This is an optimization exercise on Yosys and OpenROAD, whose aim is small area and a short achievable clock period, not a production implementation. Function was checked by simulation only, so behaviour that the tests miss may differ from the original. Some runs may be left out. An edit can pass the tests and still lose a function that they never use. Power and IR drop assume default switching activity.

Fig. 1: run 1, M1 wires
Drawn at 1 px/um. Supply wires on this layer in grey.
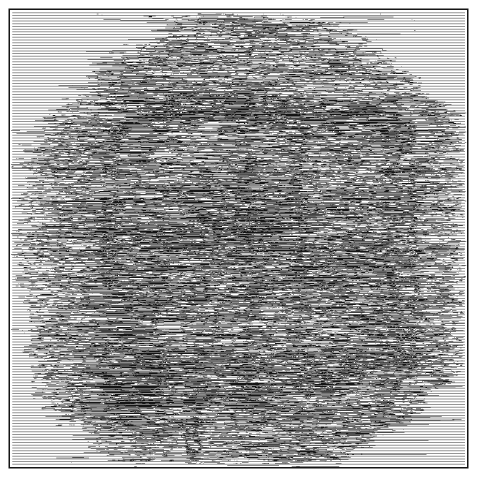
Fig. 2: run 1, M2 wires
Drawn at 1 px/um.
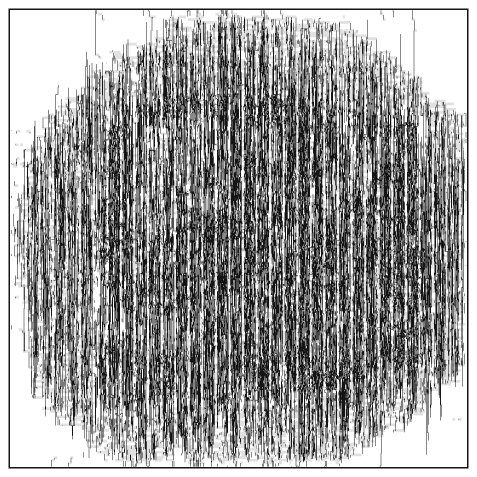
Fig. 3: run 1, metal 3
Drawn at 1 px/um.
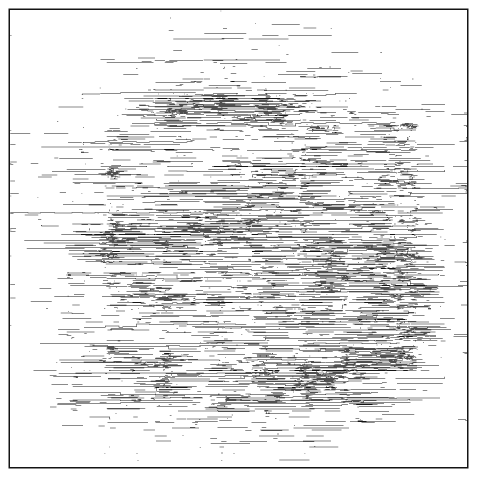
`flow/run.sh`:
```
#!/bin/bash
# synth_recipe.tcl (not shown) runs the flow's synth.tcl, then flattens the netlist and writes it again
# the make line also repeats each setting of config.mk as NAME=value (left out here)
make -C /OpenROAD-flow-scripts/flow DESIGN_CONFIG=/design/flow/config.mk WORK_HOME=/design/flow/orfs CLKGATE_MAP_FILE= SYNTH_SCRIPT=/design/flow/synth_recipe.tcl finish
```
`flow/config.mk`:
```
export PLATFORM = sky130hd
export DESIGN_NAME = Regfiles
export DESIGN_NICKNAME = Regfiles
export VERILOG_FILES = /design/flow/design.v
export SDC_FILE = /design/flow/constraint.sdc
export NUM_CORES = 4
export LEC_CHECK = 0
export CAP_MARGIN = 20
export CORE_MARGIN = 2
export CORE_UTILIZATION = 40
export SLEW_MARGIN = 20
```
`flow/constraint.sdc`:
```
create_clock -name core_clock -period 6.5 [get_ports {clk}]
set_input_delay 1.3000 -clock core_clock [delete_from_list [all_inputs] [get_ports {clk}]]
set_output_delay 1.3000 -clock core_clock [all_outputs]
set_load 0.01 [all_outputs]
```
`flow/design.v`:
```
`timescale 1ns / 1ps
module selector16To1(
    input [31:0] iC0,
    input [31:0] iC1,
    input [31:0] iC2,
    input [31:0] iC3,
    input [31:0] iC4,
    input [31:0] iC5,
    input [31:0] iC6,
    input [31:0] iC7,
    input [31:0] iC8,
    input [31:0] iC9,
    input [31:0] iC10,
    input [31:0] iC11,
    input [31:0] iC12,
    input [31:0] iC13,
    input [31:0] iC14,
    input [31:0] iC15,
    input [31:0] iC16,
    input [31:0] iC17,
    input [31:0] iC18,
    input [31:0] iC19,
    input [31:0] iC20,
    input [31:0] iC21,
    input [31:0] iC22,
    input [31:0] iC23,
    input [31:0] iC24,
    input [31:0] iC25,
    input [31:0] iC26,
    input [31:0] iC27,
    input [31:0] iC28,
    input [31:0] iC29,
    input [31:0] iC30,
    input [31:0] iC31,
    input [4:0] raddr,
    input rena,
    output reg [31:0] rdata
    );
    always @ (*) begin
        if (rena == 1) begin
        case(raddr)
            5'b00000: rdata = iC0;
            5'b00001: rdata = iC1;
            5'b00010: rdata = iC2;
            5'b00011: rdata = iC3;
            5'b00100: rdata = iC4;
            5'b00101: rdata = iC5;
            5'b00110: rdata = iC6;
            5'b00111: rdata = iC7;
            5'b01000: rdata = iC8;
            5'b01001: rdata = iC9;
            5'b01010: rdata = iC10;
            5'b01011: rdata = iC11;
            5'b01100: rdata = iC12;
            5'b01101: rdata = iC13;
            5'b01110: rdata = iC14;
            5'b01111: rdata = iC15;
            5'b10000: rdata = iC16;
            5'b10001: rdata = iC17;
            5'b10010: rdata = iC18;
            5'b10011: rdata = iC19;
            5'b10100: rdata = iC20;
            5'b10101: rdata = iC21;
            5'b10110: rdata = iC22;
            5'b10111: rdata = iC23;
            5'b11000: rdata = iC24;
            5'b11001: rdata = iC25;
            5'b11010: rdata = iC26;
            5'b11011: rdata = iC27;
            5'b11100: rdata = iC28;
            5'b11101: rdata = iC29;
            5'b11110: rdata = iC30;
            5'b11111: rdata = iC31;
            default: rdata = 0;
        endcase
        end
        else rdata = 32'b0;
    end
endmodule
module decoder5To32(
    input [4:0] iData,
    input iEna,
    output reg [31:0] oData
    );
    always @ (iEna or iData)
    begin
        oData = 32'h0000_0000;
        if (iEna == 1)
            oData[iData[0] + 2*iData[1] + 4*iData[2] + 8*iData[3] + 16*iData[4]] = 1'b1;
    end
endmodule
   module reg32(
    input clk,
    input rst,
    input wena,
    input [31:0] wdata,
    output reg [31:0] data_out
    );
    reg [31:0] register;
    always @ (posedge clk or posedge rst) begin
        if (rst)
            data_out <= 32'h0000_0000;
        else if (wena == 0)
            data_out <= register;
    end
    always @ (posedge clk) begin
        if (!rst && wena == 1)
            register <= wdata;
    end
endmodule
module Regfiles(
    input clk,
    input rst,
    input we,
    input [4:0] raddr1,
    input [4:0] raddr2,
    input [4:0] waddr,
    input [31:0] wdata,
    output reg [31:0] rdata1,
    output reg [31:0] rdata2
    );
    wire [31:0] wrdata1;
    wire [31:0] wrdata2;
    wire [31:0] out_decoder;
    decoder5To32 decoder(waddr, we, out_decoder);        
    wire [31:0] out_reg0;
    wire [31:0] out_reg1; 
    wire [31:0] out_reg2; 
    wire [31:0] out_reg3; 
    wire [31:0] out_reg4; 
    wire [31:0] out_reg5; 
    wire [31:0] out_reg6;
    wire [31:0] out_reg7;
    wire [31:0] out_reg8;
    wire [31:0] out_reg9; 
    wire [31:0] out_reg10; 
    wire [31:0] out_reg11;
    wire [31:0] out_reg12; 
    wire [31:0] out_reg13; 
    wire [31:0] out_reg14; 
    wire [31:0] out_reg15; 
    wire [31:0] out_reg16; 
    wire [31:0] out_reg17; 
    wire [31:0] out_reg18; 
    wire [31:0] out_reg19; 
    wire [31:0] out_reg20; 
    wire [31:0] out_reg21; 
    wire [31:0] out_reg22;
    wire [31:0] out_reg23; 
    wire [31:0] out_reg24; 
    wire [31:0] out_reg25; 
    wire [31:0] out_reg26; 
    wire [31:0] out_reg27; 
    wire [31:0] out_reg28; 
    wire [31:0] out_reg29; 
    wire [31:0] out_reg30; 
    wire [31:0] out_reg31;
    reg32 r0(clk, rst, out_decoder[0], wdata, out_reg0);
    reg32 r1(clk, rst, out_decoder[1], wdata, out_reg1);   
    reg32 r2(clk, rst, out_decoder[2], wdata, out_reg2);    
    reg32 r6(clk, rst, out_decoder[3], wdata, out_reg3);    
    reg32 r3(clk, rst, out_decoder[4], wdata, out_reg4);    
    reg32 r4(clk, rst, out_decoder[5], wdata, out_reg5);    
    reg32 r5(clk, rst, out_decoder[6], wdata, out_reg6);    
    reg32 r7(clk, rst, out_decoder[7], wdata, out_reg7);    
    reg32 r8(clk, rst, out_decoder[8], wdata, out_reg8);    
    reg32 r9(clk, rst, out_decoder[9], wdata, out_reg9);    
    reg32 r10(clk, rst, out_decoder[10], wdata, out_reg10);  
    reg32 r11(clk, rst, out_decoder[11], wdata, out_reg11);    
    reg32 r12(clk, rst, out_decoder[12], wdata, out_reg12);    
    reg32 r13(clk, rst, out_decoder[13], wdata, out_reg13);    
    reg32 r14(clk, rst, out_decoder[14], wdata, out_reg14);    
    reg32 r15(clk, rst, out_decoder[15], wdata, out_reg15);    
    reg32 r16(clk, rst, out_decoder[16], wdata, out_reg16);    
    reg32 r17(clk, rst, out_decoder[17], wdata, out_reg17);    
    reg32 r18(clk, rst, out_decoder[18], wdata, out_reg18);    
    reg32 r19(clk, rst, out_decoder[19], wdata, out_reg19);    
    reg32 r20(clk, rst, out_decoder[20], wdata, out_reg20);    
    reg32 r21(clk, rst, out_decoder[21], wdata, out_reg21);    
    reg32 r22(clk, rst, out_decoder[22], wdata, out_reg22);    
    reg32 r23(clk, rst, out_decoder[23], wdata, out_reg23);    
    reg32 r24(clk, rst, out_decoder[24], wdata, out_reg24);    
    reg32 r25(clk, rst, out_decoder[25], wdata, out_reg25);    
    reg32 r26(clk, rst, out_decoder[26], wdata, out_reg26);    
    reg32 r27(clk, rst, out_decoder[27], wdata, out_reg27);    
    reg32 r28(clk, rst, out_decoder[28], wdata, out_reg28);    
    reg32 r29(clk, rst, out_decoder[29], wdata, out_reg29);   
    reg32 r30(clk, rst, out_decoder[30], wdata, out_reg30);    
    reg32 r31(clk, rst, out_decoder[31], wdata, out_reg31);  
    selector16To1 s1(out_reg0, out_reg1, out_reg2, out_reg3, out_reg4, out_reg5, out_reg6, out_reg7, out_reg8, out_reg9, out_reg10, out_reg11,
          out_reg12, out_reg13, out_reg14, out_reg15, out_reg16, out_reg17, out_reg18, out_reg19, out_reg20, out_reg21, out_reg22,
          out_reg23, out_reg24, out_reg25, out_reg26, out_reg27, out_reg28, out_reg29, out_reg30, out_reg31,
          raddr1, 1'b1, wrdata1);         
    selector16To1 s2(out_reg0, out_reg1, out_reg2, out_reg3, out_reg4, out_reg5, out_reg6, out_reg7, out_reg8, out_reg9, out_reg10, out_reg11,
          out_reg12, out_reg13, out_reg14, out_reg15, out_reg16, out_reg17, out_reg18, out_reg19, out_reg20, out_reg21, out_reg22,
          out_reg23, out_reg24, out_reg25, out_reg26, out_reg27, out_reg28, out_reg29, out_reg30, out_reg31,
          raddr2, 1'b1, wrdata2);
    always @ (*) begin
        rdata1 <= wrdata1;
        rdata2 <= wrdata2;
    end
endmodule
```
==> reports/results.tsv, run 1 <==
metric	value	unit
run status	no timing/DRC/antenna violations	
share of layout cells above drive strength 1	30.9	%
setup tns final	0	ns
post-CTS sizing	0	
required time of the critical path	5.20	ns
Avg Vias per Cell	6.96	
Post CTS Setup Buffer Count	0	
Mapped Area	82100	sq um
sequential share of the synthesized area	68.7	%
hpwl dp	257	mm
# nets final	5785	
clock-pin slew on the worst setup and hold paths	0.06	ns
drt first pass iters	10	
Max Transition Viols Final	0	
Die Height	457	um
CP Class	primary input to output port	
top post-synthesis cells by area	edfxtp_1 37%, dfrtp_1 31%, mux2_2 12%, a22oi_1 7.6%, mux2_1 1.3%	
CTS tree	done	
Layout area overhead	18.4	%
min-delay worst type	flip-flop to flip-flop	
gpl congestion	1.02	
Worst Setup End Kind	output port	
mux contribution to synthesized area	14.5	%
Main synth FF type	edfxtp_1	
Die ar.	209000	sq um
Port Buffers	113	
global route overflow	0	
Initial DRC Count	10900	
CTS Buffer Depth	3	
CP arrival	5.06	ns
Layout Skew	0.0536	ns
critical path fanouts, max	8	
Root Driver	clkbuf_16	
Initial Utilization	40.2	%
post-synthesis adder-cell area fraction	0.0305	%
# IOs	114	
Yosys top cell by area	edfxtp_1	
setup ws final	0.143	ns
largest family of logic cells by synthesized area	multiplexers	
max-cap violations	0	
Synth Area in Compound Gates	9.77	%
CP cell instances	clkdlybuf4s50_1 -> nand2b_1 -> buf_4 -> nor2_4 -> buf_4 -> a22oi_1 -> nand2_1 -> a311oi_1 -> a21oi_1 -> buf_4 -> clkdlybuf4s50_1	
Final Hold Violating Endpoints	0	
#FFs+latches synth	2048	
Worst Tran Pin Value	1.28	ns
most frequent CP cell	buf_4	
first-pass GRT wire length	539	mm
Synth Area in Simple Gates	4.82	%
area share of the largest cell type after synthesis	37.5	%
# hold bufs at CTS	0	
Horiz. Die Dim	457	um
number of enable flip-flop cells after synthesis	1024	
pwr dens	289	nW/um^2
Overall Global Routing Usage	38.6	%
vias in the first global route	57100	
post-synthesis xor/xnor area fraction	0.0320	%
fin crit period	6.36	ns
drt wl/cell	47.7	um
DR DRC count	0	
Mapped Cells	5355	
slowest stage cell on the critical path	clkdlybuf4s50_1	
Worst-Skew Late Latency	0.89	ns
Slew Limit Headroom	14.7	%
Critical Path Max Stage Delay	0.72	ns
Cell variety after synth	69	
fmax	157	MHz
row count	166	
RSZ-0062 raised after global routing	false	
H-Tree Depth	4	
total core area	204000	sq um
-- Fig. 1 (at the start) --
The layer carries 154 mm of wire. 5530 nets have wire on it. The layer holds 38% of the routed length. The longest straight run is 124 um. The wires run mostly horizontal.
Routed Wire Length: 411 mm
DR vias: 60000
met1 Usage GRT: 50.1%

-- Fig. 2 (at the start) --
The layer holds 43% of the routed length. The longest straight run is 154 um. The wires run mostly vertical.
routing usage on met2: 56.5%

-- Fig. 3 (at the start) --
The layer carries 48.8 mm of wire. The layer holds 12% of the routed length.

==> run 1: stage by stage <==
| step | cell area, sq um | total power, mW | hold WS [ns] | utilization [%] | std cells |
|---|---|---|---|---|---|
| 5_1_grt | 97200 | 28.7 | 0.438 | 47.5 | 8610 |
| 3_3_place_gp | 90000 | 15.7 | 0.434 | 44.0 | 8209 |
| 2_1_floorplan | 82100 | 14.7 | 0.432 | - | 5355 |
| 3_5_place_dp | 89900 | 15.7 | 0.440 | 44.0 | 8210 |
| 6_report | 97200 | 28.1 | 0.419 | 47.6 | 8622 |
| 4_1_cts | 97100 | 28.1 | 0.419 | 47.5 | 8606 |
==> run 1: worst paths after layout <==
check / cells after the start / slack, ns / to / startpoint
worst max-delay path: 11 / 0.14 / rdata2[31] / raddr2[0]
worst min-delay path: 1 / 0.42 / r28.data_out[8] / r28.register[8]
worst max register to register: 1 / 5.46 / r4.data_out[28] / r4.data_out[28]
worst min register to register: 1 / 0.42 / r28.data_out[8] / r28.register[8]
max in group asynchronous: 5 / 3.67 / r30.data_out[28] / rst
min in group asynchronous: 4 / 1.19 / r22.data_out[31] / rst
==> run 1: layout make-up <==
cell class	instances	area (sq um)
Fill cell	17600	107000
Sequential cell	2048	56400
Multi-Input combinational cell	2950	24800
Clock buffer	292	5980
Timing Repair Buffer	510	5400
Tap cell	2688	3360
Clock inverter	104	1230
Inverter	15	60.1
Antenna cell	15	37.5
==> run 1: cell usage in the layout, fill, tap and decap left out, types with 21 or more instances in the layout <==
cell type and n:
clkdlybuf4s50_1 94, buf_4 287, clkbuf_1 43, a221oi_1 26, clkbuf_16 212, mux2_2 904, nand2_1 250, mux2_1 97
clkbuf_8 37, edfxtp_1 1024, a22oi_1 826, a222oi_1 28, mux2_4 29, nor2_1 104, o21ai_0 23, nor3_1 62
dfrtp_1 1024, a21oi_1 82, nor4_1 28, nand4_1 103, buf_12 108, clkinv_2 38, a22o_1 21, nand3_1 55
nor2_4 91
==> run 1: where the power goes <==
part           leakage, nW  internal (mW)  switching (mW)
combinational         11.2          0.482            1.10
sequential            21.1           13.8           0.132
clock                 3.50           7.24            5.39
total                 35.8           21.5            6.62
==> run 1: layer usage <==
metal | vias up | GRT usage, % | part of all wire (%)
met5 | - | 0 | 0.025
met4 | 16 | 24.4 | 7.7
met3 | 1491 | 11.6 | 12
met2 | 5176 | 56.5 | 43
met1 | 31700 | 50.1 | 38
li1 | 21700 | - | -
==> run 2: changes to the inputs <==
==> flow/design.v (replaced) <==
`timescale 1ns / 1ps
module Regfiles(
    input clk,
    input rst,
    input we,
    input [4:0] raddr1,
    input [4:0] raddr2,
    input [4:0] waddr,
    input [31:0] wdata,
    output reg [31:0] rdata1,
    output reg [31:0] rdata2
    );
    reg [31:0] mem [0:31];
    reg [31:0] wb_data;
    reg [4:0]  wb_addr;
    reg        wb_valid;
    reg        vz;
    reg        rst_flag;
    wire wr    = we & ~rst;
    wire same  = waddr == wb_addr;
    wire flush = wb_valid & ~(wr & same);
    always @(posedge clk) begin
        if (flush)
            mem[wb_addr] <= wb_data;
        wb_data  <= wdata;
        wb_addr  <= waddr;
        wb_valid <= wr;
        vz       <= wr & (rst_flag | (vz & same));
    end
    always @(posedge clk or posedge rst) begin
        if (rst)
            rst_flag <= 1'b1;
        else
            rst_flag <= 1'b0;
    end
    wire z1 = rst_flag | (vz & (raddr1 == wb_addr));
    wire z2 = rst_flag | (vz & (raddr2 == wb_addr));
    reg [31:0] sel1, sel2;
    integer i;
    always @(*) begin
        for (i = 0; i < 32; i = i + 1) begin
            sel1[i] = raddr1 == i;
            sel2[i] = raddr2 == i;
        end
    end
    always @(*) begin
        rdata1 = 32'h0;
        rdata2 = 32'h0;
        for (i = 0; i < 32; i = i + 1) begin
            rdata1 = rdata1 | (mem[i] & {32{sel1[i]}});
            rdata2 = rdata2 | (mem[i] & {32{sel2[i]}});
        end
        rdata1 = rdata1 & {32{~z1}};
        rdata2 = rdata2 & {32{~z2}};
    end
endmodule
Fig. 4: run 2, M2 wires
Drawn at 1 px/um.
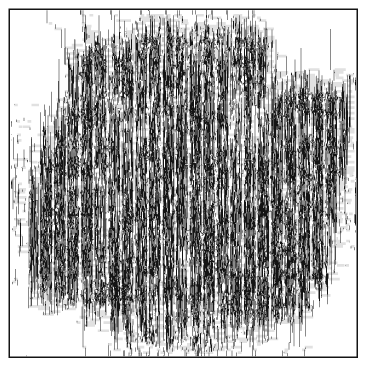
Routed Wire Length: 230 mm
routing usage on met2: 54.0%
DR vias: 39400

Fig. 5: run 2, the metal 4 layer
Drawn at 2 px/um. Supply wires on this layer in grey.
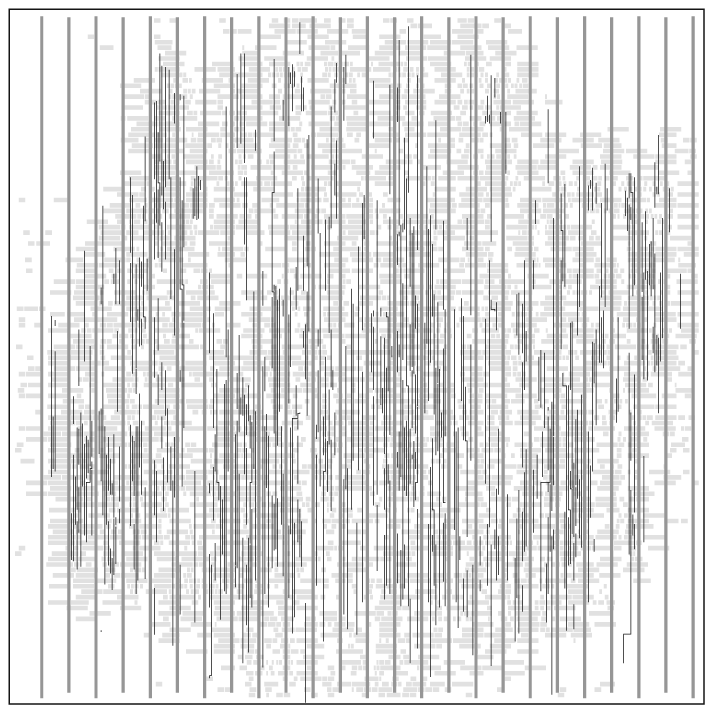
229 nets have wire on it. The longest straight run is 154 um.

Fig. 6: run 2, M1 wires
Drawn at 1 px/um. Supply wires on this layer in grey.
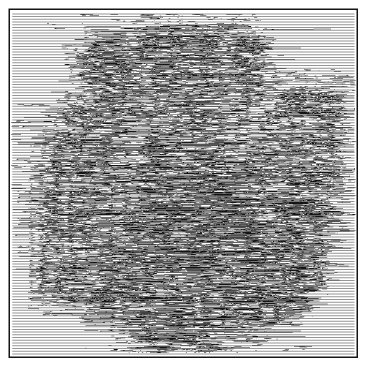
The longest straight run is 103 um. The layer carries 78.2 mm of wire. The wires run mostly horizontal. The layer holds 34% of the routed length.

==> reports/results.tsv, run 2 <==
metric	value	unit
Mapped Cells	3442	
Final Setup Violations	1	
DP Cell Count	5066	
Worst-Skew Late Latency	0.73	ns
CP arrival	5.21	ns
setup slack, reg-to-reg	2.58	ns
CTS tree	done	
sequential share of the synthesized area	67.2	%
Final Hold Violating Endpoints	0	
Slew Limit Headroom	14.4	%
worst reg-to-reg path cell count	6	
pwr dens	281	nW/um^2
Horiz. Die Dim	347	um
RSZ-0062 raised after global routing	false	
Yosys top cell by area	edfxtp_1	
Root Driver	clkbuf_16	
gpl congestion	0.988	
Avg Vias per Cell	7.45	
Worst Tran Pin Value	1.28	ns
global route overflow	0	
required time of the critical path	5.20	ns
fillers	10200	
run status	complete, but fails checks	
most frequent CP cell	clkdlybuf4s50_1	
first-pass GRT wire length	308	mm
Initial Utilization	40.3	%
vias in the first global route	37300	
Die ar.	120000	sq um
clock-pin slew on the worst setup and hold paths	0.06	ns
commonest non-fill, non-tap cell in the layout	edfxtp_1	
fin util	47.9	%
Max Transition Viols Final	0	
Post CTS Setup Buffer Count	0	
#FFs+latches synth	1064	
Mapped Area	46900	sq um
# nets final	3708	
SO Faults	setup timing	
Overall Global Routing Usage	37.2	%
hpwl dp	142	mm
WHS	0.486	ns
FF-to-FF End	mem[28][31]	
Die Height	347	um
Pwr Total	15.7	mW
Finished Layout Cells	5286	
CP Class	primary input to output port	
setup ws final	-0.00608	ns
Initial DRC Count	7897	
number of enable flip-flop cells after synthesis	1024	
DR DRC count	0	
crit path from	raddr2[3]	
Worst Setup End Kind	output port	
RR Startpoint	wb_addr[2]	
Main synth FF type	edfxtp_1	
final instance area	55700	sq um
Critical Path Max Stage Delay	1.04	ns
drt wl/cell	43.5	um
Layout Skew	0.0301	ns
total core area	116000	sq um
drt first pass iters	9	
CP cell instances	clkdlybuf4s50_1 -> buf_12 -> nand3b_2 -> nor2_1 -> buf_4 -> a22oi_1 -> and3_1 -> a41oi_1 -> clkdlybuf4s50_1	
# IOs	114	
post-CTS sizing	0	
[run 2: changes by cell type in the layout (fill, tap and decap cells not counted), moves of 109 or more]
cell     before  now
nand2_1     250   26
a22oi_1     826  331
and3_1       10  119
a22o_1       21  214
dfrtp_1    1024    0
mux2_2      904   28
nand3_1      55  601
[run 2: worst min-delay path, cell delays in order, from the launching register on]
cell	delay [ns]
dfxtp_1	0.33
nand3_1	0.07
nand2_1	0.05
[run 2: cell families after synthesis]
| kind of cell | count (synthesis) | share of synthesized area [%] |
|---|---|---|
| other | 1 | 0.00799 |
| AO/OA/AOI/OAI | 768 | 13.4 |
| flip-flops | 1064 | 67.2 |
| multiplexers | 38 | 0.938 |
| XOR/XNOR | 15 | 0.280 |
| buffers and inverters | 313 | 3.23 |
| AND/OR/NAND/NOR | 1243 | 14.9 |
[run 2: worst min path at each step]
stage / start / end / slack (ns) / cells after the start
floorplan: vz / vz / 0.45 / 2
global route: vz / vz / 0.50 / 2
CTS: vz / vz / 0.48 / 2
finish: vz / vz / 0.49 / 2
detailed placement: vz / vz / 0.47 / 2
global placement: vz / vz / 0.47 / 2
[run 2: layout make-up]
class                           instances  area, sq um  share of cell area [%]
Antenna cell                            9         22.5                  0.0404
Clock buffer                          136         3030                    5.43
Clock inverter                         75          932                    1.67
Inverter                                5         18.8                  0.0337
Multi-Input combinational cell       2065        14400                    25.9
Sequential cell                      1064        31600                    56.7
Tap cell                             1524         1910                    3.42
Timing Repair Buffer                  408         3840                    6.89
[run 2: per-layer routing]
layer | vias up | share of wire (%) | GRT usage (%)
li1 | 14800 | - | -
met1 | 19200 | 34 | 47.0
met2 | 4374 | 42 | 54.0
met3 | 1049 | 16 | 13.3
met4 | 6 | 8.1 | 23.9
met5 | - | 0.017 | 0.0800
[run 2: report_power, final]
group	switching [mW]	total, mW	internal [mW]
clock	2.89	7.00	4.10
combinational	0.698	1.03	0.333
sequential	0.101	7.64	7.54
total	3.69	15.7	12.0
Fig. 7: run 2, cell outlines without signal wires
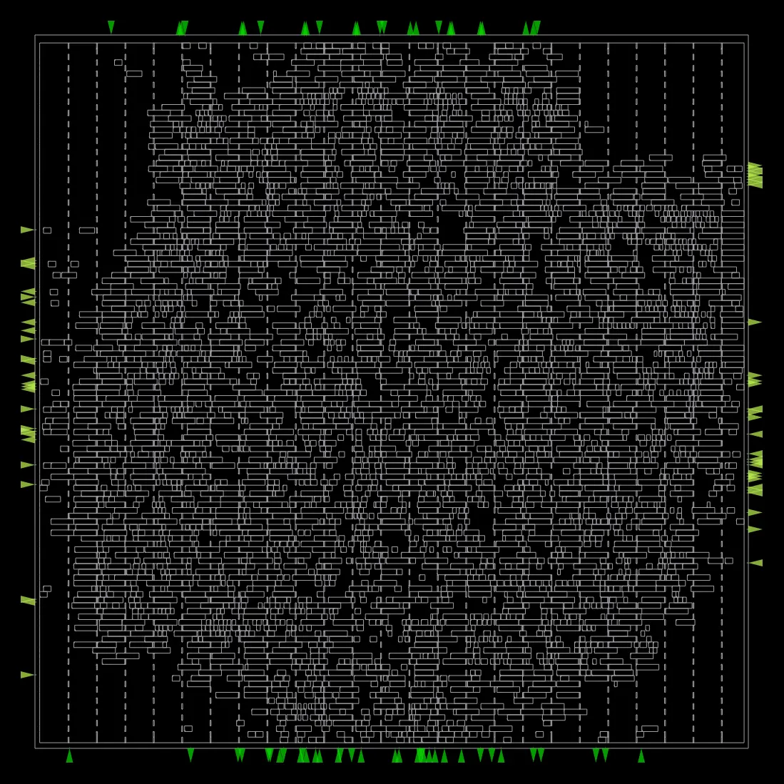

--- run 3 (changed files replaced; the others as in run 2) ---
removed: flow/run.sh
==> flow/design.v <==
`timescale 1ns / 1ps
module Regfiles(
    input clk,
    input rst,
    input we,
    input [4:0] raddr1,
    input [4:0] raddr2,
    input [4:0] waddr,
    input [31:0] wdata,
    output reg [31:0] rdata1,
    output reg [31:0] rdata2
    );
    reg [31:0] mem [0:31];
    reg [31:0] wb_data;
    reg [4:0]  wb_addr;
    reg        wb_valid;
    reg        vz;
    reg        rst_flag;
    wire wr    = we & ~rst;
    wire same  = waddr == wb_addr;
    wire flush = wb_valid & ~(wr & same);
    always @(posedge clk) begin
        if (flush)
            mem[wb_addr] <= wb_data;
        wb_data  <= wdata;
        wb_addr  <= waddr;
        wb_valid <= wr;
        vz       <= wr & (rst_flag | (vz & same));
    end
    always @(posedge clk or posedge rst) begin
        if (rst)
            rst_flag <= 1'b1;
        else
            rst_flag <= 1'b0;
    end
    reg [31:0] ren;
    integer i;
    always @(*) begin
        for (i = 0; i < 32; i = i + 1)
            ren[i] = ~rst_flag & ~(vz & (wb_addr == i));
    end
    wire [1023:0] words;
    genvar g;
    generate
        for (g = 0; g < 32; g = g + 1) begin : gw
            assign words[32*g +: 32] = mem[g];
        end
    endgenerate
    wire [31:0] q1, q2;
    Regfiles_rdport p1(.a(raddr1), .en(ren), .d(words), .q(q1));
    Regfiles_rdport p2(.a(raddr2), .en(ren), .d(words), .q(q2));
    always @(*) begin
        rdata1 = q1;
        rdata2 = q2;
    end
endmodule
module Regfiles_rdport(
    input [4:0] a,
    input [31:0] en,
    input [1023:0] d,
    output [31:0] q
    );
    assign q = en[a] ? d[32*a +: 32] : 32'h0;
endmodule
==> flow/flow/run.sh <==
#!/bin/bash
# Layout flow: the standard ORFS flow (standard.sh), except that the read-port
# module Regfiles_rdport is replaced, before synthesis, by a hand-mapped
# sky130_fd_sc_hd netlist that flow/gen_rdport.py writes (same function: entry
# a of d when en[a] is set, else 0). Registers are untouched.
set -euo pipefail
python3 -I flow/gen_rdport.py A > rdport_cells.v 2> gen_rdport.log
python3 -I flow/subst.py design.v rdport_cells.v design_mapped.v > subst.log 2>&1
bash standard.sh VERILOG_FILES="$PWD/design_mapped.v" finish > standard.log 2>&1
==> flow/flow/gen_rdport.py <==
#!/usr/bin/env python3
"""Writes the gate-level netlist of module Regfiles_rdport (one read port of
the register file) in sky130_fd_sc_hd cells.  usage: gen_rdport.py A|B [sizes]"""
import sys

variant = sys.argv[1] if len(sys.argv) > 1 else "B"
SELDRV = sys.argv[2] if len(sys.argv) > 2 else "2"
P = "sky130_fd_sc_hd__"
out = []
w = out.append
w("module Regfiles_rdport(a, en, d, q);")
w("  input [4:0] a;")
w("  input [31:0] en;")
w("  input [1023:0] d;")
w("  output [31:0] q;")
w("  wire [4:0] an;")
w("  wire [3:0] lo;")
w("  wire [7:0] hi;")
w("  wire [31:0] sel;")
n = [0]

def cell(typ, pins):
    n[0] += 1
    conn = ", ".join(".%s(%s)" % (p, s) for p, s in pins)
    w("  %s%s u%d (%s);" % (P, typ, n[0], conn))

for k in range(5):
    cell("inv_1", [("A", "a[%d]" % k), ("Y", "an[%d]" % k)])

def lit(k, v):
    # signal that is 1 when a[k] == v, for a NOR input: pass the opposite
    return "an[%d]" % k if v else "a[%d]" % k

for j in range(4):
    cell("nor2_1", [("A", lit(0, j & 1)), ("B", lit(1, (j >> 1) & 1)), ("Y", "lo[%d]" % j)])
for m in range(8):
    cell("nor3_1", [("A", lit(2, m & 1)), ("B", lit(3, (m >> 1) & 1)), ("C", lit(4, (m >> 2) & 1)),
                    ("Y", "hi[%d]" % m)])

if variant == "B":
    # sel is active low: sel[i] = 0 when entry i is read
    for i in range(32):
        cell("nand3_%s" % SELDRV, [("A", "lo[%d]" % (i & 3)), ("B", "hi[%d]" % (i >> 2)),
                                   ("C", "en[%d]" % i), ("Y", "sel[%d]" % i)])
    for b in range(32):
        w("  wire [15:0] y%d;" % b)
        w("  wire [3:0] g%d;" % b)
        for k in range(16):
            i0, i1 = 2 * k, 2 * k + 1
            cell("o22ai_1", [("A1", "d[%d]" % (32 * i0 + b)), ("A2", "sel[%d]" % i0),
                             ("B1", "d[%d]" % (32 * i1 + b)), ("B2", "sel[%d]" % i1),
                             ("Y", "y%d[%d]" % (b, k))])
        for m in range(4):
            cell("nor4_1", [("A", "y%d[%d]" % (b, 4 * m)), ("B", "y%d[%d]" % (b, 4 * m + 1)),
                            ("C", "y%d[%d]" % (b, 4 * m + 2)), ("D", "y%d[%d]" % (b, 4 * m + 3)),
                            ("Y", "g%d[%d]" % (b, m))])
        cell("and4_1", [("A", "g%d[0]" % b), ("B", "g%d[1]" % b), ("C", "g%d[2]" % b),
                        ("D", "g%d[3]" % b), ("X", "q[%d]" % b)])
else:
    w("  wire [31:0] seln;")
    for i in range(32):
        cell("nand3_1", [("A", "lo[%d]" % (i & 3)), ("B", "hi[%d]" % (i >> 2)),
                         ("C", "en[%d]" % i), ("Y", "seln[%d]" % i)])
        cell("inv_%s" % SELDRV, [("A", "seln[%d]" % i), ("Y", "sel[%d]" % i)])
    for b in range(32):
        w("  wire [10:0] y%d;" % b)
        w("  wire [2:0] g%d;" % b)
        for k in range(11):
            es = [e for e in (3 * k, 3 * k + 1, 3 * k + 2) if e < 32]
            pins = []
            for p, e in zip("ABC", es):
                pins += [(p + "1", "d[%d]" % (32 * e + b)), (p + "2", "sel[%d]" % e)]
            cell("a222oi_1" if len(es) == 3 else "a22oi_1", pins + [("Y", "y%d[%d]" % (b, k))])
        cell("nand4_1", [("A", "y%d[0]" % b), ("B", "y%d[1]" % b), ("C", "y%d[2]" % b),
                         ("D", "y%d[3]" % b), ("Y", "g%d[0]" % b)])
        cell("nand4_1", [("A", "y%d[4]" % b), ("B", "y%d[5]" % b), ("C", "y%d[6]" % b),
                         ("D", "y%d[7]" % b), ("Y", "g%d[1]" % b)])
        cell("nand3_1", [("A", "y%d[8]" % b), ("B", "y%d[9]" % b), ("C", "y%d[10]" % b),
                         ("Y", "g%d[2]" % b)])
        cell("or3_1", [("A", "g%d[0]" % b), ("B", "g%d[1]" % b), ("C", "g%d[2]" % b),
                       ("X", "q[%d]" % b)])
w("endmodule")
print("\n".join(out))
==> flow/flow/subst.py <==
#!/usr/bin/env python3
# subst.py design.v cells.v out.v : replace module Regfiles_rdport in design.v by cells.v
import re, sys
src = open(sys.argv[1]).read()
cells = open(sys.argv[2]).read()
m = re.search(r"^\s*module\s+Regfiles_rdport\b.*?^\s*endmodule\b", src, re.S | re.M)
assert m, "Regfiles_rdport not found"
open(sys.argv[3], "w").write(src[:m.start()] + "\n" + cells + "\n" + src[m.end():])
==> flow/standard.sh <==
#!/bin/bash
# synth_recipe.tcl (not shown) runs the flow's synth.tcl, then flattens the netlist and writes it again
# the make line also repeats each setting of config.mk as NAME=value (left out here)
make -C /OpenROAD-flow-scripts/flow DESIGN_CONFIG=/design/flow/config.mk WORK_HOME=/design/flow/orfs CLKGATE_MAP_FILE= SYNTH_SCRIPT=/design/flow/synth_recipe.tcl "${@:-finish}"
==> flow/config.mk <==
export PLATFORM = sky130hd
export DESIGN_NAME = Regfiles
export DESIGN_NICKNAME = Regfiles
export VERILOG_FILES = /design/flow/design.v
export SDC_FILE = /design/flow/constraint.sdc
export NUM_CORES = 4
export LEC_CHECK = 0
export CAP_MARGIN = 20
export CORE_MARGIN = 2
export CORE_UTILIZATION = 40
export SETUP_SLACK_MARGIN = 1.5
export SLEW_MARGIN = 20
Fig. 8: run 3, cell outlines without signal wires
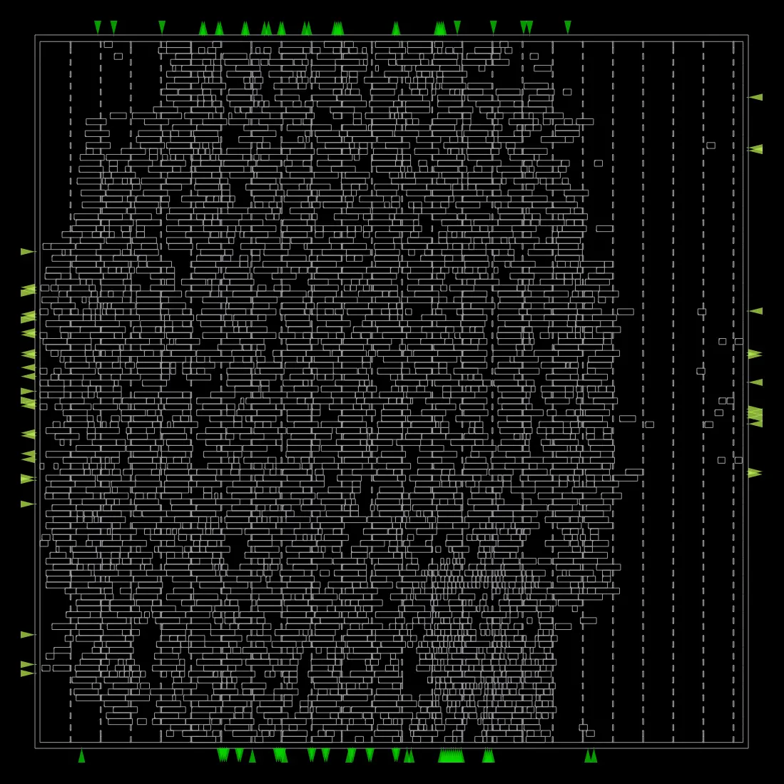
fin util: 49.5%
fillers: 8484
row count: 118
number of well taps: 1380
Finished Layout Cells: 4190

Fig. 9: run 3, M1 wires
Drawn at 1 px/um. Supply wires on this layer in grey.
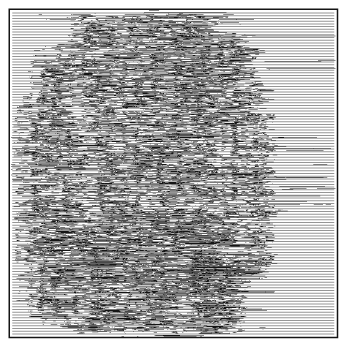
The layer holds 33% of the routed length. 2681 nets have wire on it.
DR vias: 32200
met1 Usage GRT: 37.5%

Fig. 10: run 3, M2 wires
Drawn at 1 px/um.
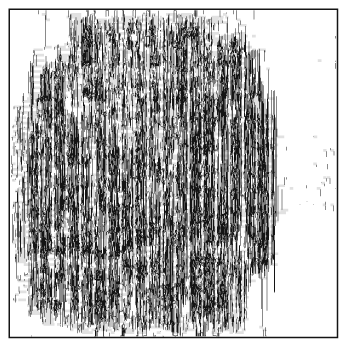
The layer holds 45% of the routed length. The longest straight run is 123 um. The wires run mostly vertical.
routing usage on met2: 46.7%
Routed Wire Length: 170 mm

==> reports/results.tsv, run 3 <==
metric	value	unit
CP arrival	3.72	ns
CTS Buffer Depth	3	
global route overflow	0	
run status	no timing/DRC/antenna violations	
Cell variety after synth	32	
max-cap violations	0	
critical path fanouts, max	12	
WHS	0.542	ns
setup tns final	0	ns
Overall Global Routing Usage	30.0	%
Mapped Area	41700	sq um
Root Driver	clkbuf_16	
DR WL met2	75.5	mm
Worst Tran Pin Value	1.17	ns
Yosys top cell by area	edfxtp_1	
sequential share of the synthesized area	75.8	%
worst reg-to-reg path cell count	5	
Port Buffers	113	
hpwl dp	94.3	mm
drt wl/cell	40.5	um
Placed Area	46200	sq um
Final Hold Violating Endpoints	0	
# hold bufs at CTS	0	
Layout area overhead	22.7	%
# IOs	114	
worst hold path depth	1	
number of enable flip-flop cells after synthesis	1024	
final instance area	51100	sq um
CP Class	flip-flop to output port	
min-delay worst type	flip-flop to flip-flop	
#FFs+latches synth	1064	
Initial Utilization	40.3	%
drt first pass iters	13	
Max Transition Viols Final	0	
# nets final	2772	
Horiz. Die Dim	327	um
vias in the first global route	31100	
DR DRC count	0	
Reg area	31600	sq um
DR top layer	met5	
Main synth FF type	edfxtp_1	
## run 3: cell types whose count changed in the layout (fill, tap and decap cells not counted), moves of 61 or more
cell             before  now
a22oi_1             331   64
buf_4               255  108
clkdlybuf4s50_1     111   39
a222oi_1             31  640
nand3_1             601  108
nor2_4               64    3
a22o_1              214    0
and3_1              119    0
## run 3: cell type report
class	instances	share of cell area, %
multi-input cells	1175	20.5
clock inverters	71	1.69
flip-flops and latches	1064	61.8
well taps	1380	3.38
inverters	75	1.03
repair inverters	4	0.0685
repair buffers	297	6.11
clock buffers	123	5.46
diodes	1	0.00490
## run 3: layer usage
metal / GRT usage [%] / vias to the layer above
li1: - / 12100
met1: 37.5 / 16000
met2: 46.7 / 3330
met3: 9.34 / 726
met4: 16.2 / 6
met5: 0 / -
## run 3: critical path, cell delays in order (launching register included)
cell,delay (ns)
dfxtp_4,0.38
buf_6,0.16
nor4_4,0.42
a21oi_2,0.13
nand3_2,0.13
inv_6,0.11
buf_4,0.22
a222oi_1,0.42
nand4_1,0.28
or3_4,0.48
clkdlybuf4s15_1,0.25
## run 3: final timing paths
kind                       startpoint         end
hold reg to reg                    vz          vz
min in group asynchronous         rst    rst_flag
max in group asynchronous         rst    rst_flag
setup / recovery           wb_addr[1]   rdata1[3]
hold / removal                     vz          vz
setup reg to reg           wb_addr[1]  mem[2][21]
## run 3: cell families (layout without fill, tap and decap cells)
kind of cell | after synthesis | count (layout) | synth area share (%)
compound gates | 769 | 769 | 17.6
xor+xnor | 5 | 5 | 0.105
buf+inv | 100 | 570 | 1.02
flops | 1064 | 1064 | 75.8
other cells | 1 | 2 | 0.00900
simple gates | 400 | 400 | 5.52
## run 3: report_power, final
| part | internal [mW] | switching [mW] |
|---|---|---|
| combinational | 0.232 | 0.364 |
| clock | 3.79 | 2.68 |
| sequential | 7.57 | 0.119 |
## run 3: timing repair
| action | CTS | global route |
|---|---|---|
| gates cloned | 2 | 6 |
| endpoints found under the setup margin | 64 | 64 |
| setup buffers | 12 | 26 |
| pin swaps | 156 | 129 |
| gates resized for setup | 258 | 107 |
| hold endpoints to repair | 0 | 0 |
==> run 4: changes to the inputs <==
--- a/flow/config.mk
+++ b/flow/config.mk
@@ -9,4 +9,4 @@
 export CORE_MARGIN = 2
 export CORE_UTILIZATION = 40
-export SETUP_SLACK_MARGIN = 1.5
+export SETUP_SLACK_MARGIN = 2.5
 export SLEW_MARGIN = 20
Fig. 11: run 4, M2 wires
Drawn at 1 px/um.
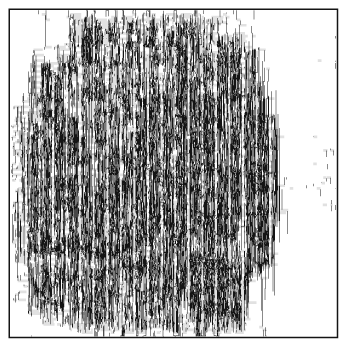
2720 nets have wire on it. The longest straight run is 132 um.

Fig. 12: run 4, metal 3
Drawn at 1.5 px/um.
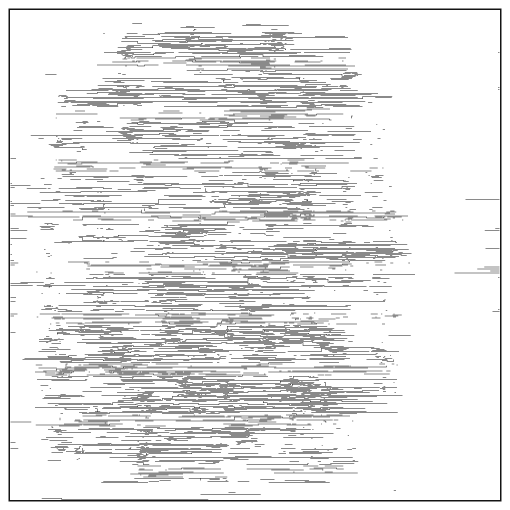
The longest straight run is 166 um. The layer holds 17% of the routed length. 746 nets have wire on it. The layer carries 31.3 mm of wire.
Routed Wire Length: 187 mm
DR vias: 33600
GR Util met3: 11.9%

Fig. 13: run 4, cell outlines without signal wires
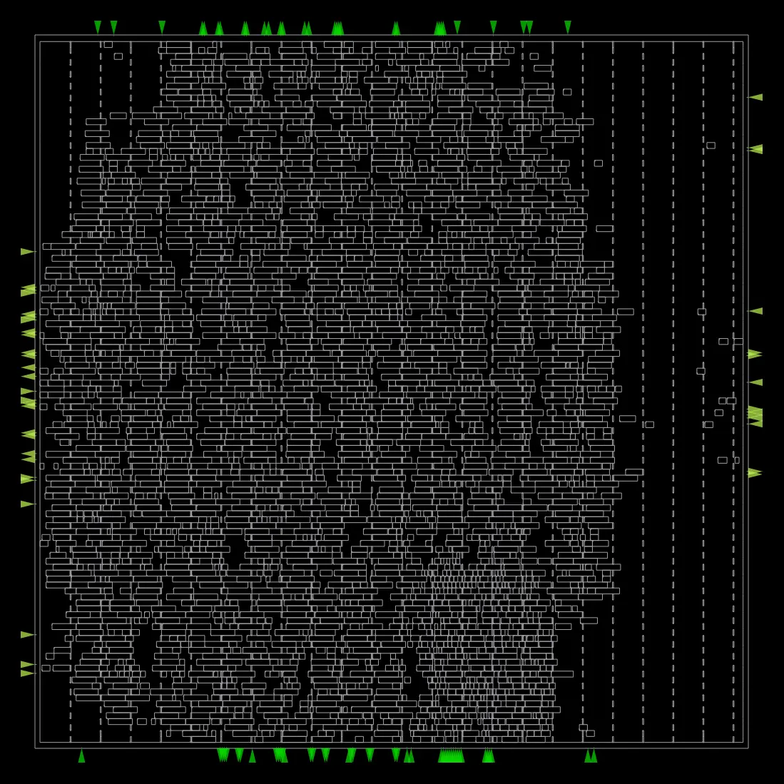
fraction of area in registers: 59.4%
Finished Layout Cells: 4305

==> reports/results.tsv, run 4 <==
metric	value	unit
Root Driver	clkbuf_16	
number of enable flip-flop cells after synthesis	1024	
gpl congestion	0.914	
# hold bufs at CTS	0	
Final Setup Violations	0	
fmax	202	MHz
Die Height	327	um
vias in the first global route	31900	
#FFs+latches synth	1064	
RSZ-0062 raised after global routing	true	
Max Transition Viols Final	0	
# nets final	2878	
Worst Setup End Kind	output port	
sequential share of the synthesized area	75.8	%
Layout area overhead	27.6	%
share of layout cells above drive strength 1	26.7	%
drt first pass iters	14	
pwr dens	280	nW/um^2
commonest non-fill, non-tap cell in the layout	edfxtp_1	
Worst Tran Pin Value	1.29	ns
critical path fanouts, max	8	
hpwl dp	94.3	mm
most frequent cells in the layout	1024 x edfxtp_1, 640 x a222oi_1, 145 x buf_4, 128 x nand4_1, 114 x clkbuf_16	
Avg Vias per Cell	7.81	
total core area	103000	sq um
min-delay worst type	flip-flop to flip-flop	
CTS tree	done	
Gate power share	4.6	%
fin crit period	4.95	ns
Worst-Skew Late Latency	0.71	ns
Mapped Cells	2339	
H-Tree Depth	3	
Placed Area	46200	sq um
Overall Global Routing Usage	32.3	%
Pwr Total	14.9	mW
row count	118	
run status	no timing/DRC/antenna violations	
worst hold path depth	1	
drt wl/cell	43.4	um
Yosys top cell by area	edfxtp_1	
DR WL met2	80.5	mm
Clock Power Share	43.6	%
met1 wire length	58.6	mm
final instance area	53200	sq um
Final Hold Violating Endpoints	0	
CTS Buffer Depth	3	
Mapped Area	41700	sq um
worst reg-to-reg path cell count	6	
CP arrival	3.65	ns
Slew Limit Headroom	13.7	%
Psw	3.23	mW
Horiz. Die Dim	327	um
required time of the critical path	5.20	ns
Initial Utilization	40.3	%
## run 4: cell counts after synthesis
Identical to the previous run, type by type.
## run 4: layout make-up
cell class                 count  area, sq um
multi-input combinational   1175        10700
tap                         1380         1730
antenna                       10         25.0
sequential                  1064        31600
timing repair buffer         397         4760
clock buffer                 123         2790
fill                        8241        50200
inverter                      75          613
clock inverter                71          863
timing repair inverter        10         92.6
## run 4: cells by family after synthesis
kind of cell / count (synthesis) / share of synthesized area, %
compound gates: 769 / 17.6
xor+xnor: 5 / 0.105
buf+inv: 100 / 1.02
flops: 1064 / 75.8
other cells: 1 / 0.00900
simple gates: 400 / 5.52
## run 4: layer usage
layer | vias up | global-route usage, %
li1 | 12400 | -
met1 | 16600 | 38.9
met2 | 3708 | 49.0
met3 | 913 | 11.9
met4 | 10 | 21.1
met5 | - | 0.266
## run 4: timing repair
item                                    4_1_cts  5_1_grt
gates resized for setup                     574       93
setup buffers                                72       38
endpoints found under the setup margin       64       64
pin swaps                                   316      176
cloned                                       29       14
## run 4: per-stage QoR
stage | hold slack, ns | std cells | worst slack (ns) | utilization, %
after global placement | 0.484 | 3946 | 0.573 | 44.7
final | 0.575 | 4305 | 1.55 | 51.4
after floorplan | 0.467 | 2339 | 2.61 | -
after global routing | 0.570 | 4297 | 1.53 | 51.4
after CTS | 0.527 | 4241 | 1.69 | 50.6
after detailed placement | 0.484 | 3946 | 0.597 | 44.7
## run 4: critical path: stages, from the launching register on
cell	delay [ns]
dfxtp_4	0.41
buf_4	0.19
nor4b_4	0.26
buf_4	0.19
a21oi_4	0.07
nand3_2	0.10
inv_4	0.09
clkbuf_16	0.20
buf_6	0.18
a222oi_1	0.40
nand4_1	0.27
or3_4	0.44
buf_6	0.15
## run 4: path summary, 6_finish.rpt
path / start / end / slack, ns
worst max register to register: wb_addr[1] / mem[8][17] / 3.15
min in group asynchronous: rst / rst_flag / 0.92
worst max-delay path: wb_addr[1] / rdata1[21] / 1.55
worst min register to register: vz / vz / 0.57
worst min-delay path: vz / vz / 0.57
max in group asynchronous: rst / rst_flag / 5.57
## run 4: power by group through the flow
stage / combinational [mW] / sequential [mW] / clock [mW]
after floorplan: 0.227 / 7.78 / 0
after global placement: 0.539 / 7.82 / 0
after detailed placement: 0.538 / 7.84 / 0
after CTS: 0.619 / 7.69 / 6.48
after global routing: 0.693 / 7.70 / 6.75
final: 0.685 / 7.69 / 6.49
==> run 5: changes to the inputs <==
--- a/flow/design.v
+++ b/flow/design.v
@@ -17,7 +17,8 @@
     reg        vz;
     reg        rst_flag;
-    wire wr    = we & ~rst;
-    wire same  = waddr == wb_addr;
-    wire flush = wb_valid & ~(wr & same);
+    wire wr      = we & ~rst;
+    wire same    = waddr == wb_addr;
+    wire flush   = wb_valid & ~(wr & same);
+    wire vz_next = wr & (rst_flag | (vz & same));
     always @(posedge clk) begin
         if (flush)
@@ -26,5 +27,5 @@
         wb_addr  <= waddr;
         wb_valid <= wr;
-        vz       <= wr & (rst_flag | (vz & same));
+        vz       <= vz_next;
     end
     always @(posedge clk or posedge rst) begin
@@ -36,7 +37,10 @@
     reg [31:0] ren;
     integer i;
-    always @(*) begin
-        for (i = 0; i < 32; i = i + 1)
-            ren[i] = ~rst_flag & ~(vz & (wb_addr == i));
+    always @(posedge clk or posedge rst) begin
+        if (rst)
+            ren <= 32'h0;
+        else
+            for (i = 0; i < 32; i = i + 1)
+                ren[i] <= ~(vz_next & (waddr == i));
     end
     wire [1023:0] words;
==> flow/flow/run.sh (replaced) <==
#!/bin/bash
# Layout flow: the standard ORFS flow (standard.sh), except that
#  - the read-port module Regfiles_rdport is replaced, before synthesis, by a
#    hand-mapped sky130_fd_sc_hd netlist that flow/gen_rdport.py writes (same
#    function: entry a of d when en[a] is set, else 0); registers are untouched;
#  - port buffers are buf_2 cells, and CTS inserts no dummy loads.
set -euo pipefail
python3 -I flow/gen_rdport.py A > rdport_cells.v 2> gen_rdport.log
python3 -I flow/subst.py design.v rdport_cells.v design_mapped.v > subst.log 2>&1
export BUFFER_PORTS_ARGS="-buffer_cell sky130_fd_sc_hd__buf_2"
export CTS_ARGS="-sink_clustering_enable -repair_clock_nets -dont_use_dummy_load -buf_list {sky130_fd_sc_hd__clkbuf_4 sky130_fd_sc_hd__clkbuf_8}"
bash standard.sh VERILOG_FILES="$PWD/design_mapped.v" finish > standard.log 2>&1
--- a/flow/flow/gen_rdport.py
+++ b/flow/flow/gen_rdport.py
@@ -65,5 +65,4 @@
     for b in range(32):
         w("  wire [10:0] y%d;" % b)
-        w("  wire [2:0] g%d;" % b)
         for k in range(11):
             es = [e for e in (3 * k, 3 * k + 1, 3 * k + 2) if e < 32]
@@ -72,12 +71,14 @@
                 pins += [(p + "1", "d[%d]" % (32 * e + b)), (p + "2", "sel[%d]" % e)]
             cell("a222oi_1" if len(es) == 3 else "a22oi_1", pins + [("Y", "y%d[%d]" % (b, k))])
-        cell("nand4_1", [("A", "y%d[0]" % b), ("B", "y%d[1]" % b), ("C", "y%d[2]" % b),
-                         ("D", "y%d[3]" % b), ("Y", "g%d[0]" % b)])
-        cell("nand4_1", [("A", "y%d[4]" % b), ("B", "y%d[5]" % b), ("C", "y%d[6]" % b),
-                         ("D", "y%d[7]" % b), ("Y", "g%d[1]" % b)])
-        cell("nand3_1", [("A", "y%d[8]" % b), ("B", "y%d[9]" % b), ("C", "y%d[10]" % b),
-                         ("Y", "g%d[2]" % b)])
-        cell("or3_1", [("A", "g%d[0]" % b), ("B", "g%d[1]" % b), ("C", "g%d[2]" % b),
-                       ("X", "q[%d]" % b)])
+        h = ["h%d_%d" % (b, j) for j in range(4)]
+        k = ["k%d_%d" % (b, j) for j in range(2)]
+        w("  wire %s;" % ", ".join(h + k))
+        for j in range(3):
+            cell("nand3_1", [("A", "y%d[%d]" % (b, 3 * j)), ("B", "y%d[%d]" % (b, 3 * j + 1)),
+                             ("C", "y%d[%d]" % (b, 3 * j + 2)), ("Y", h[j])])
+        cell("nand2_1", [("A", "y%d[9]" % b), ("B", "y%d[10]" % b), ("Y", h[3])])
+        cell("nor2_1", [("A", h[0]), ("B", h[1]), ("Y", k[0])])
+        cell("nor2_1", [("A", h[2]), ("B", h[3]), ("Y", k[1])])
+        cell("nand2_1", [("A", k[0]), ("B", k[1]), ("Y", "q[%d]" % b)])
 w("endmodule")
 print("\n".join(out))
--- a/flow/config.mk
+++ b/flow/config.mk
@@ -9,4 +9,4 @@
 export CORE_MARGIN = 2
 export CORE_UTILIZATION = 40
-export SETUP_SLACK_MARGIN = 2.5
+export SETUP_SLACK_MARGIN = 2.0
 export SLEW_MARGIN = 20
Fig. 14: run 5, M1 wires
Drawn at 1 px/um. Supply wires on this layer in grey.
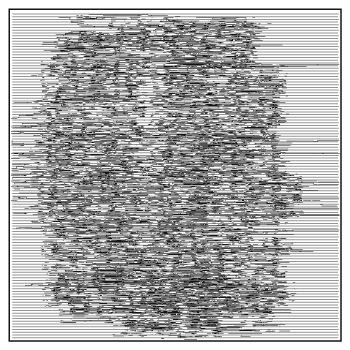
Routed Wire Length: 168 mm
met1 Usage GRT: 35.6%
DR vias: 32400

Fig. 15: run 5, metal 3
Drawn at 1.5 px/um.
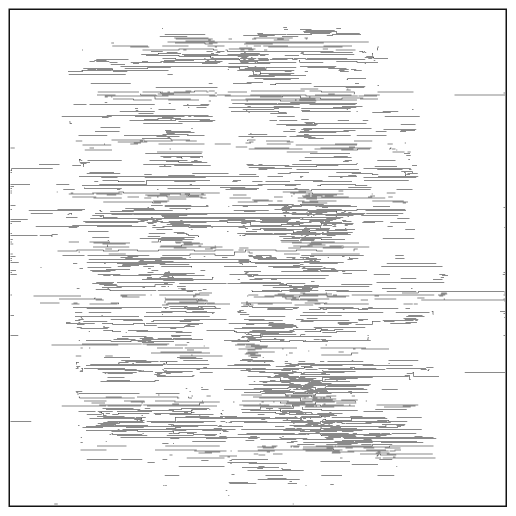
The layer carries 24.5 mm of wire. The layer holds 15% of the routed length. The longest straight run is 144 um.
GR Util met3: 8.28%

==> reports/results.tsv, run 5 <==
metric	value	unit
run status	no timing/DRC/antenna violations	
CTS Buffer Depth	3	
WHS	0.519	ns
RR Startpoint	wb_addr[2]	
drt first pass iters	22	
CP Class	primary input to output port	
number of enable flip-flop cells after synthesis	1024	
fmax	215	MHz
Mapped Nets	2576	
hpwl dp	86.7	mm
largest registers	mem (1024), ren (32), wb_data (32)	
count leader, synth	edfxtp_1	
Cell Int Power	10.4	mW
Final Hold Violating Endpoints	0	
switch share	23.1	%
total core area	105000	sq um
H-Tree Depth	4	
worst reg-to-reg path cell count	5	
max reg flops	1024	
fin crit period	4.65	ns
syn avg cell area	16.9	sq um
Psw	3.12	mW
# nets final	3030	
Overall Global Routing Usage	28.5	%
top post-synthesis cells by area	edfxtp_1 72%, a222oi_1 15%, nand3_1 3.4%, dfrtp_1 1.9%, dfxtp_1 1.8%	
critical path fanouts, max	16	
DR DRC count	0	
largest reg by FF count	mem	
global route overflow	0	
number of CTS-inserted buffers	177	
clock net sink count	1096	
share of layout cells above drive strength 1	25.3	%
row count	119	
#FFs+latches synth	1096	
crit path from	raddr1[3]	
pwr dens	263	nW/um^2
Buf/Inv on CP	6	
Port Buffers	113	
Layout area overhead	20.6	%
peak supply drop	0.219	mV
Leak Pwr	16.8	nW
Initial Utilization	40.4	%
Root Driver	clkbuf_8	
RSZ-0062 raised after global routing	true	
Avg Vias per Cell	7.41	
CP arrival	3.35	ns
Clock Power Share	35.8	%
vias in the first global route	31500	
Worst-Skew Late Latency	0.88	ns
Die Height	330	um
Worst Tran Pin Value	1.11	ns
synth warn	1	
setup slack, reg-to-reg	2.99	ns
Cell variety after synth	35	
Layout Skew	0.0777	ns
Gate power share	6.2	%
Worst Setup End Kind	output port	
Final Setup Violations	0	
most frequent cells in the layout	1024 x edfxtp_1, 640 x a222oi_1, 254 x nand3_1, 177 x clkbuf_8, 123 x buf_4	
fillers	8769	
commonest non-fill, non-tap cell in the layout	edfxtp_1	
drt wl/cell	38.5	um
initial antenna violation count	3	
max-cap violations	0	
sequential share of the synthesized area	75.9	%
Seq pwr share	58.1	%
Yosys top cell by area	edfxtp_1	
slowest stage cell on the critical path	a222oi_1	
Mapped Cells	2526	
Reg area	32400	sq um
area share of the largest cell type after synthesis	72.2	%
CP endpoint	rdata1[31]	
Max Transition Viols Final	0	
CTS tree	done	
gpl congestion	0.958	
min-delay worst type	flip-flop to flip-flop	
kind of cell adding the most delay to the critical path	buffers and inverters	
setup tns final	0	ns
Initial DRC Count	7735	
number of cells on the critical path	12	
Main synth FF type	edfxtp_1	
largest net degree at the start of global routing	34	
area of the multi-input gates	11100	sq um
ANT nets after route	0	
FF-to-FF End	mem[28][11]	
CP Launch Type	primary input	
commonest cells in the netlist	1024 x edfxtp_1, 640 x a222oi_1, 290 x nand3_1	
crit share post-route	71.5	%
Die ar.	109000	sq um
Horiz. Die Dim	330	um
# IOs	114	
Slew Limit Headroom	26.0	%
clock-pin slew on the worst setup and hold paths	0.05	ns
Mapped Area	42600	sq um
Async SR Flop Fraction	3.01	%
Pwr Total	13.5	mW
Critical Path Max Stage Delay	0.32	ns
CP cell instances	buf_12 -> buf_4 -> nor3_4 -> buf_12 -> nand3_4 -> buf_4 -> inv_6 -> a222oi_1 -> nand3_1 -> nor2_1 -> nand2_1 -> buf_2	
first-pass GRT wire length	221	mm
required time of the critical path	5.20	ns
Fig. 16: run 5, M2 wires
Drawn at 1 px/um.
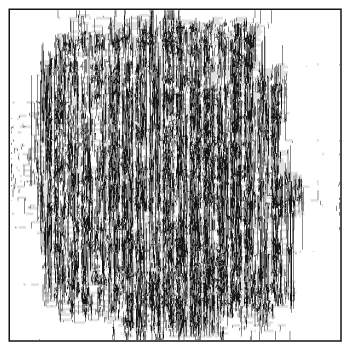
The longest straight run is 111 um. The layer carries 77.0 mm of wire. The layer holds 46% of the routed length. The wires run mostly vertical.
routing usage on met2: 44.5%

[run 5: power by group through the flow]
stage                     Combinational (mW)  Sequential (mW)  Clock [mW]
after floorplan                        0.310             7.93           0
after global placement                 0.650             7.97           0
after detailed placement               0.653             7.98           0
after CTS                              0.723             7.84        4.86
after global routing                   0.850             7.85        5.13
final                                  0.835             7.85        4.83
[run 5: worst min-delay path by stage]
| stage | start | slack (ns) | depth (start not counted) | to |
|---|---|---|---|---|
| after floorplan | vz | 0.47 | 2 | vz |
| after global placement | vz | 0.48 | 2 | vz |
| after detailed placement | vz | 0.51 | 2 | vz |
| after CTS | wdata[18] | 0.51 | 1 | wb_data[18] |
| after global routing | wdata[18] | 0.55 | 1 | wb_data[18] |
| final | vz | 0.52 | 2 | vz |
[run 5: per-stage QoR]
step	setup WS [ns]	cell area [sq um]	std cells	util, %
after global placement	1.15	45700	4106	43.4
after global routing	1.89	51400	4370	48.7
after floorplan	2.54	42600	2526	-
after detailed placement	1.16	45800	4108	43.4
after CTS	1.97	49600	4295	47.1
final	1.85	51400	4370	48.7
[run 5: logic make-up after synthesis]
| family | share of synthesized area (%) |
|---|---|
| DFF | 75.9 |
| AOI/OAI and AO/OA | 16.5 |
| and+or+nand+nor | 6.54 |
| buffers and inverters | 0.902 |
| xor gates and xnor gates | 0.0822 |
| other | 0.00880 |
[run 5: layout make-up]
class,instances,area share [%]
clock buffers,177,4.74
diodes,1,0.00487
well taps,1391,3.39
flip-flops and latches,1096,63.1
repair inverters,21,0.373
multi-input cells,1342,21.6
repair buffers,265,4.08
inverters,77,2.71
[run 5: what timing repair did]
action | in CTS | in global routing
gates resized for setup | 324 | 237
cloned | 5 | 17
hold buffers | 0 | 0
pin swaps | 48 | 110
endpoints found under the setup margin | 64 | 63
buffers inserted | 5 | 57
[run 5: worst register-to-register path, stage by stage (launching register included)]
cell	delay [ns]
dfxtp_1	0.53
xnor2_1	0.13
nand2_1	0.40
o2111ai_2	0.61
nor2_4	1.02
buf_4	0.48
[run 5: per-layer routing]
metal | up-vias | wire length (um) | track usage (%) | share of wire [%]
li1 | 12500 | - | - | -
met1 | 16200 | 56600 | 35.6 | 34
met2 | 3113 | 77000 | 44.5 | 46
met3 | 590 | 24500 | 8.28 | 15
met4 | 2 | 10300 | 16.4 | 6.1
met5 | - | 17 | 0 | 0.010
==> run 6: changes to the inputs <==
--- a/flow/config.mk
+++ b/flow/config.mk
@@ -8,5 +8,6 @@
 export CAP_MARGIN = 20
 export CORE_MARGIN = 2
-export CORE_UTILIZATION = 40
+export CORE_UTILIZATION = 65
+export PLACE_DENSITY = 0.75
 export SETUP_SLACK_MARGIN = 2.0
 export SLEW_MARGIN = 20
==> reports/results.tsv, run 6 <==
metric	value	unit
area share of the largest cell type after synthesis	72.2	%
synth warn	1	
CTS Buffer Depth	3	
Overall Global Routing Usage	45.4	%
worst hold path depth	2	
setup tns final	0	ns
top post-synthesis cells by area	edfxtp_1 72%, a222oi_1 15%, nand3_1 3.4%, dfrtp_1 1.9%, dfxtp_1 1.8%	
Initial Utilization	66.0	%
Layout Skew	0.0546	ns
CTS tree	done	
Worst-Skew Late Latency	0.84	ns
drt first pass iters	15	
fin util	77.2	%
drt wl/cell	42.9	um
number of CTS-inserted buffers	168	
CP Class	primary input to output port	
#FFs+latches synth	1096	
H-Tree Depth	4	
setup ws final	1.83	ns
required time of the critical path	5.20	ns
Layout area overhead	17.1	%
min-delay src	vz	
clock-pin slew on the worst setup and hold paths	0.06	ns
pre-CTS WS	1.32	ns
Mapped Cells	2526	
worst reg-to-reg path cell count	5	
first-pass GRT wire length	215	mm
Yosys top cell by area	edfxtp_1	
fmax	214	MHz
crit share post-route	71.8	%
sequential share of the synthesized area	75.9	%
Mapped Area	42600	sq um
pwr dens	267	nW/um^2
row count	93	
Pwr Total	13.3	mW
Leak Pwr	16.4	nW
Finished Layout Cells	3768	
Worst Setup End Kind	output port	
gpl congestion	0.941	
# IOs	114	
RR Startpoint	wb_addr[2]	
Final Setup Violations	0	
global route overflow	0	
run status	no timing/DRC/antenna violations	
Main synth FF type	edfxtp_1	
Max Transition Viols Final	0	
largest reg by FF count	mem	
max reg flops	1024	
hpwl dp	80.5	mm
-- run 6: cell types whose count changed in the layout (fill, tap and decap cells not counted), sizes merged --
cell	change
buf	-56
clkinv	-4
diode	+1
inv	+2
bufinv	+1
clkbuf	-10
-- run 6: area by class of cell --
cell class,count,area (sq um),area share [%]
sequential,1096,32400,64.9
tap,855,1070,2.14
multi-input combinational,1342,11000,22.0
timing repair inverter,20,188,0.376
antenna,2,5.00,0.0100
inverter,77,1310,2.63
clock buffer,168,2310,4.64
timing repair buffer,208,1640,3.29
-- run 6: cells by family (layout without fill, tap and decap cells) --
group                  Yosys count  after routing  share of synthesized area [%]
buffers and inverters           88            473                          0.902
AO/OA/AOI/OAI                  713            713                           16.5
AND/OR/NAND/NOR                624            624                           6.54
XOR/XNOR                         4              4                         0.0822
flip-flops                    1096           1096                           75.9
other                            1              3                        0.00880
-- run 6: worst max-delay path, cell delays in order --
cell and delay, ns:
buf_12 0.13, clkinv_8 0.06, nor3_4 0.04, buf_12 0.13
nand3_4 0.14, buf_4 0.25, inv_6 0.15, a222oi_1 0.45
nand3_1 0.16, nor2_2 0.22, nand2_1 0.15, buf_2 0.17
-- run 6: routing by layer --
layer,GRT usage [%],share of wire [%]
met3,18.1,20
met5,0,0.087
met4,30.8,8.2
met2,64.6,42
met1,57.6,29
-- run 6: stage by stage --
stage	instance area, sq um	hold WS, ns
after floorplan	42600	0.467
after global placement	44700	0.479
after detailed placement	44700	0.510
after CTS	48200	0.521
after global routing	49900	0.537
final	49900	0.528
-- run 6: what timing repair did --
| item | in CTS | in global routing |
|---|---|---|
| cloned | 7 | 13 |
| pin swaps | 27 | 107 |
| buffers inserted | 7 | 42 |
| gates resized for setup | 287 | 248 |
| endpoints found under the hold margin | 0 | 0 |
| endpoints found under the setup margin | 64 | 64 |
-- run 6: worst paths after layout --
path,to,slack [ns]
worst max-delay path,rdata2[0],1.83
worst min-delay path,vz,0.53
worst max register to register,mem[30][9],3.04
worst min register to register,vz,0.53
max in group asynchronous,rst_flag,5.57
min in group asynchronous,ren[27],0.58
-- run 6: where the power goes --
part	internal [mW]	switching, mW	total [mW]
sequential	7.74	0.112	7.85
combinational	0.257	0.564	0.822
clock	2.27	2.39	4.66
Fig. 17: run 6, M1 wires
Drawn at 1.5 px/um. Supply wires on this layer in grey.
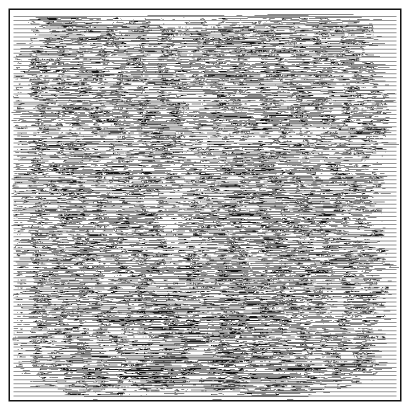
met1 Usage GRT: 57.6%
Routed Wire Length: 162 mm
DR vias: 33100

Fig. 18: run 6, M2 wires
Drawn at 1.5 px/um.
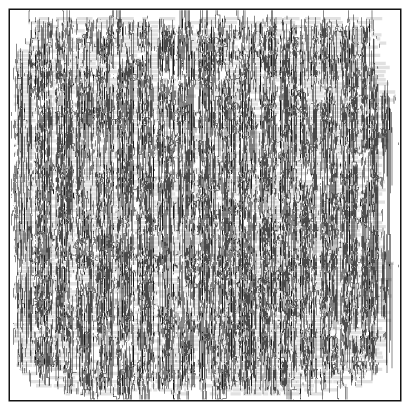
routing usage on met2: 64.6%

Fig. 19: run 6, metal 3
Drawn at 2 px/um.
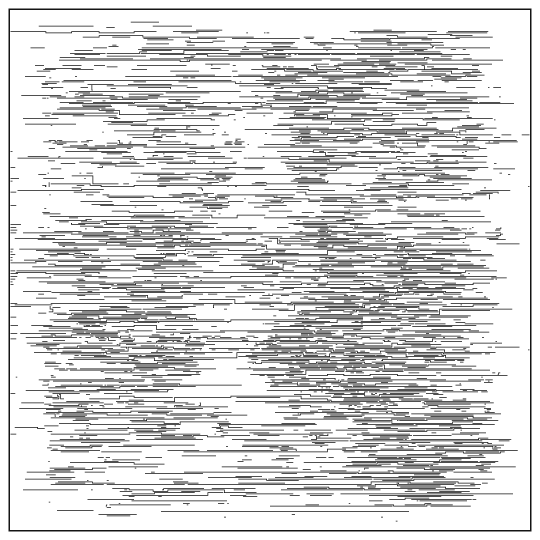
The layer holds 20% of the routed length. 720 nets have wire on it.
GR Util met3: 18.1%

Fig. 20: run 6, the metal 4 layer
Drawn at 3 px/um. Supply wires on this layer in grey.
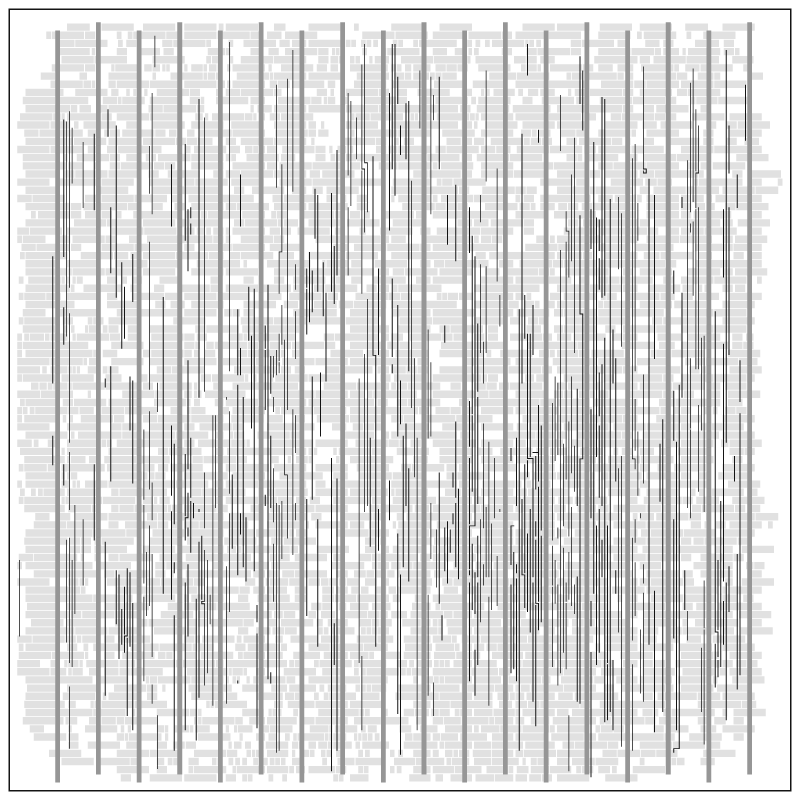

==> run 7: changes to the inputs <==
==> flow/flow/run.sh (replaced) <==
#!/bin/bash
# Layout flow: the standard ORFS flow (standard.sh), except that
#  - the read-port module Regfiles_rdport is replaced, before synthesis, by a
#    hand-mapped sky130_fd_sc_hd netlist that flow/gen_rdport.py writes (same
#    function: entry a of d when en[a] is set, else 0); registers are untouched;
#  - port buffers are buf_2 cells, and CTS uses clkbuf_8 cells, clusters of at most 14 sinks, no dummy loads.
set -euo pipefail
python3 -I flow/gen_rdport.py A > rdport_cells.v 2> gen_rdport.log
python3 -I flow/subst.py design.v rdport_cells.v design_mapped.v > subst.log 2>&1
export BUFFER_PORTS_ARGS="-buffer_cell sky130_fd_sc_hd__buf_2"
export CTS_ARGS="-sink_clustering_enable -repair_clock_nets -dont_use_dummy_load -buf_list sky130_fd_sc_hd__clkbuf_8 -sink_clustering_size 14 -sink_clustering_max_diameter 80"
bash standard.sh VERILOG_FILES="$PWD/design_mapped.v" finish > standard.log 2>&1
==> flow/flow/gen_rdport.py (replaced) <==
#!/usr/bin/env python3
"""Writes the gate-level netlist (sky130_fd_sc_hd cells) of module
Regfiles_rdport, one read port of the register file:
q = en[a] ? d[32*a +: 32] : 0.

The address is decoded one-hot (sel[i] = (a == i) & en[i]), then each output
bit is an AND-OR of the 32 entries' bits and their selects.
usage: gen_rdport.py A|C
  A: a222oi (3 entries) + nand3/nand2 + nor2 + nand2
  C: a22oi (2 entries) + nand4 + nor2 + nand2"""
import sys

variant = sys.argv[1] if len(sys.argv) > 1 else "C"
P = "sky130_fd_sc_hd__"
out = []
w = out.append
n = [0]


def cell(typ, pins):
    n[0] += 1
    conn = ", ".join(".%s(%s)" % (p, s) for p, s in pins)
    w("  %s%s u%d (%s);" % (P, typ, n[0], conn))


def lit(k, v):
    # NOR input that is 0 when a[k] == v
    return "an[%d]" % k if v else "a[%d]" % k


w("module Regfiles_rdport(a, en, d, q);")
w("  input [4:0] a;")
w("  input [31:0] en;")
w("  input [1023:0] d;")
w("  output [31:0] q;")
w("  wire [4:0] an;")
w("  wire [3:0] lo;")
w("  wire [7:0] hi;")
w("  wire [31:0] seln, sel;")
for k in range(5):
    cell("inv_1", [("A", "a[%d]" % k), ("Y", "an[%d]" % k)])
for j in range(4):
    cell("nor2_1", [("A", lit(0, j & 1)), ("B", lit(1, (j >> 1) & 1)), ("Y", "lo[%d]" % j)])
for m in range(8):
    cell("nor3_1", [("A", lit(2, m & 1)), ("B", lit(3, (m >> 1) & 1)), ("C", lit(4, (m >> 2) & 1)),
                    ("Y", "hi[%d]" % m)])
for i in range(32):
    cell("nand3_1", [("A", "lo[%d]" % (i & 3)), ("B", "hi[%d]" % (i >> 2)),
                     ("C", "en[%d]" % i), ("Y", "seln[%d]" % i)])
    cell("inv_2", [("A", "seln[%d]" % i), ("Y", "sel[%d]" % i)])

group = 3 if variant == "A" else 2
for b in range(32):
    # y: active-low OR of up to `group` selected entries
    ys = []
    for k in range(0, 32, group):
        es = list(range(k, min(k + group, 32)))
        y = "y%d_%d" % (b, k // group)
        w("  wire %s;" % y)
        pins = []
        for p, e in zip("ABC", es):
            pins += [(p + "1", "d[%d]" % (32 * e + b)), (p + "2", "sel[%d]" % e)]
        cell("a222oi_1" if len(es) == 3 else "a22oi_1", pins + [("Y", y)])
        ys.append(y)
    # h: active-high OR of the groups; 4 of them
    if variant == "A":
        parts = [ys[0:3], ys[3:6], ys[6:9], ys[9:11]]
    else:
        parts = [ys[0:4], ys[4:8], ys[8:12], ys[12:16]]
    hs = []
    for j, part in enumerate(parts):
        h = "h%d_%d" % (b, j)
        w("  wire %s;" % h)
        typ = {2: "nand2_1", 3: "nand3_1", 4: "nand4_1"}[len(part)]
        cell(typ, [(p, s) for p, s in zip("ABCD", part)] + [("Y", h)])
        hs.append(h)
    k0, k1 = "k%d_0" % b, "k%d_1" % b
    w("  wire %s, %s;" % (k0, k1))
    cell("nor2_1", [("A", hs[0]), ("B", hs[1]), ("Y", k0)])
    cell("nor2_1", [("A", hs[2]), ("B", hs[3]), ("Y", k1)])
    cell("nand2_1", [("A", k0), ("B", k1), ("Y", "q[%d]" % b)])
w("endmodule")
print("\n".join(out))
--- a/flow/config.mk
+++ b/flow/config.mk
@@ -8,6 +8,6 @@
 export CAP_MARGIN = 20
 export CORE_MARGIN = 2
-export CORE_UTILIZATION = 65
-export PLACE_DENSITY = 0.75
+export CORE_UTILIZATION = 50
+export PLACE_DENSITY = 0.65
 export SETUP_SLACK_MARGIN = 2.0
 export SLEW_MARGIN = 20
Fig. 21: run 7, the metal 4 layer
Drawn at 2 px/um. Supply wires on this layer in grey.
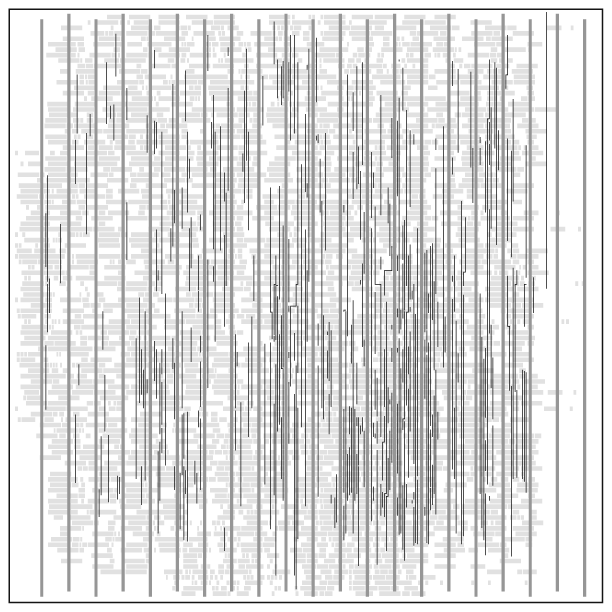
The wires run mostly vertical. The layer carries 12600 um of wire.

Fig. 22: run 7, M2 wires
Drawn at 1 px/um.
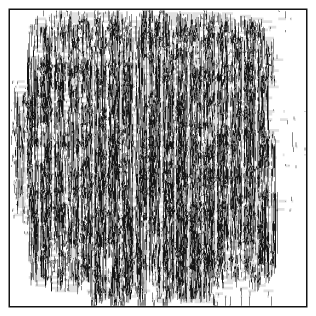
The layer holds 43% of the routed length. The layer carries 74.0 mm of wire. The longest straight run is 130 um. 2756 nets have wire on it.

==> reports/results.tsv, run 7 <==
metric	value	unit
area share of the largest cell type after synthesis	72.2	%
sequential share of the synthesized area	75.9	%
Mapped Nets	2576	
global route overflow	0	
Overall Global Routing Usage	36.1	%
CP Class	primary input to output port	
vias in the first global route	31200	
share of layout cells above drive strength 1	23.9	%
synth warn	1	
Die ar.	87600	sq um
ANT nets after route	0	
H-Tree Depth	3	
Main synth FF type	edfxtp_1	
Final Hold Violating Endpoints	0	
CTS tree	done	
Horiz. Die Dim	296	um
max-cap violations	0	
number of enable flip-flop cells after synthesis	1024	
setup tns final	0	ns
Mapped Area	42600	sq um
row count	107	
CTS Buffer Depth	3	
# IOs	114	
first-pass GRT wire length	222	mm
Cell variety after synth	35	
Pwr Total	12.1	mW
pwr dens	239	nW/um^2
Max Transition Viols Final	0	
crit share post-route	72.3	%
Async SR Flop Fraction	3.01	%
Layout Skew	0.105	ns
Worst-Skew Late Latency	0.76	ns
# nets final	2949	
kind of cell adding the most delay to the critical path	simple AND/OR/NAND/NOR gates	
peak supply drop	0.185	mV
most frequent CP cell	buf_2	
fillers	6130	
commonest non-fill, non-tap cell in the layout	edfxtp_1	
Buf/Inv on CP	4	
CP Launch Type	primary input	
Final Setup Violations	0	
required time of the critical path	5.20	ns
largest reg by FF count	mem	
fin crit period	4.70	ns
Worst Setup End Kind	output port	
Leak Pwr	16.4	nW
CP cell instances	buf_2 -> nor2_1 -> buf_6 -> nand3_4 -> bufinv_16 -> a222oi_1 -> nand3_1 -> nor2_4 -> nand2_1 -> buf_2	
max reg flops	1024	
Critical Path Max Stage Delay	0.55	ns
Avg Vias per Cell	8.10	
run status	no timing/DRC/antenna violations	
largest registers	mem (1024), ren (32), wb_data (32)	
Worst Tran Pin Value	1.18	ns
clock-pin slew on the worst setup and hold paths	0.10	ns
number of CTS-inserted buffers	88	
Fig. 23: run 7, M1 wires
Drawn at 1 px/um. Supply wires on this layer in grey.
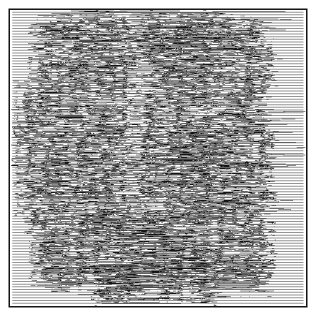
The longest straight run is 119 um. The layer holds 32% of the routed length. The layer carries 54.2 mm of wire.
Routed Wire Length: 171 mm
DR vias: 32700
met1 Usage GRT: 45.7%

[run 7: cell counts after synthesis]
Identical to the previous run, type by type.
[run 7: layout make-up]
cell class,instances,area [sq um],area share (%)
Antenna cell,3,7.51,0.0148
Clock buffer,88,1210,2.39
Inverter,77,1530,3.03
Multi-Input combinational cell,1342,11300,22.3
Sequential cell,1096,32400,64.0
Tap cell,1144,1430,2.83
Timing Repair Buffer,261,2400,4.75
Timing Repair inverter,33,332,0.656
[run 7: metal layers]
metal  wire length, um  global-route usage, %
met5               137                      0
met4             12600                   21.5
met3             30100                   11.9
met2             74000                   54.5
met1             54200                   45.7
[run 7: timing repair]
| action | in CTS | in global routing |
|---|---|---|
| buffers inserted | 20 | 44 |
| cloned | 15 | 21 |
| pin swaps | 57 | 171 |
| hold buffers | 0 | 0 |
| endpoints found under the setup margin | 64 | 64 |
| hold endpoints to repair | 0 | 0 |
| gates resized for setup | 364 | 309 |
[run 7: cells by family after synthesis]
family	count (synthesis)	synth area share, %
DFF	1096	75.9
and+or+nand+nor	624	6.54
AOI/OAI and AO/OA	713	16.5
other	1	0.00880
xor gates and xnor gates	4	0.0822
buffers and inverters	88	0.902
[run 7: final timing paths]
kind                                  from  cells past startpoint          end  slack (ns)
worst max-delay path             raddr2[0]                     10   rdata2[31]        1.80
worst min-delay path                    vz                      2           vz        0.53
worst max register to register  wb_addr[2]                      5  mem[18][26]        3.03
worst min register to register          vz                      2           vz        0.53
max in group asynchronous              rst                      3     rst_flag        5.46
min in group asynchronous              rst                      3       ren[7]        0.66
[run 7: worst register-to-register path, stage by stage, from the launching register on]
cell       delay (ns)
dfxtp_1          0.52
xnor2_1          0.13
nand2_1          0.41
o2111ai_2        0.64
nor2_4           1.08
buf_4            0.42
[run 7: power by group]
group	internal [mW]	switching [mW]
Sequential	7.72	0.103
Combinational	0.283	0.600
Clock	1.21	2.17
[run 7: through the flow]
stage | setup WS (ns) | instances | utilization (%) | cell area, sq um | hold WS (ns)
3_3_place_gp | 1.12 | 3844 | 53.5 | 45300 | 0.480
3_5_place_dp | 1.14 | 3849 | 53.6 | 45400 | 0.507
4_1_cts | 1.96 | 3972 | 57.2 | 48500 | 0.527
2_1_floorplan | 2.54 | 2526 | - | 42600 | 0.467
5_1_grt | 1.85 | 4042 | 59.7 | 50600 | 0.549
6_report | 1.80 | 4044 | 59.7 | 50600 | 0.528
Fig. 24: run 7, metal 3
Drawn at 2 px/um.
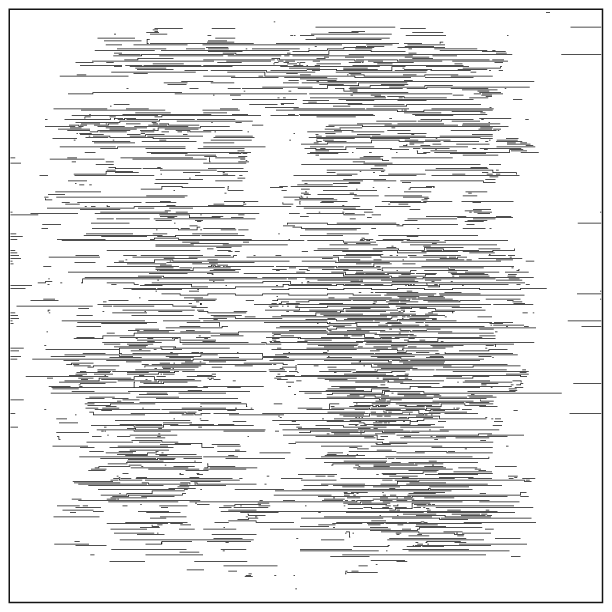

==> run 8: changes to the inputs <==
--- a/flow/flow/run.sh
+++ b/flow/flow/run.sh
@@ -6,5 +6,5 @@
 #  - port buffers are buf_2 cells, and CTS uses clkbuf_8 cells, clusters of at most 14 sinks, no dummy loads.
 set -euo pipefail
-python3 -I flow/gen_rdport.py A > rdport_cells.v 2> gen_rdport.log
+python3 -I flow/gen_rdport.py C > rdport_cells.v 2> gen_rdport.log
 python3 -I flow/subst.py design.v rdport_cells.v design_mapped.v > subst.log 2>&1
 export BUFFER_PORTS_ARGS="-buffer_cell sky130_fd_sc_hd__buf_2"
--- a/flow/config.mk
+++ b/flow/config.mk
@@ -8,6 +8,6 @@
 export CAP_MARGIN = 20
 export CORE_MARGIN = 2
-export CORE_UTILIZATION = 50
-export PLACE_DENSITY = 0.65
+export CORE_UTILIZATION = 65
+export PLACE_DENSITY = 0.75
 export SETUP_SLACK_MARGIN = 2.0
 export SLEW_MARGIN = 20
Fig. 25: run 8, metal 3
Drawn at 2 px/um.
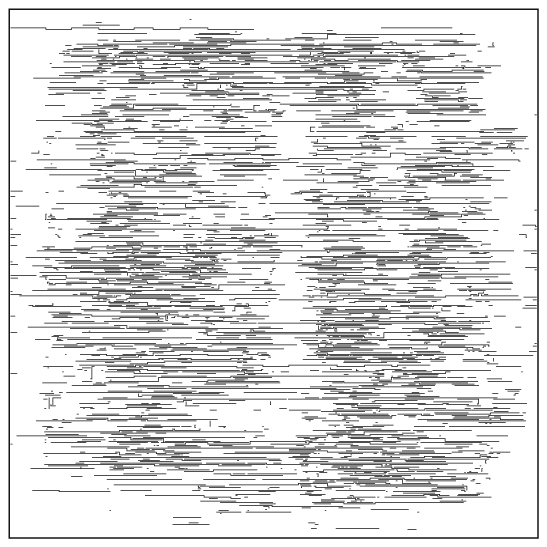
The wires run mostly horizontal. 761 nets have wire on it. The longest straight run is 131 um.
DR vias: 33800
GR Util met3: 14.2%
Routed Wire Length: 160 mm

Fig. 26: run 8, M2 wires
Drawn at 1.5 px/um.
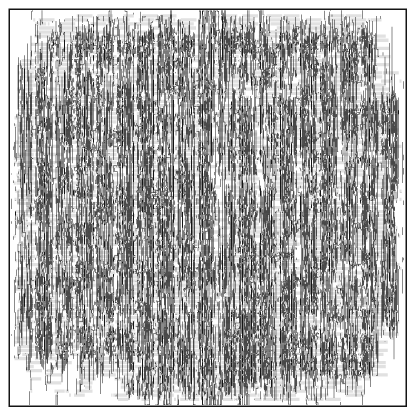
routing usage on met2: 63.4%

==> reports/results.tsv, run 8 <==
metric	value	unit
run status	no timing/DRC/antenna violations	
CP arrival	3.47	ns
Main synth FF type	edfxtp_1	
Top Usage Layer GRT	met2	
largest reg by FF count	mem	
global route overflow	0	
top post-synthesis cells by area	edfxtp_1 70%, a22oi_1 18%, nand4_1 3.7%, dfrtp_1 1.8%, dfxtp_1 1.8%	
Initial DRC Count	7576	
CP Class	primary input to output port	
# nets final	3218	
Cell Int Power	9.17	mW
# IOs	114	
Mapped Nets	2896	
Die ar.	69500	sq um
share of layout cells above drive strength 1	18.4	%
H-Tree Depth	3	
fin crit period	4.77	ns
pwr dens	239	nW/um^2
Worst-Skew Late Latency	0.73	ns
met1 wire length	48.8	mm
largest net degree at the start of global routing	33	
Worst Tran Pin Value	1.21	ns
#FFs+latches synth	1096	
Leak Pwr	15.4	nW
Worst Setup End Kind	output port	
min-delay worst type	flip-flop to flip-flop	
Slew Limit Headroom	18.9	%
Mapped Cells	2846	
Mapped Area	43800	sq um
setup ws final	1.73	ns
ANT nets after route	0	
peak supply drop	0.264	mV
clock-pin slew on the worst setup and hold paths	0.08	ns
setup tns final	0	ns
Async SR Flop Fraction	3.01	%
commonest cells in the netlist	1024 x a22oi_1, 1024 x edfxtp_1, 256 x nand4_1	
Max Transition Viols Final	0	
max-cap violations	0	
vias in the first global route	32600	
hpwl dp	81.3	mm
DR top layer	met5	
Cell variety after synth	35	
number of enable flip-flop cells after synthesis	1024	
CTS Buffer Depth	3	
total core area	66900	sq um
Port Buffers	113	
gpl congestion	0.929	
Overall Global Routing Usage	42.2	%
row count	95	
Psw	2.78	mW
syn avg cell area	15.4	sq um
# hold bufs at CTS	0	
crit share post-route	73.4	%
sequential share of the synthesized area	73.9	%
drt wl/cell	39.6	um
CTS tree	done	
synth warn	1	
Root Driver	clkbuf_8	
critical path fanouts, max	32	
Yosys top cell by area	edfxtp_1	
largest registers	mem (1024), ren (32), wb_data (32)	
Avg Vias per Cell	8.37	
drt first pass iters	9	
initial antenna violation count	6	
CP Launch Type	primary input	
met1 Usage GRT	54.4	%
Seq pwr share	65.5	%
Initial Utilization	65.5	%
switch share	23.3	%
Clock Power Share	27.9	%
number of CTS-inserted buffers	88	
Die Height	264	um
Final Setup Violations	0	
fmax	209	MHz
Horiz. Die Dim	264	um
metal3 WL	29.2	mm
RSZ-0062 raised after global routing	true	
commonest non-fill, non-tap cell in the layout	edfxtp_1	
DR WL met2	70.4	mm
most frequent cells in the layout	1024 x edfxtp_1, 1017 x a22oi_1, 256 x nand4_1, 110 x buf_2, 88 x clkbuf_8	
pre-CTS WS	1.41	ns
max reg flops	1024	
Layout area overhead	14.4	%
first-pass GRT wire length	210	mm
clock net sink count	1096	
Fig. 27: run 8, cell outlines without signal wires
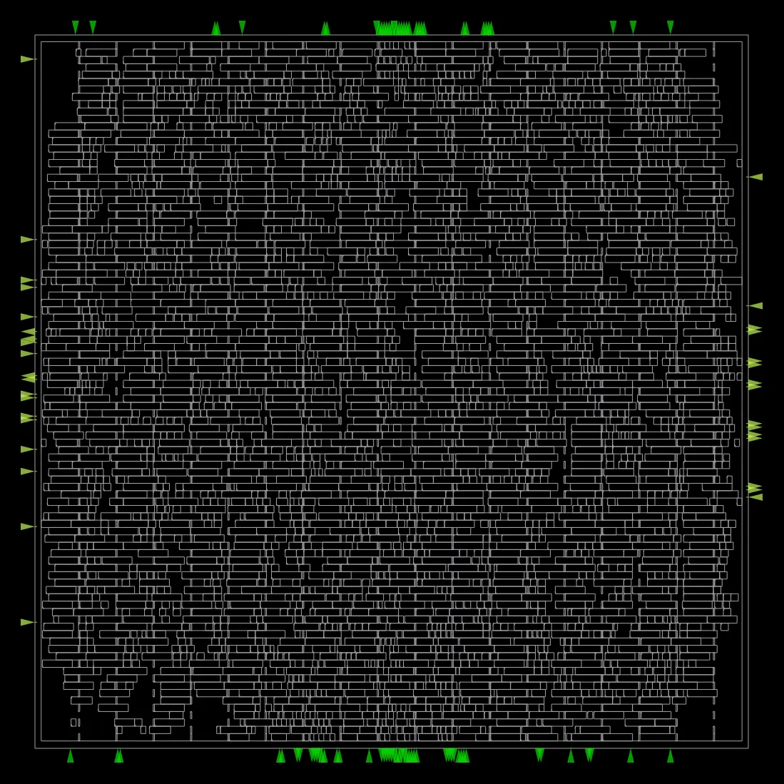
fillers: 3941
Finished Layout Cells: 4042

==> run 8: cell count changes in the layout (fill, tap and decap cells not counted), sizes merged, moves of 11 or more <==
cell,change
a222oi,-640
a22oi,+960
buf,-41
inv,-11
nand2,-64
nand3,-192
nand4,+256
==> run 8: repair_timing <==
item                                    in CTS  in global routing
pin swaps                                    0                 31
setup buffers                                0                 59
resized for setup                          218                262
cloned                                       0                 25
endpoints found under the setup margin      64                 64
endpoints found under the hold margin        0                  0
==> run 8: critical path, stage by stage <==
cell and delay (ns):
buf_2 0.18, inv_1 0.16, nor3_2 0.46, nand3_1 0.16, bufinv_8 0.43, a22oi_1 0.14
nand4_1 0.15, nor2_1 0.09, nand2_1 0.20, buf_2 0.18
==> run 8: cell type report <==
class / count / area, sq um
sequential: 1096 / 32400
fill: 3941 / 16800
multi-input combinational: 1662 / 12000
timing repair buffer: 218 / 1670
inverter: 77 / 1450
clock buffer: 88 / 1210
tap: 873 / 1090
timing repair inverter: 25 / 294
antenna: 3 / 7.51
==> run 8: power by group through the flow <==
stage	registers (mW)	logic (mW)	clock network, mW
global placement	7.98	0.609	0
finish	7.83	0.785	3.34
floorplan	7.93	0.303	0
detailed placement	7.99	0.618	0
global route	7.84	0.788	3.55
CTS	7.82	0.648	3.30
==> run 8: worst paths after layout <==
kind,startpoint,end,slack [ns],depth (start not counted)
max,raddr2[3],rdata2[20],1.73,10
min,vz,vz,0.51,2
max reg2reg,wb_addr[2],mem[24][28],2.96,5
min reg2reg,vz,vz,0.51,2
max in group asynchronous,rst,ren[10],5.46,3
min in group asynchronous,rst,rst_flag,0.61,2
==> run 8: metrics by stage <==
| step | cell area, sq um | util, % | instances | hold WS, ns | power (mW) |
|---|---|---|---|---|---|
| floorplan | 43800 | - | 2846 | 0.467 | 8.24 |
| global placement | 46000 | 68.7 | 3865 | 0.478 | 8.59 |
| detailed placement | 46000 | 68.8 | 3867 | 0.502 | 8.60 |
| CTS | 48200 | 72.0 | 3955 | 0.519 | 11.8 |
| global route | 50100 | 74.9 | 4040 | 0.558 | 12.2 |
| finish | 50100 | 74.9 | 4042 | 0.512 | 12.0 |
==> run 8: logic make-up after synthesis <==
group	after synthesis	share of synthesized area, %
buffers and inverters	88	0.877
AOI/OAI and AO/OA	1033	17.9
DFF	1096	73.9
other	1	0.00856
and+or+nand+nor	624	7.27
xor gates and xnor gates	4	0.0800
==> run 9: a larger rewrite; changed files in full <==
==> flow/design.v <==
`timescale 1ns / 1ps
module Regfiles(
    input clk,
    input rst,
    input we,
    input [4:0] raddr1,
    input [4:0] raddr2,
    input [4:0] waddr,
    input [31:0] wdata,
    output reg [31:0] rdata1,
    output reg [31:0] rdata2
    );
    reg [31:0] mem [0:31];
    reg [31:0] wb_ndata;
    reg [4:0]  wb_addr;
    reg        wb_valid;
    reg        vz;
    reg        rst_flag;
    wire wr    = we & ~rst;
    wire same  = waddr == wb_addr;
    wire flush = wb_valid & ~(wr & same);
    always @(posedge clk) begin
        if (flush)
            mem[wb_addr] <= wb_ndata;
        wb_ndata <= ~wdata;
        wb_addr  <= waddr;
        wb_valid <= wr;
        vz       <= wr & (rst_flag | (vz & same));
    end
    always @(posedge clk or posedge rst) begin
        if (rst)
            rst_flag <= 1'b1;
        else
            rst_flag <= 1'b0;
    end
    wire [1023:0] words;
    genvar g;
    generate
        for (g = 0; g < 32; g = g + 1) begin : gw
            assign words[32*g +: 32] = mem[g];
        end
    endgenerate
    wire [31:0] q1, q2;
    Regfiles_rdport p1(.a(raddr1), .rf(rst_flag), .zv(vz), .zw(wb_addr), .dn(words), .q(q1));
    Regfiles_rdport p2(.a(raddr2), .rf(rst_flag), .zv(vz), .zw(wb_addr), .dn(words), .q(q2));
    always @(*) begin
        rdata1 = q1;
        rdata2 = q2;
    end
endmodule
module Regfiles_rdport(
    input [4:0] a,
    input rf,
    input zv,
    input [4:0] zw,
    input [1023:0] dn,
    output [31:0] q
    );
    assign q = (rf | (zv & (a == zw))) ? 32'h0 : ~dn[32*a +: 32];
endmodule
==> flow/flow/run.sh <==
#!/bin/bash
# Layout flow: the standard ORFS flow (standard.sh), except that
#  - the read-port module Regfiles_rdport is replaced, before synthesis, by a
#    hand-mapped sky130_fd_sc_hd netlist that flow/gen_rdport.py writes (same
#    function as the RTL module); registers are untouched;
#  - port buffers are buf_2 cells, and CTS uses clkbuf_8 cells, clusters of at most 12 sinks, no dummy loads.
set -euo pipefail
python3 -I flow/gen_rdport.py > rdport_cells.v 2> gen_rdport.log
python3 -I flow/subst.py design.v rdport_cells.v design_mapped.v > subst.log 2>&1
export BUFFER_PORTS_ARGS="-buffer_cell sky130_fd_sc_hd__buf_2"
export CTS_ARGS="-sink_clustering_enable -repair_clock_nets -dont_use_dummy_load -buf_list sky130_fd_sc_hd__clkbuf_8 -sink_clustering_size 12 -sink_clustering_max_diameter 60"
bash standard.sh VERILOG_FILES="$PWD/design_mapped.v" finish > standard.log 2>&1
==> flow/flow/gen_rdport.py <==
#!/usr/bin/env python3
"""Writes the gate-level netlist (sky130_fd_sc_hd cells) of module
Regfiles_rdport, one read port of the register file:
q = (rf | (zv & (a == zw))) ? 0 : ~dn[32*a +: 32].

The address is decoded one-hot (sel). For each output bit, a222oi cells give
y = NOT(OR of dn & sel) over groups of 3 entries, which is the selected
entry's bit (dn inverted back) in its group and 1 elsewhere; the last group
(an a221oi) also takes z = rf | (zv & (a == zw)), forcing 0. The output is the
AND of the 11 groups: nand4 / nand4 / nand3, then nor3."""
P = "sky130_fd_sc_hd__"
out = []
w = out.append
n = [0]


def cell(typ, pins):
    n[0] += 1
    conn = ", ".join(".%s(%s)" % (p, s) for p, s in pins)
    w("  %s%s u%d (%s);" % (P, typ, n[0], conn))


def lit(k, v):
    # NOR input that is 0 when a[k] == v
    return "an[%d]" % k if v else "a[%d]" % k


w("module Regfiles_rdport(a, rf, zv, zw, dn, q);")
w("  input [4:0] a;")
w("  input rf;")
w("  input zv;")
w("  input [4:0] zw;")
w("  input [1023:0] dn;")
w("  output [31:0] q;")
w("  wire [4:0] an, x;")
w("  wire [3:0] lo;")
w("  wire [7:0] hi;")
w("  wire [31:0] seln, sel;")
w("  wire t, u, z;")
for k in range(5):
    cell("inv_1", [("A", "a[%d]" % k), ("Y", "an[%d]" % k)])
for j in range(4):
    cell("nor2_1", [("A", lit(0, j & 1)), ("B", lit(1, (j >> 1) & 1)), ("Y", "lo[%d]" % j)])
for m in range(8):
    cell("nor3_1", [("A", lit(2, m & 1)), ("B", lit(3, (m >> 1) & 1)), ("C", lit(4, (m >> 2) & 1)),
                    ("Y", "hi[%d]" % m)])
for i in range(32):
    cell("nand2_1", [("A", "lo[%d]" % (i & 3)), ("B", "hi[%d]" % (i >> 2)), ("Y", "seln[%d]" % i)])
    cell("inv_2", [("A", "seln[%d]" % i), ("Y", "sel[%d]" % i)])
# z = rf | (zv & (a == zw))
for k in range(5):
    cell("xor2_1", [("A", "a[%d]" % k), ("B", "zw[%d]" % k), ("X", "x[%d]" % k)])
cell("nor3_1", [("A", "x[0]"), ("B", "x[1]"), ("C", "x[2]"), ("Y", "t")])
cell("nor2_1", [("A", "x[3]"), ("B", "x[4]"), ("Y", "u")])
cell("a31o_1", [("A1", "zv"), ("A2", "t"), ("A3", "u"), ("B1", "rf"), ("X", "z")])
for b in range(32):
    ys = []
    for k in range(11):
        y = "y%d_%d" % (b, k)
        w("  wire %s;" % y)
        es = list(range(3 * k, min(3 * k + 3, 32)))
        pins = []
        for p, e in zip("ABC", es):
            pins += [(p + "1", "dn[%d]" % (32 * e + b)), (p + "2", "sel[%d]" % e)]
        if len(es) == 3:
            cell("a222oi_1", pins + [("Y", y)])
        else:
            cell("a221oi_1", pins + [("C1", "z"), ("Y", y)])
        ys.append(y)
    hs = []
    for j, part in enumerate([ys[0:4], ys[4:8], ys[8:11]]):
        h = "h%d_%d" % (b, j)
        w("  wire %s;" % h)
        typ = {3: "nand3_1", 4: "nand4_1"}[len(part)]
        cell(typ, [(p, s) for p, s in zip("ABCD", part)] + [("Y", h)])
        hs.append(h)
    cell("nor3_1", [("A", hs[0]), ("B", hs[1]), ("C", hs[2]), ("Y", "q[%d]" % b)])
w("endmodule")
print("\n".join(out))
==> flow/config.mk <==
export PLATFORM = sky130hd
export DESIGN_NAME = Regfiles
export DESIGN_NICKNAME = Regfiles
export VERILOG_FILES = /design/flow/design.v
export SDC_FILE = /design/flow/constraint.sdc
export NUM_CORES = 4
export LEC_CHECK = 0
export CAP_MARGIN = 20
export CORE_MARGIN = 2
export CORE_UTILIZATION = 50
export PLACE_DENSITY = 0.65
export SETUP_SLACK_MARGIN = 2.0
export SLEW_MARGIN = 20
Fig. 28: run 9, the metal 4 layer
Drawn at 3 px/um. Supply wires on this layer in grey.
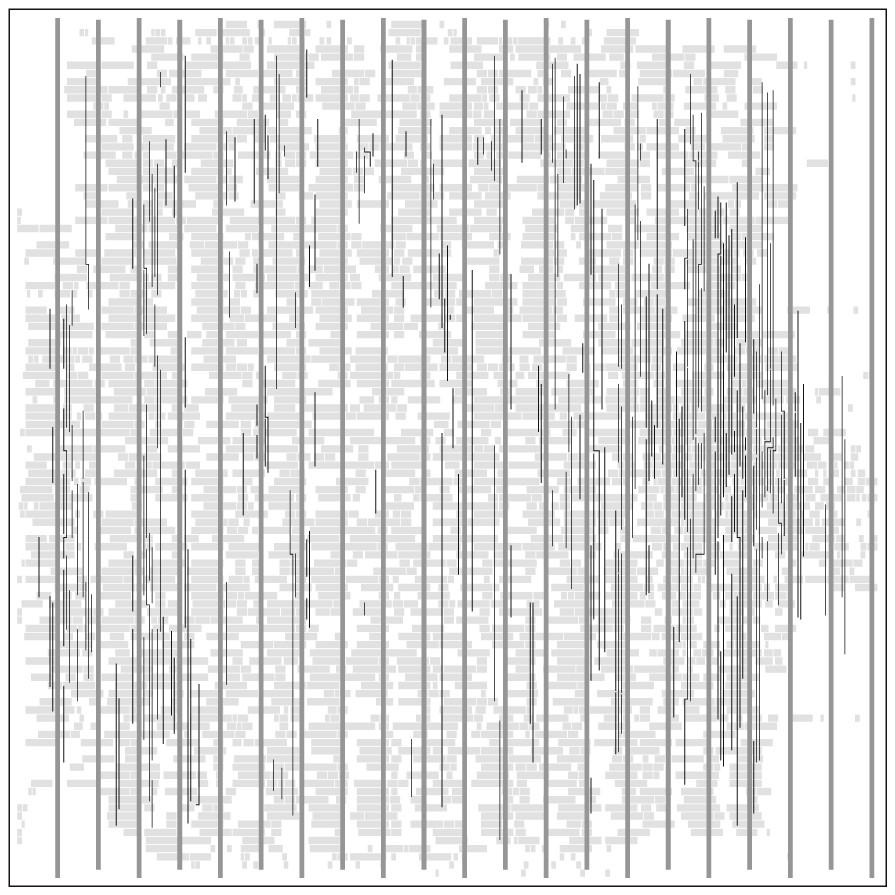
The wires run mostly vertical. The longest straight run is 158 um. The layer carries 9650 um of wire. 125 nets have wire on it.

Fig. 29: run 9, M1 wires
Drawn at 1 px/um. Supply wires on this layer in grey.
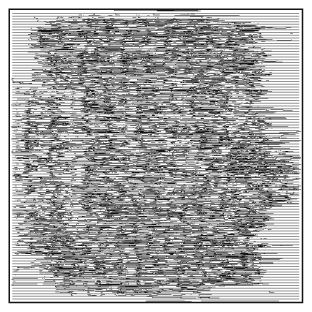
The layer holds 34% of the routed length. 2545 nets have wire on it. The longest straight run is 77.7 um. The wires run mostly horizontal. The layer carries 50.4 mm of wire.
Routed Wire Length: 149 mm
DR vias: 30400
met1 Usage GRT: 44.5%

Fig. 30: run 9, metal 3
Drawn at 2 px/um.
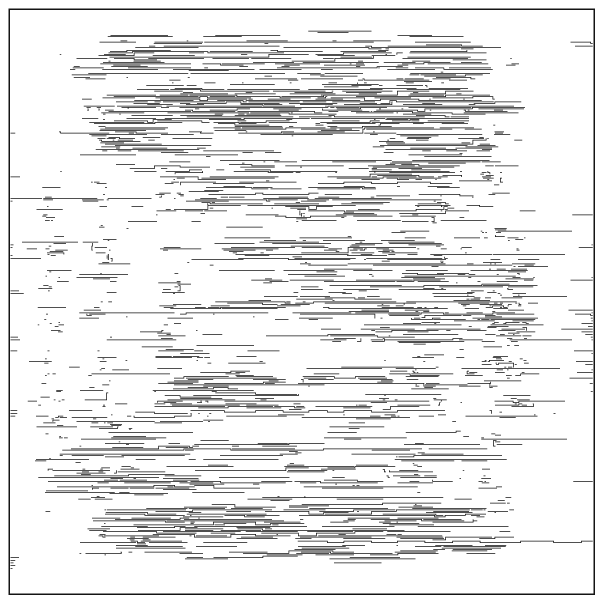
The layer holds 16% of the routed length. 516 nets have wire on it. The longest straight run is 102 um. The wires run mostly horizontal. The layer carries 24.1 mm of wire.

==> reports/results.tsv, run 9 <==
metric	value	unit
run status	no timing/DRC/antenna violations	
clock net sink count	1064	
Layout area overhead	12.5	%
share of layout cells above drive strength 1	18.5	%
RSZ-0062 raised after global routing	true	
Worst Setup End Kind	output port	
Async SR Flop Fraction	0.0940	%
fin crit period	4.64	ns
Main synth FF type	edfxtp_1	
count leader, synth	edfxtp_1	
Finished Layout Cells	3659	
area share of the largest cell type after synthesis	74.2	%
Die ar.	85100	sq um
required time of the critical path	5.20	ns
CP Class	primary input to output port	
fmax	216	MHz
Mapped Nets	2376	
CP arrival	3.34	ns
most frequent cells in the layout	1024 x edfxtp_1, 640 x a222oi_1, 130 x nand4_1, 106 x buf_2, 103 x clkbuf_8	
largest net degree at the start of global routing	34	
# IOs	114	
Worst-Skew Late Latency	0.77	ns
pre-CTS WS	1.47	ns
CP Launch Type	primary input	
crit share post-route	71.4	%
pwr dens	254	nW/um^2
Placed Area	43900	sq um
commonest cells in the netlist	1024 x edfxtp_1, 640 x a222oi_1, 130 x nand4_1	
Pwr Total	11.8	mW
Root Driver	clkbuf_8	
Cell variety after synth	33	
hpwl dp	75.5	mm
Horiz. Die Dim	292	um
DR DRC count	0	
Initial Utilization	50.5	%
max-cap violations	0	
max reg flops	1024	
syn avg cell area	17.8	sq um
largest registers	mem (1024), wb_ndata (32), wb_addr (5)	
Worst Tran Pin Value	1.15	ns
## run 9: changes by cell type after synthesis, moves of 64 or more
| cell | before | now |
|---|---|---|
| nor2_1 | 171 | 11 |
| nor3_1 | 16 | 83 |
| nand4_1 | 256 | 130 |
| a22oi_1 | 1024 | 0 |
| a222oi_1 | 0 | 640 |
| a221oi_1 | 0 | 64 |
## run 9: per-layer routing
metal | GRT usage, % | share of wire (%) | vias up
met4 | 18.6 | 6.5 | 5
li1 | - | - | 11700
met2 | 49.3 | 43 | 3125
met3 | 10.4 | 16 | 609
met1 | 44.5 | 34 | 15000
met5 | 0.624 | 0.046 | -
## run 9: worst paths after layout
check / startpoint / to / slack (ns) / depth (start not counted)
max: raddr2[3] / rdata2[5] / 1.86 / 9
min: vz / vz / 0.61 / 1
max reg2reg: wb_addr[4] / mem[27][9] / 3.50 / 5
min reg2reg: vz / vz / 0.61 / 1
max in group asynchronous: rst / rst_flag / 5.86 / 2
min in group asynchronous: rst / rst_flag / 0.62 / 2
## run 9: cell type report
type,instances,area (sq um)
Fill cell,6224,35400
Sequential cell,1064,31600
Multi-Input combinational cell,1142,10200
Clock buffer,103,1420
Tap cell,1070,1340
Timing Repair Buffer,164,1010
Inverter,108,971
Timing Repair inverter,6,52.6
Antenna cell,2,5.00
## run 9: cell families (layout without fill, tap and decap cells)
family / Yosys count / count (layout) / synth area share, %
buffers and inverters: 120 / 381 / 1.16
XOR/XNOR: 14 / 14 / 0.296
flip-flops: 1064 / 1064 / 76.2
AND/OR/NAND/NOR: 386 / 386 / 4.90
AO/OA/AOI/OAI: 741 / 741 / 17.4
other: 1 / 3 / 0.00906
## run 9: repair_timing
| item | in CTS | in global routing |
|---|---|---|
| endpoints found under the setup margin | 64 | 64 |
| buffers inserted | 3 | 11 |
| pin swaps | 37 | 81 |
| resized for setup | 205 | 136 |
| hold buffers | 0 | 0 |
| cloned | 3 | 3 |
## run 9: critical path: stages
cell and delay [ns]:
buf_4 0.16, inv_4 0.07, nor3_1 0.47, nand2_1 0.24, inv_6 0.43, a222oi_1 0.25, nand3_1 0.18, nor3_4 0.07
buf_2 0.15
## run 9: where the power goes
part           switching (mW)  leakage, nW  internal (mW)
sequential              0.117         9.55           7.56
combinational           0.443         4.06          0.206
clock                    2.12        0.741           1.40
total                    2.68         14.3           9.17
Fig. 31: run 9, M2 wires
Drawn at 1 px/um.
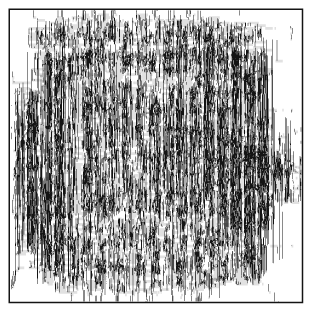

==> run 10: changes to the inputs <==
--- a/flow/config.mk
+++ b/flow/config.mk
@@ -8,6 +8,6 @@
 export CAP_MARGIN = 20
 export CORE_MARGIN = 2
-export CORE_UTILIZATION = 50
-export PLACE_DENSITY = 0.65
+export CORE_UTILIZATION = 56
+export PLACE_DENSITY = 0.68
 export SETUP_SLACK_MARGIN = 2.0
 export SLEW_MARGIN = 20
Fig. 32: run 10, M2 wires
Drawn at 1.5 px/um.
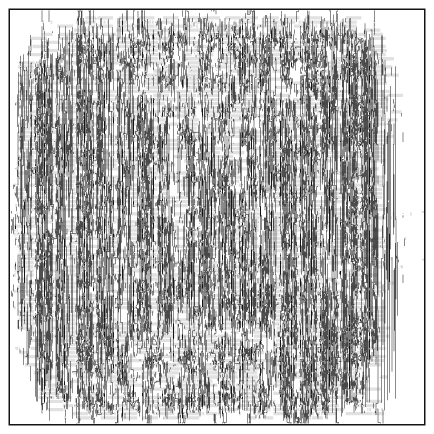
The layer carries 67.1 mm of wire. The longest straight run is 115 um. The layer holds 44% of the routed length.
routing usage on met2: 58.3%
DR vias: 30900
Routed Wire Length: 152 mm

Fig. 33: run 10, the metal 4 layer
Drawn at 3 px/um. Supply wires on this layer in grey.
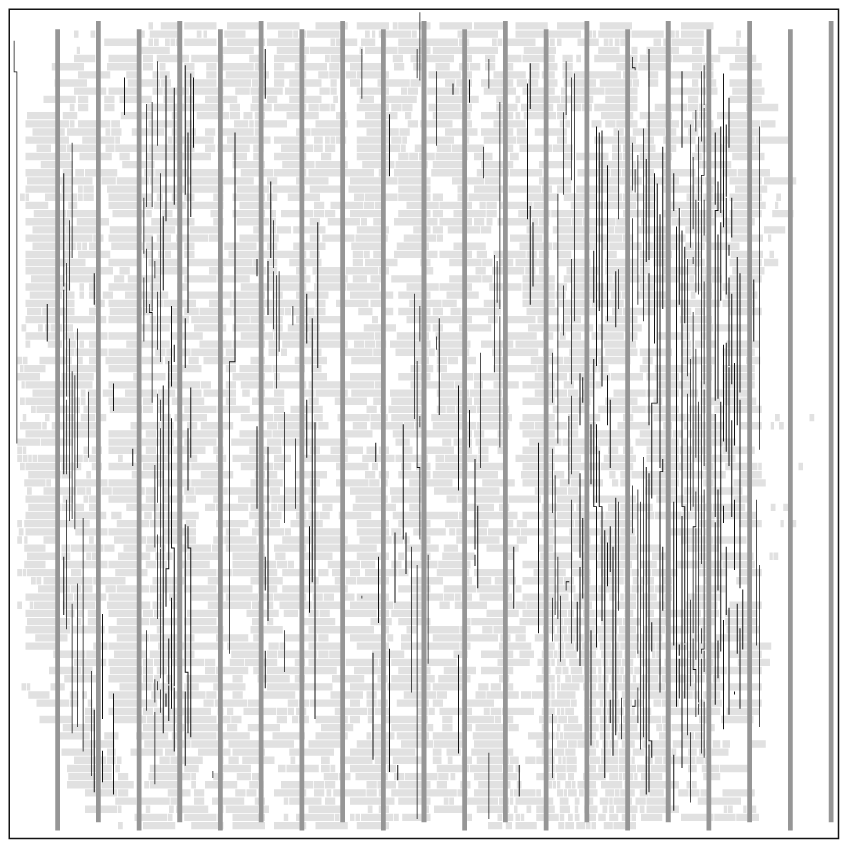

Fig. 34: run 10, M1 wires
Drawn at 1.5 px/um. Supply wires on this layer in grey.
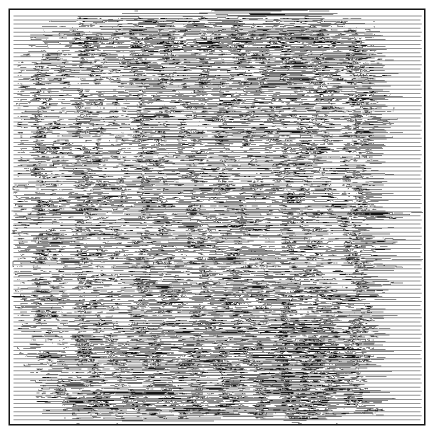
2575 nets have wire on it. The layer carries 48.1 mm of wire.
met1 Usage GRT: 48.2%

==> reports/results.tsv, run 10 <==
metric	value	unit
Overall Global Routing Usage	38.5	%
initial antenna violation count	2	
pre-CTS WS	1.52	ns
Critical Path Max Stage Delay	0.40	ns
setup slack, reg-to-reg	3.21	ns
kind of cell adding the most delay to the critical path	simple AND/OR/NAND/NOR gates	
gpl congestion	0.874	
#FFs+latches synth	1064	
Final Hold Violating Endpoints	0	
largest registers	mem (1024), wb_ndata (32), wb_addr (5)	
vias in the first global route	30000	
Slew Limit Headroom	19.0	%
H-Tree Depth	3	
CP arrival	3.32	ns
DR DRC count	0	
largest reg by FF count	mem	
number of CTS-inserted buffers	99	
run status	no timing/DRC/antenna violations	
max-cap violations	0	
Clock Power Share	29.3	%
row count	99	
Worst Setup End Kind	output port	
setup tns final	0	ns
clock net sink count	1064	
CTS tree	done	
top post-synthesis cells by area	edfxtp_1 74%, a222oi_1 15%, nand4_1 2.0%, dfxtp_1 1.9%, a221oi_1 1.4%	
Avg Vias per Cell	8.69	
Worst Tran Pin Value	1.21	ns
Max Transition Viols Final	0	
Mapped Area	41400	sq um
worst reg-to-reg path cell count	5	
share of layout cells above drive strength 1	19.3	%
Gate power share	5.6	%
min-delay worst type	primary input to async pin	
Die Height	276	um
global route overflow	0	
Yosys top cell by area	edfxtp_1	
peak supply drop	0.188	mV
commonest cells in the netlist	1024 x edfxtp_1, 640 x a222oi_1, 130 x nand4_1	
Cell Int Power	9.12	mW
critical path fanouts, max	32	
Mapped Cells	2326	
syn avg cell area	17.8	sq um
FF-to-FF End	mem[13][31]	
Seq pwr share	65.0	%
drt wl/cell	42.8	um
commonest non-fill, non-tap cell in the layout	edfxtp_1	
Final Setup Violations	0	
pwr dens	254	nW/um^2
Async SR Flop Fraction	0.0940	%
switch share	22.8	%
Mapped Nets	2376	
drt first pass iters	22	
area share of the largest cell type after synthesis	74.2	%
==> run 10: area by class of cell <==
class                           instances  area [sq um]
Multi-Input combinational cell       1142         10300
Clock buffer                           99          1360
Inverter                              108           991
Timing Repair Buffer                  167          1070
Sequential cell                      1064         31600
Tap cell                              959          1200
Antenna cell                            7          17.5
Timing Repair inverter                  9          78.8
Fill cell                            5110         26500
==> run 10: worst max-delay path by stage <==
stage | endpoint | startpoint
after global routing | rdata1[30] | raddr1[0]
final | rdata2[4] | raddr2[3]
after detailed placement | rdata1[14] | raddr1[3]
after CTS | rdata1[14] | raddr1[3]
after global placement | rdata2[14] | raddr2[3]
after floorplan | mem[10][0] | waddr[2]
==> run 10: cells by family after synthesis <==
group                     Yosys count  synth area share, %
xor gates and xnor gates           14                0.296
AOI/OAI and AO/OA                 741                 17.4
and+or+nand+nor                   386                 4.90
DFF                              1064                 76.2
other                               1              0.00906
buffers and inverters             120                 1.16
==> run 10: timing repair <==
action	4_1_cts	5_1_grt
gates cloned	0	9
endpoints found under the setup margin	64	64
buffers inserted	0	13
resized for setup	167	217
pin swaps	21	109
hold buffers	0	0
==> run 10: power by group through the flow <==
stage | clock network [mW] | logic [mW] | registers (mW)
floorplan | 0 | 0.292 | 7.78
global placement | 0 | 0.555 | 7.82
detailed placement | 0 | 0.560 | 7.84
CTS | 3.47 | 0.587 | 7.68
global route | 3.71 | 0.673 | 7.70
finish | 3.47 | 0.662 | 7.69
==> run 10: metal layers <==
layer  global-route usage [%]  up-vias  share of wire (%)
li1                         -    11700                  -
met1                     48.2    15000                 32
met2                     58.3     3507                 44
met3                     14.1      700                 17
met4                     22.0        4                6.8
met5                    0.125        -              0.044
==> run 10: metrics by stage <==
| stage | util [%] | area (sq um) | hold WS (ns) |
|---|---|---|---|
| global placement | 59.9 | 43800 | 0.543 |
| global route | 63.7 | 46600 | 0.607 |
| finish | 63.7 | 46600 | 0.599 |
| CTS | 62.6 | 45700 | 0.570 |
| detailed placement | 59.9 | 43800 | 0.558 |
| floorplan | - | 41400 | 0.492 |
==> run 11: changes to the inputs <==
--- a/flow/config.mk
+++ b/flow/config.mk
@@ -8,6 +8,6 @@
 export CAP_MARGIN = 20
 export CORE_MARGIN = 2
-export CORE_UTILIZATION = 56
-export PLACE_DENSITY = 0.68
+export CORE_UTILIZATION = 60
+export PLACE_DENSITY = 0.7
 export SETUP_SLACK_MARGIN = 2.0
 export SLEW_MARGIN = 20
Fig. 35: run 11, cell outlines without signal wires
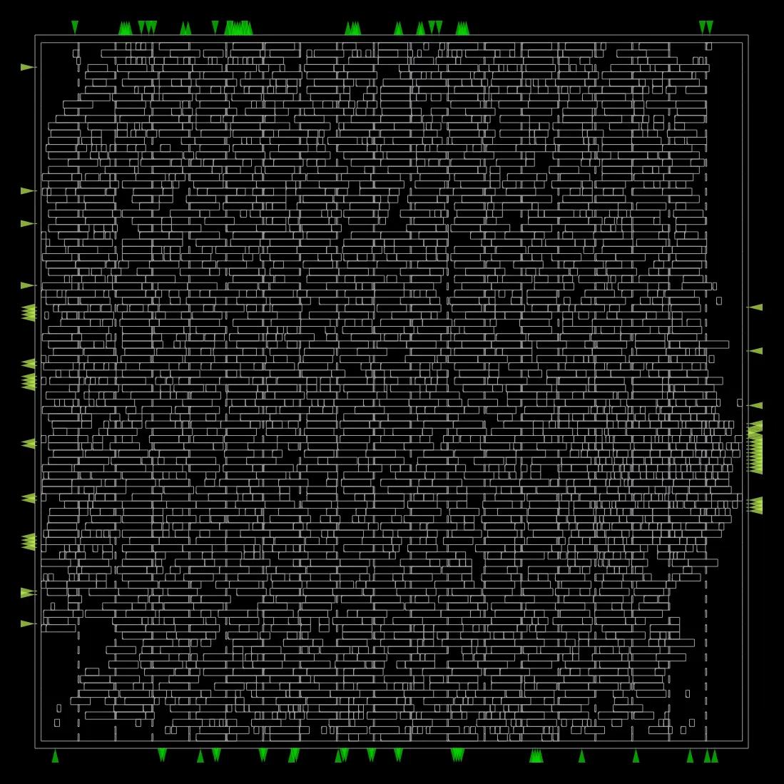
total core area: 68500 sq um
fillers: 4466
fraction of area in registers: 67.9%
row count: 96

Fig. 36: run 11, M2 wires
Drawn at 1.5 px/um.
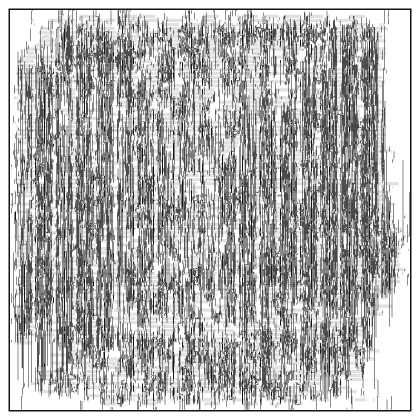
The layer holds 42% of the routed length. The layer carries 64.9 mm of wire. The wires run mostly vertical.

Fig. 37: run 11, M1 wires
Drawn at 1.5 px/um. Supply wires on this layer in grey.
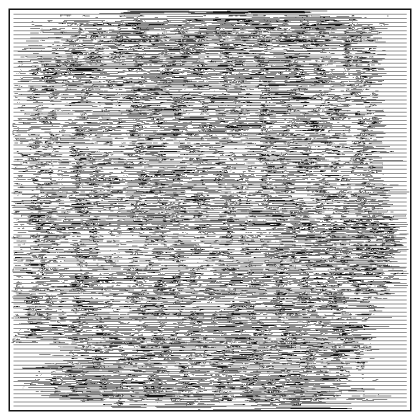
The wires run mostly horizontal. The longest straight run is 69.9 um. The layer holds 31% of the routed length. The layer carries 48.0 mm of wire.
Routed Wire Length: 153 mm
met1 Usage GRT: 52.5%
DR vias: 31100

==> reports/results.tsv, run 11 <==
metric	value	unit
run status	no timing/DRC/antenna violations	
Worst Setup End Kind	output port	
clock net sink count	1064	
first-pass GRT wire length	208	mm
Initial DRC Count	8983	
global route overflow	0	
drt wl/cell	44.2	um
Worst-Skew Late Latency	0.74	ns
Final Hold Violating Endpoints	0	
most frequent cells in the layout	1024 x edfxtp_1, 640 x a222oi_1, 130 x nand4_1, 107 x buf_2, 99 x clkbuf_8	
min-delay src	rst_flag	
WHS	0.644	ns
Die ar.	71100	sq um
initial antenna violation count	2	
worst hold path depth	1	
Mapped Cells	2326	
clock-pin slew on the worst setup and hold paths	0.06	ns
commonest non-fill, non-tap cell in the layout	edfxtp_1	
Layout Skew	0.102	ns
CP cell instances	buf_2 -> inv_2 -> nor3_2 -> nand2_1 -> bufinv_8 -> a222oi_1 -> nand4_1 -> nor3_2 -> buf_2	
min-delay worst type	flip-flop to flip-flop	
Yosys top cell by area	edfxtp_1	
Min-Delay Endpoint	vz	
kind of cell adding the most delay to the critical path	simple AND/OR/NAND/NOR gates	
pwr dens	254	nW/um^2
FF-to-FF End	mem[20][3]	
Layout area overhead	12.2	%
Critical Path Max Stage Delay	0.40	ns
Mapped Nets	2376	
number of CTS-inserted buffers	99	
syn avg cell area	17.8	sq um
synth warn	1	
Buf/Inv on CP	4	
DR DRC count	0	
Main synth FF type	edfxtp_1	
# hold bufs at CTS	0	
#FFs+latches synth	1064	
CTS tree	done	
vias in the first global route	30500	
ANT nets after route	0	
largest registers	mem (1024), wb_ndata (32), wb_addr (5)	
max-cap violations	0	
required time of the critical path	5.20	ns
crit path from	raddr2[3]	
worst reg-to-reg path cell count	5	
max reg flops	1024	
number of enable flip-flop cells after synthesis	1024	
Worst Tran Pin Value	1.14	ns
Root Driver	clkbuf_8	
share of layout cells above drive strength 1	19.4	%
Mapped Area	41400	sq um
peak supply drop	0.177	mV
Final Setup Violations	0	
Slew Limit Headroom	23.8	%
CP Class	primary input to output port	
Avg Vias per Cell	9.00	
largest net degree at the start of global routing	33	
CP arrival	3.36	ns
# nets final	2631	
critical path fanouts, max	32	
largest reg by FF count	mem	
fin crit period	4.66	ns
Die Height	267	um
Async SR Flop Fraction	0.0940	%
slowest stage cell on the critical path	nor3_2	
Overall Global Routing Usage	41.5	%
drt first pass iters	13	
Cell variety after synth	33	
area share of the largest cell type after synthesis	74.2	%
gpl congestion	0.880	
Initial Utilization	60.5	%
fmax	215	MHz
hpwl dp	77.7	mm
count leader, synth	edfxtp_1	
commonest cells in the netlist	1024 x edfxtp_1, 640 x a222oi_1, 130 x nand4_1	
# IOs	114	
Leak Pwr	14.3	nW
Horiz. Die Dim	267	um
crit share post-route	71.7	%
RR Startpoint	wb_addr[2]	
Port Buffers	113	
H-Tree Depth	3	
Max Transition Viols Final	0	
top post-synthesis cells by area	edfxtp_1 74%, a222oi_1 15%, nand4_1 2.0%, dfxtp_1 1.9%, a221oi_1 1.4%	
RSZ-0062 raised after global routing	true	
setup tns final	0	ns
CP Launch Type	primary input	
sequential share of the synthesized area	76.2	%
setup slack, reg-to-reg	3.24	ns
CTS Buffer Depth	3	
==> run 11: cell counts after synthesis <==
No cell type changed its count.
==> run 11: how the worst max path moves through the flow <==
stage	endpoint	slack (ns)	depth (start not counted)
after floorplan	mem[10][0]	1.84	4
after global placement	rdata2[7]	1.43	9
after detailed placement	rdata2[7]	1.47	9
after CTS	rdata1[0]	1.99	9
after global routing	rdata2[13]	1.90	9
final	rdata2[13]	1.84	9
==> run 11: layout make-up <==
class / count / area, sq um / share of cell area, %
repair inverters: 6 / 52.6 / 0.113
clock buffers: 99 / 1360 / 2.93
diodes: 1 / 2.50 / 0.00539
inverters: 108 / 1040 / 2.23
flip-flops and latches: 1064 / 31600 / 67.9
repair buffers: 160 / 1010 / 2.16
well taps: 882 / 1100 / 2.37
multi-input cells: 1142 / 10300 / 22.3
==> run 11: kinds of logic (layout without fill, tap and decap cells) <==
group | count (synthesis) | in the layout | share of synthesized area [%]
AO/OA/AOI/OAI | 741 | 741 | 17.4
XOR/XNOR | 14 | 14 | 0.296
other | 1 | 2 | 0.00906
AND/OR/NAND/NOR | 386 | 386 | 4.90
buffers and inverters | 120 | 373 | 1.16
flip-flops | 1064 | 1064 | 76.2
==> run 11: power breakdown <==
part / leakage [nW] / switching, mW / internal, mW
Combinational: 4.05 / 0.469 / 0.209
Sequential: 9.55 / 0.121 / 7.56
Clock: 0.712 / 2.11 / 1.35
Total: 14.3 / 2.70 / 9.12
==> run 11: metal layers <==
metal | up-vias | wire length (um) | global-route usage, %
met5 | - | 86 | 0.347
met4 | 6 | 11000 | 25.4
met3 | 738 | 29000 | 18.1
met2 | 3620 | 64900 | 59.2
met1 | 15100 | 48000 | 52.5
li1 | 11600 | - | -
==> run 11: through the flow <==
step	cells	setup slack (ns)	power, mW	util [%]	instance area, sq um
final	3462	1.84	11.8	67.9	46500
after global routing	3462	1.90	12.1	67.9	46500
after CTS	3448	1.99	11.7	66.6	45600
after detailed placement	3349	1.47	8.40	63.8	43700
after global placement	3349	1.43	8.38	63.8	43700
after floorplan	2326	1.84	8.08	-	41400
==> run 11: timing repair <==
item	in CTS	in global routing
gates resized for setup	168	295
pin swaps	19	110
setup endpoints to repair	64	64
endpoints found under the hold margin	0	0
setup buffers	0	6
gates cloned	0	6
==> run 12: changes to the inputs <==
--- a/flow/flow/gen_rdport.py
+++ b/flow/flow/gen_rdport.py
@@ -4,5 +4,6 @@
 q = (rf | (zv & (a == zw))) ? 0 : ~dn[32*a +: 32].
 
-The address is decoded one-hot (sel). For each output bit, a222oi cells give
+The address is decoded one-hot (sel); the selects and z have one driver
+for output bits 0-15 and one for 16-31. For each output bit, a222oi cells give
 y = NOT(OR of dn & sel) over groups of 3 entries, which is the selected
 entry's bit (dn inverted back) in its group and 1 elsewhere; the last group
@@ -36,16 +37,18 @@
 w("  wire [3:0] lo;")
 w("  wire [7:0] hi;")
-w("  wire [31:0] seln, sel;")
-w("  wire t, u, z;")
+w("  wire [31:0] seln, sel, selh;")
+w("  wire t, u, z, zh;")
 for k in range(5):
-    cell("inv_1", [("A", "a[%d]" % k), ("Y", "an[%d]" % k)])
+    cell("inv_2", [("A", "a[%d]" % k), ("Y", "an[%d]" % k)])
 for j in range(4):
-    cell("nor2_1", [("A", lit(0, j & 1)), ("B", lit(1, (j >> 1) & 1)), ("Y", "lo[%d]" % j)])
+    cell("nor2_2", [("A", lit(0, j & 1)), ("B", lit(1, (j >> 1) & 1)), ("Y", "lo[%d]" % j)])
 for m in range(8):
-    cell("nor3_1", [("A", lit(2, m & 1)), ("B", lit(3, (m >> 1) & 1)), ("C", lit(4, (m >> 2) & 1)),
+    cell("nor3_2", [("A", lit(2, m & 1)), ("B", lit(3, (m >> 1) & 1)), ("C", lit(4, (m >> 2) & 1)),
                     ("Y", "hi[%d]" % m)])
+# each select has two drivers, one for output bits 0-15 and one for 16-31
 for i in range(32):
-    cell("nand2_1", [("A", "lo[%d]" % (i & 3)), ("B", "hi[%d]" % (i >> 2)), ("Y", "seln[%d]" % i)])
-    cell("inv_2", [("A", "seln[%d]" % i), ("Y", "sel[%d]" % i)])
+    cell("nand2_2", [("A", "lo[%d]" % (i & 3)), ("B", "hi[%d]" % (i >> 2)), ("Y", "seln[%d]" % i)])
+    cell("inv_4", [("A", "seln[%d]" % i), ("Y", "sel[%d]" % i)])
+    cell("inv_4", [("A", "seln[%d]" % i), ("Y", "selh[%d]" % i)])
 # z = rf | (zv & (a == zw))
 for k in range(5):
@@ -53,5 +56,6 @@
 cell("nor3_1", [("A", "x[0]"), ("B", "x[1]"), ("C", "x[2]"), ("Y", "t")])
 cell("nor2_1", [("A", "x[3]"), ("B", "x[4]"), ("Y", "u")])
-cell("a31o_1", [("A1", "zv"), ("A2", "t"), ("A3", "u"), ("B1", "rf"), ("X", "z")])
+cell("a31o_2", [("A1", "zv"), ("A2", "t"), ("A3", "u"), ("B1", "rf"), ("X", "z")])
+cell("a31o_2", [("A1", "zv"), ("A2", "t"), ("A3", "u"), ("B1", "rf"), ("X", "zh")])
 for b in range(32):
     ys = []
@@ -62,9 +66,9 @@
         pins = []
         for p, e in zip("ABC", es):
-            pins += [(p + "1", "dn[%d]" % (32 * e + b)), (p + "2", "sel[%d]" % e)]
+            pins += [(p + "1", "dn[%d]" % (32 * e + b)), (p + "2", ("sel[%d]" if b < 16 else "selh[%d]") % e)]
         if len(es) == 3:
             cell("a222oi_1", pins + [("Y", y)])
         else:
-            cell("a221oi_1", pins + [("C1", "z"), ("Y", y)])
+            cell("a221oi_1", pins + [("C1", "z" if b < 16 else "zh"), ("Y", y)])
         ys.append(y)
     hs = []
--- a/flow/config.mk
+++ b/flow/config.mk
@@ -8,6 +8,6 @@
 export CAP_MARGIN = 20
 export CORE_MARGIN = 2
-export CORE_UTILIZATION = 60
-export PLACE_DENSITY = 0.7
+export CORE_UTILIZATION = 50
+export PLACE_DENSITY = 0.65
 export SETUP_SLACK_MARGIN = 2.0
 export SLEW_MARGIN = 20
==> reports/results.tsv, run 12 <==
metric	value	unit
most frequent cells in the layout	1024 x edfxtp_1, 640 x a222oi_1, 130 x nand4_1, 121 x buf_4	
Gate power share	6.5	%
top post-synthesis cells by area	edfxtp_1 73%, a222oi_1 15%, nand4_1 1.9%, inv_4 1.9%, dfxtp_1 1.8%	
initial antenna violation count	2	
Cell Int Power	9.21	mW
H-Tree Depth	3	
commonest non-fill, non-tap cell in the layout	edfxtp_1	
share of layout cells above drive strength 1	26.2	%
Mapped Area	42300	sq um
drt first pass iters	13	
DR DRC count	0	
switch share	23.3	%
Overall Global Routing Usage	32.4	%
# nets final	2793	
Initial Utilization	50.5	%
Die ar.	86800	sq um
CTS tree	done	
slowest stage cell on the critical path	a222oi_1	
Seq pwr share	64.0	%
hpwl dp	86.8	mm
number of enable flip-flop cells after synthesis	1024	
syn avg cell area	17.7	sq um
worst reg-to-reg path cell count	3	
CP Launch Type	primary input	
clock-pin slew on the worst setup and hold paths	0.07	ns
drt wl/cell	37.7	um
clock net sink count	1064	
required time of the critical path	5.20	ns
Mapped Cells	2392	
Main synth FF type	edfxtp_1	
first-pass GRT wire length	203	mm
sequential share of the synthesized area	74.7	%
run status	no timing/DRC/antenna violations	
count leader, synth	edfxtp_1	
Slew Limit Headroom	26.9	%
Final Setup Violations	0	
vias in the first global route	29200	
DR vias	30800	
pwr dens	248	nW/um^2
Root Driver	clkbuf_8	
Worst Setup End Kind	output port	
Layout Skew	0.0658	ns
max-cap violations	0	
Mapped Nets	2442	
largest reg by FF count	mem	
global route overflow	0	
Horiz. Die Dim	295	um
ANT nets after route	0	
CP arrival	3.33	ns
# hold bufs at CTS	0	
synth warn	1	
Routed Wire Length	146	mm
Yosys top cell by area	edfxtp_1	
# IOs	114	
max reg flops	1024	
DP Cell Count	3668	
CTS Buffer Depth	3	
setup tns final	0	ns
CP Class	primary input to output port	
crit share post-route	71.3	%
CP cell instances	buf_12 -> buf_12 -> nor2_4 -> nand2_4 -> buf_12 -> inv_4 -> buf_4 -> a222oi_1 -> nand4_1 -> nor3_2 -> buf_2	
Die Height	295	um
commonest cells in the netlist	1024 x edfxtp_1, 640 x a222oi_1, 130 x nand4_1	
Critical Path Max Stage Delay	0.49	ns
Port Buffers	113	
Avg Vias per Cell	7.94	
area share of the largest cell type after synthesis	72.8	%
RSZ-0062 raised after global routing	true	
Layout area overhead	14.6	%
peak supply drop	0.149	mV
Async SR Flop Fraction	0.0940	%
total core area	83700	sq um
number of CTS-inserted buffers	103	
gpl congestion	0.905	
## run 12: layout make-up
class	instances	area [sq um]
timing repair buffer	252	1880
tap	1134	1420
antenna	4	10.0
timing repair inverter	5	33.8
fill	6283	35300
inverter	172	1270
sequential	1064	31600
clock buffer	103	1420
multi-input combinational	1145	10800
## run 12: final timing paths
check / end / start / slack (ns)
min in group core_clock: wb_ndata[30] / wdata[30] / 0.65
max in group asynchronous: rst_flag / rst / 5.94
max reg2reg: mem[26][19] / wb_addr[1] / 3.19
max: rdata2[18] / raddr2[1] / 1.87
min reg2reg: mem[27][11] / wb_ndata[11] / 0.73
min: rst_flag / rst / 0.54
## run 12: critical path, delay by kind of cell
family	cells	cell delay [ns]
compound gates	1	0.49
buf+inv	6	0.69
simple gates	4	0.83
## run 12: cells by family after synthesis
group,count (synthesis),synth area share (%)
buffers and inverters,184,2.47
XOR/XNOR,14,0.290
AND/OR/NAND/NOR,386,5.42
AO/OA/AOI/OAI,743,17.1
flip-flops,1064,74.7
other,1,0.00888
## run 12: metal layers
| layer | GRT usage, % | vias up | part of all wire (%) |
|---|---|---|---|
| met5 | 0 | - | 0 |
| met4 | 10.5 | 0 | 4.5 |
| met3 | 9.63 | 550 | 16 |
| met2 | 49.7 | 3054 | 44 |
| met1 | 44.7 | 15200 | 35 |
| li1 | - | 12000 | - |
## run 12: metrics by stage
stage               hold slack, ns  power [mW]  util (%)  instance area, sq um
floorplan                    0.538        8.10         -                 42300
global placement             0.647        8.45      53.6                 44900
detailed placement           0.656        8.47      53.6                 44900
CTS                          0.531        11.9      56.3                 47100
global route                 0.536        12.3      57.8                 48400
finish                       0.545        12.0      57.8                 48400
## run 12: repair_timing
action,4_1_cts,5_1_grt
pin swaps,71,158
gates resized for setup,141,144
cloned,3,3
endpoints found under the setup margin,61,64
buffers inserted,27,69
## run 12: power groups by stage
stage / Sequential, mW / Clock (mW) / Combinational, mW
finish: 7.69 / 3.54 / 0.781
global route: 7.69 / 3.80 / 0.798
CTS: 7.68 / 3.55 / 0.694
detailed placement: 7.83 / 0 / 0.638
global placement: 7.82 / 0 / 0.629
floorplan: 7.78 / 0 / 0.317
Fig. 38: run 12, cell outlines without signal wires
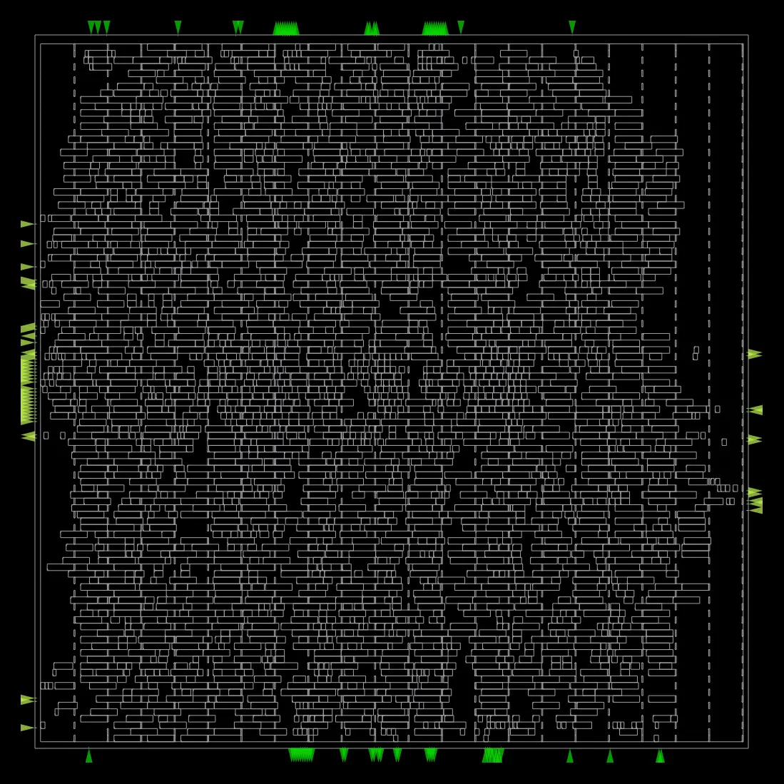
row count: 106
fraction of area in registers: 65.3%

Fig. 39: run 12, M2 wires
Drawn at 1 px/um.
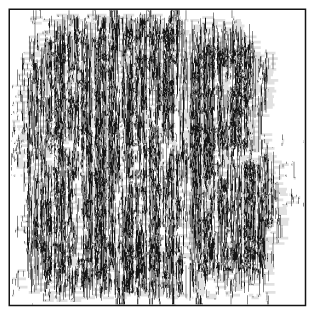
2637 nets have wire on it. The layer carries 65.0 mm of wire. The layer holds 44% of the routed length. The wires run mostly vertical.

Fig. 40: run 12, M1 wires
Drawn at 1 px/um. Supply wires on this layer in grey.
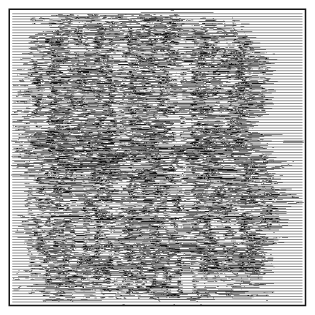
The wires run mostly horizontal. The longest straight run is 92.8 um. The layer carries 50.6 mm of wire.

Re-timed with assumed drivers on the ports (clkbuf_16 on the clock, buf_2 on other inputs), run 12 has 1.750 ns of setup slack against 1.866 ns with ideal ports, and 1.750 ns once port delays also move by the mid clock arrival of 0.812 ns.
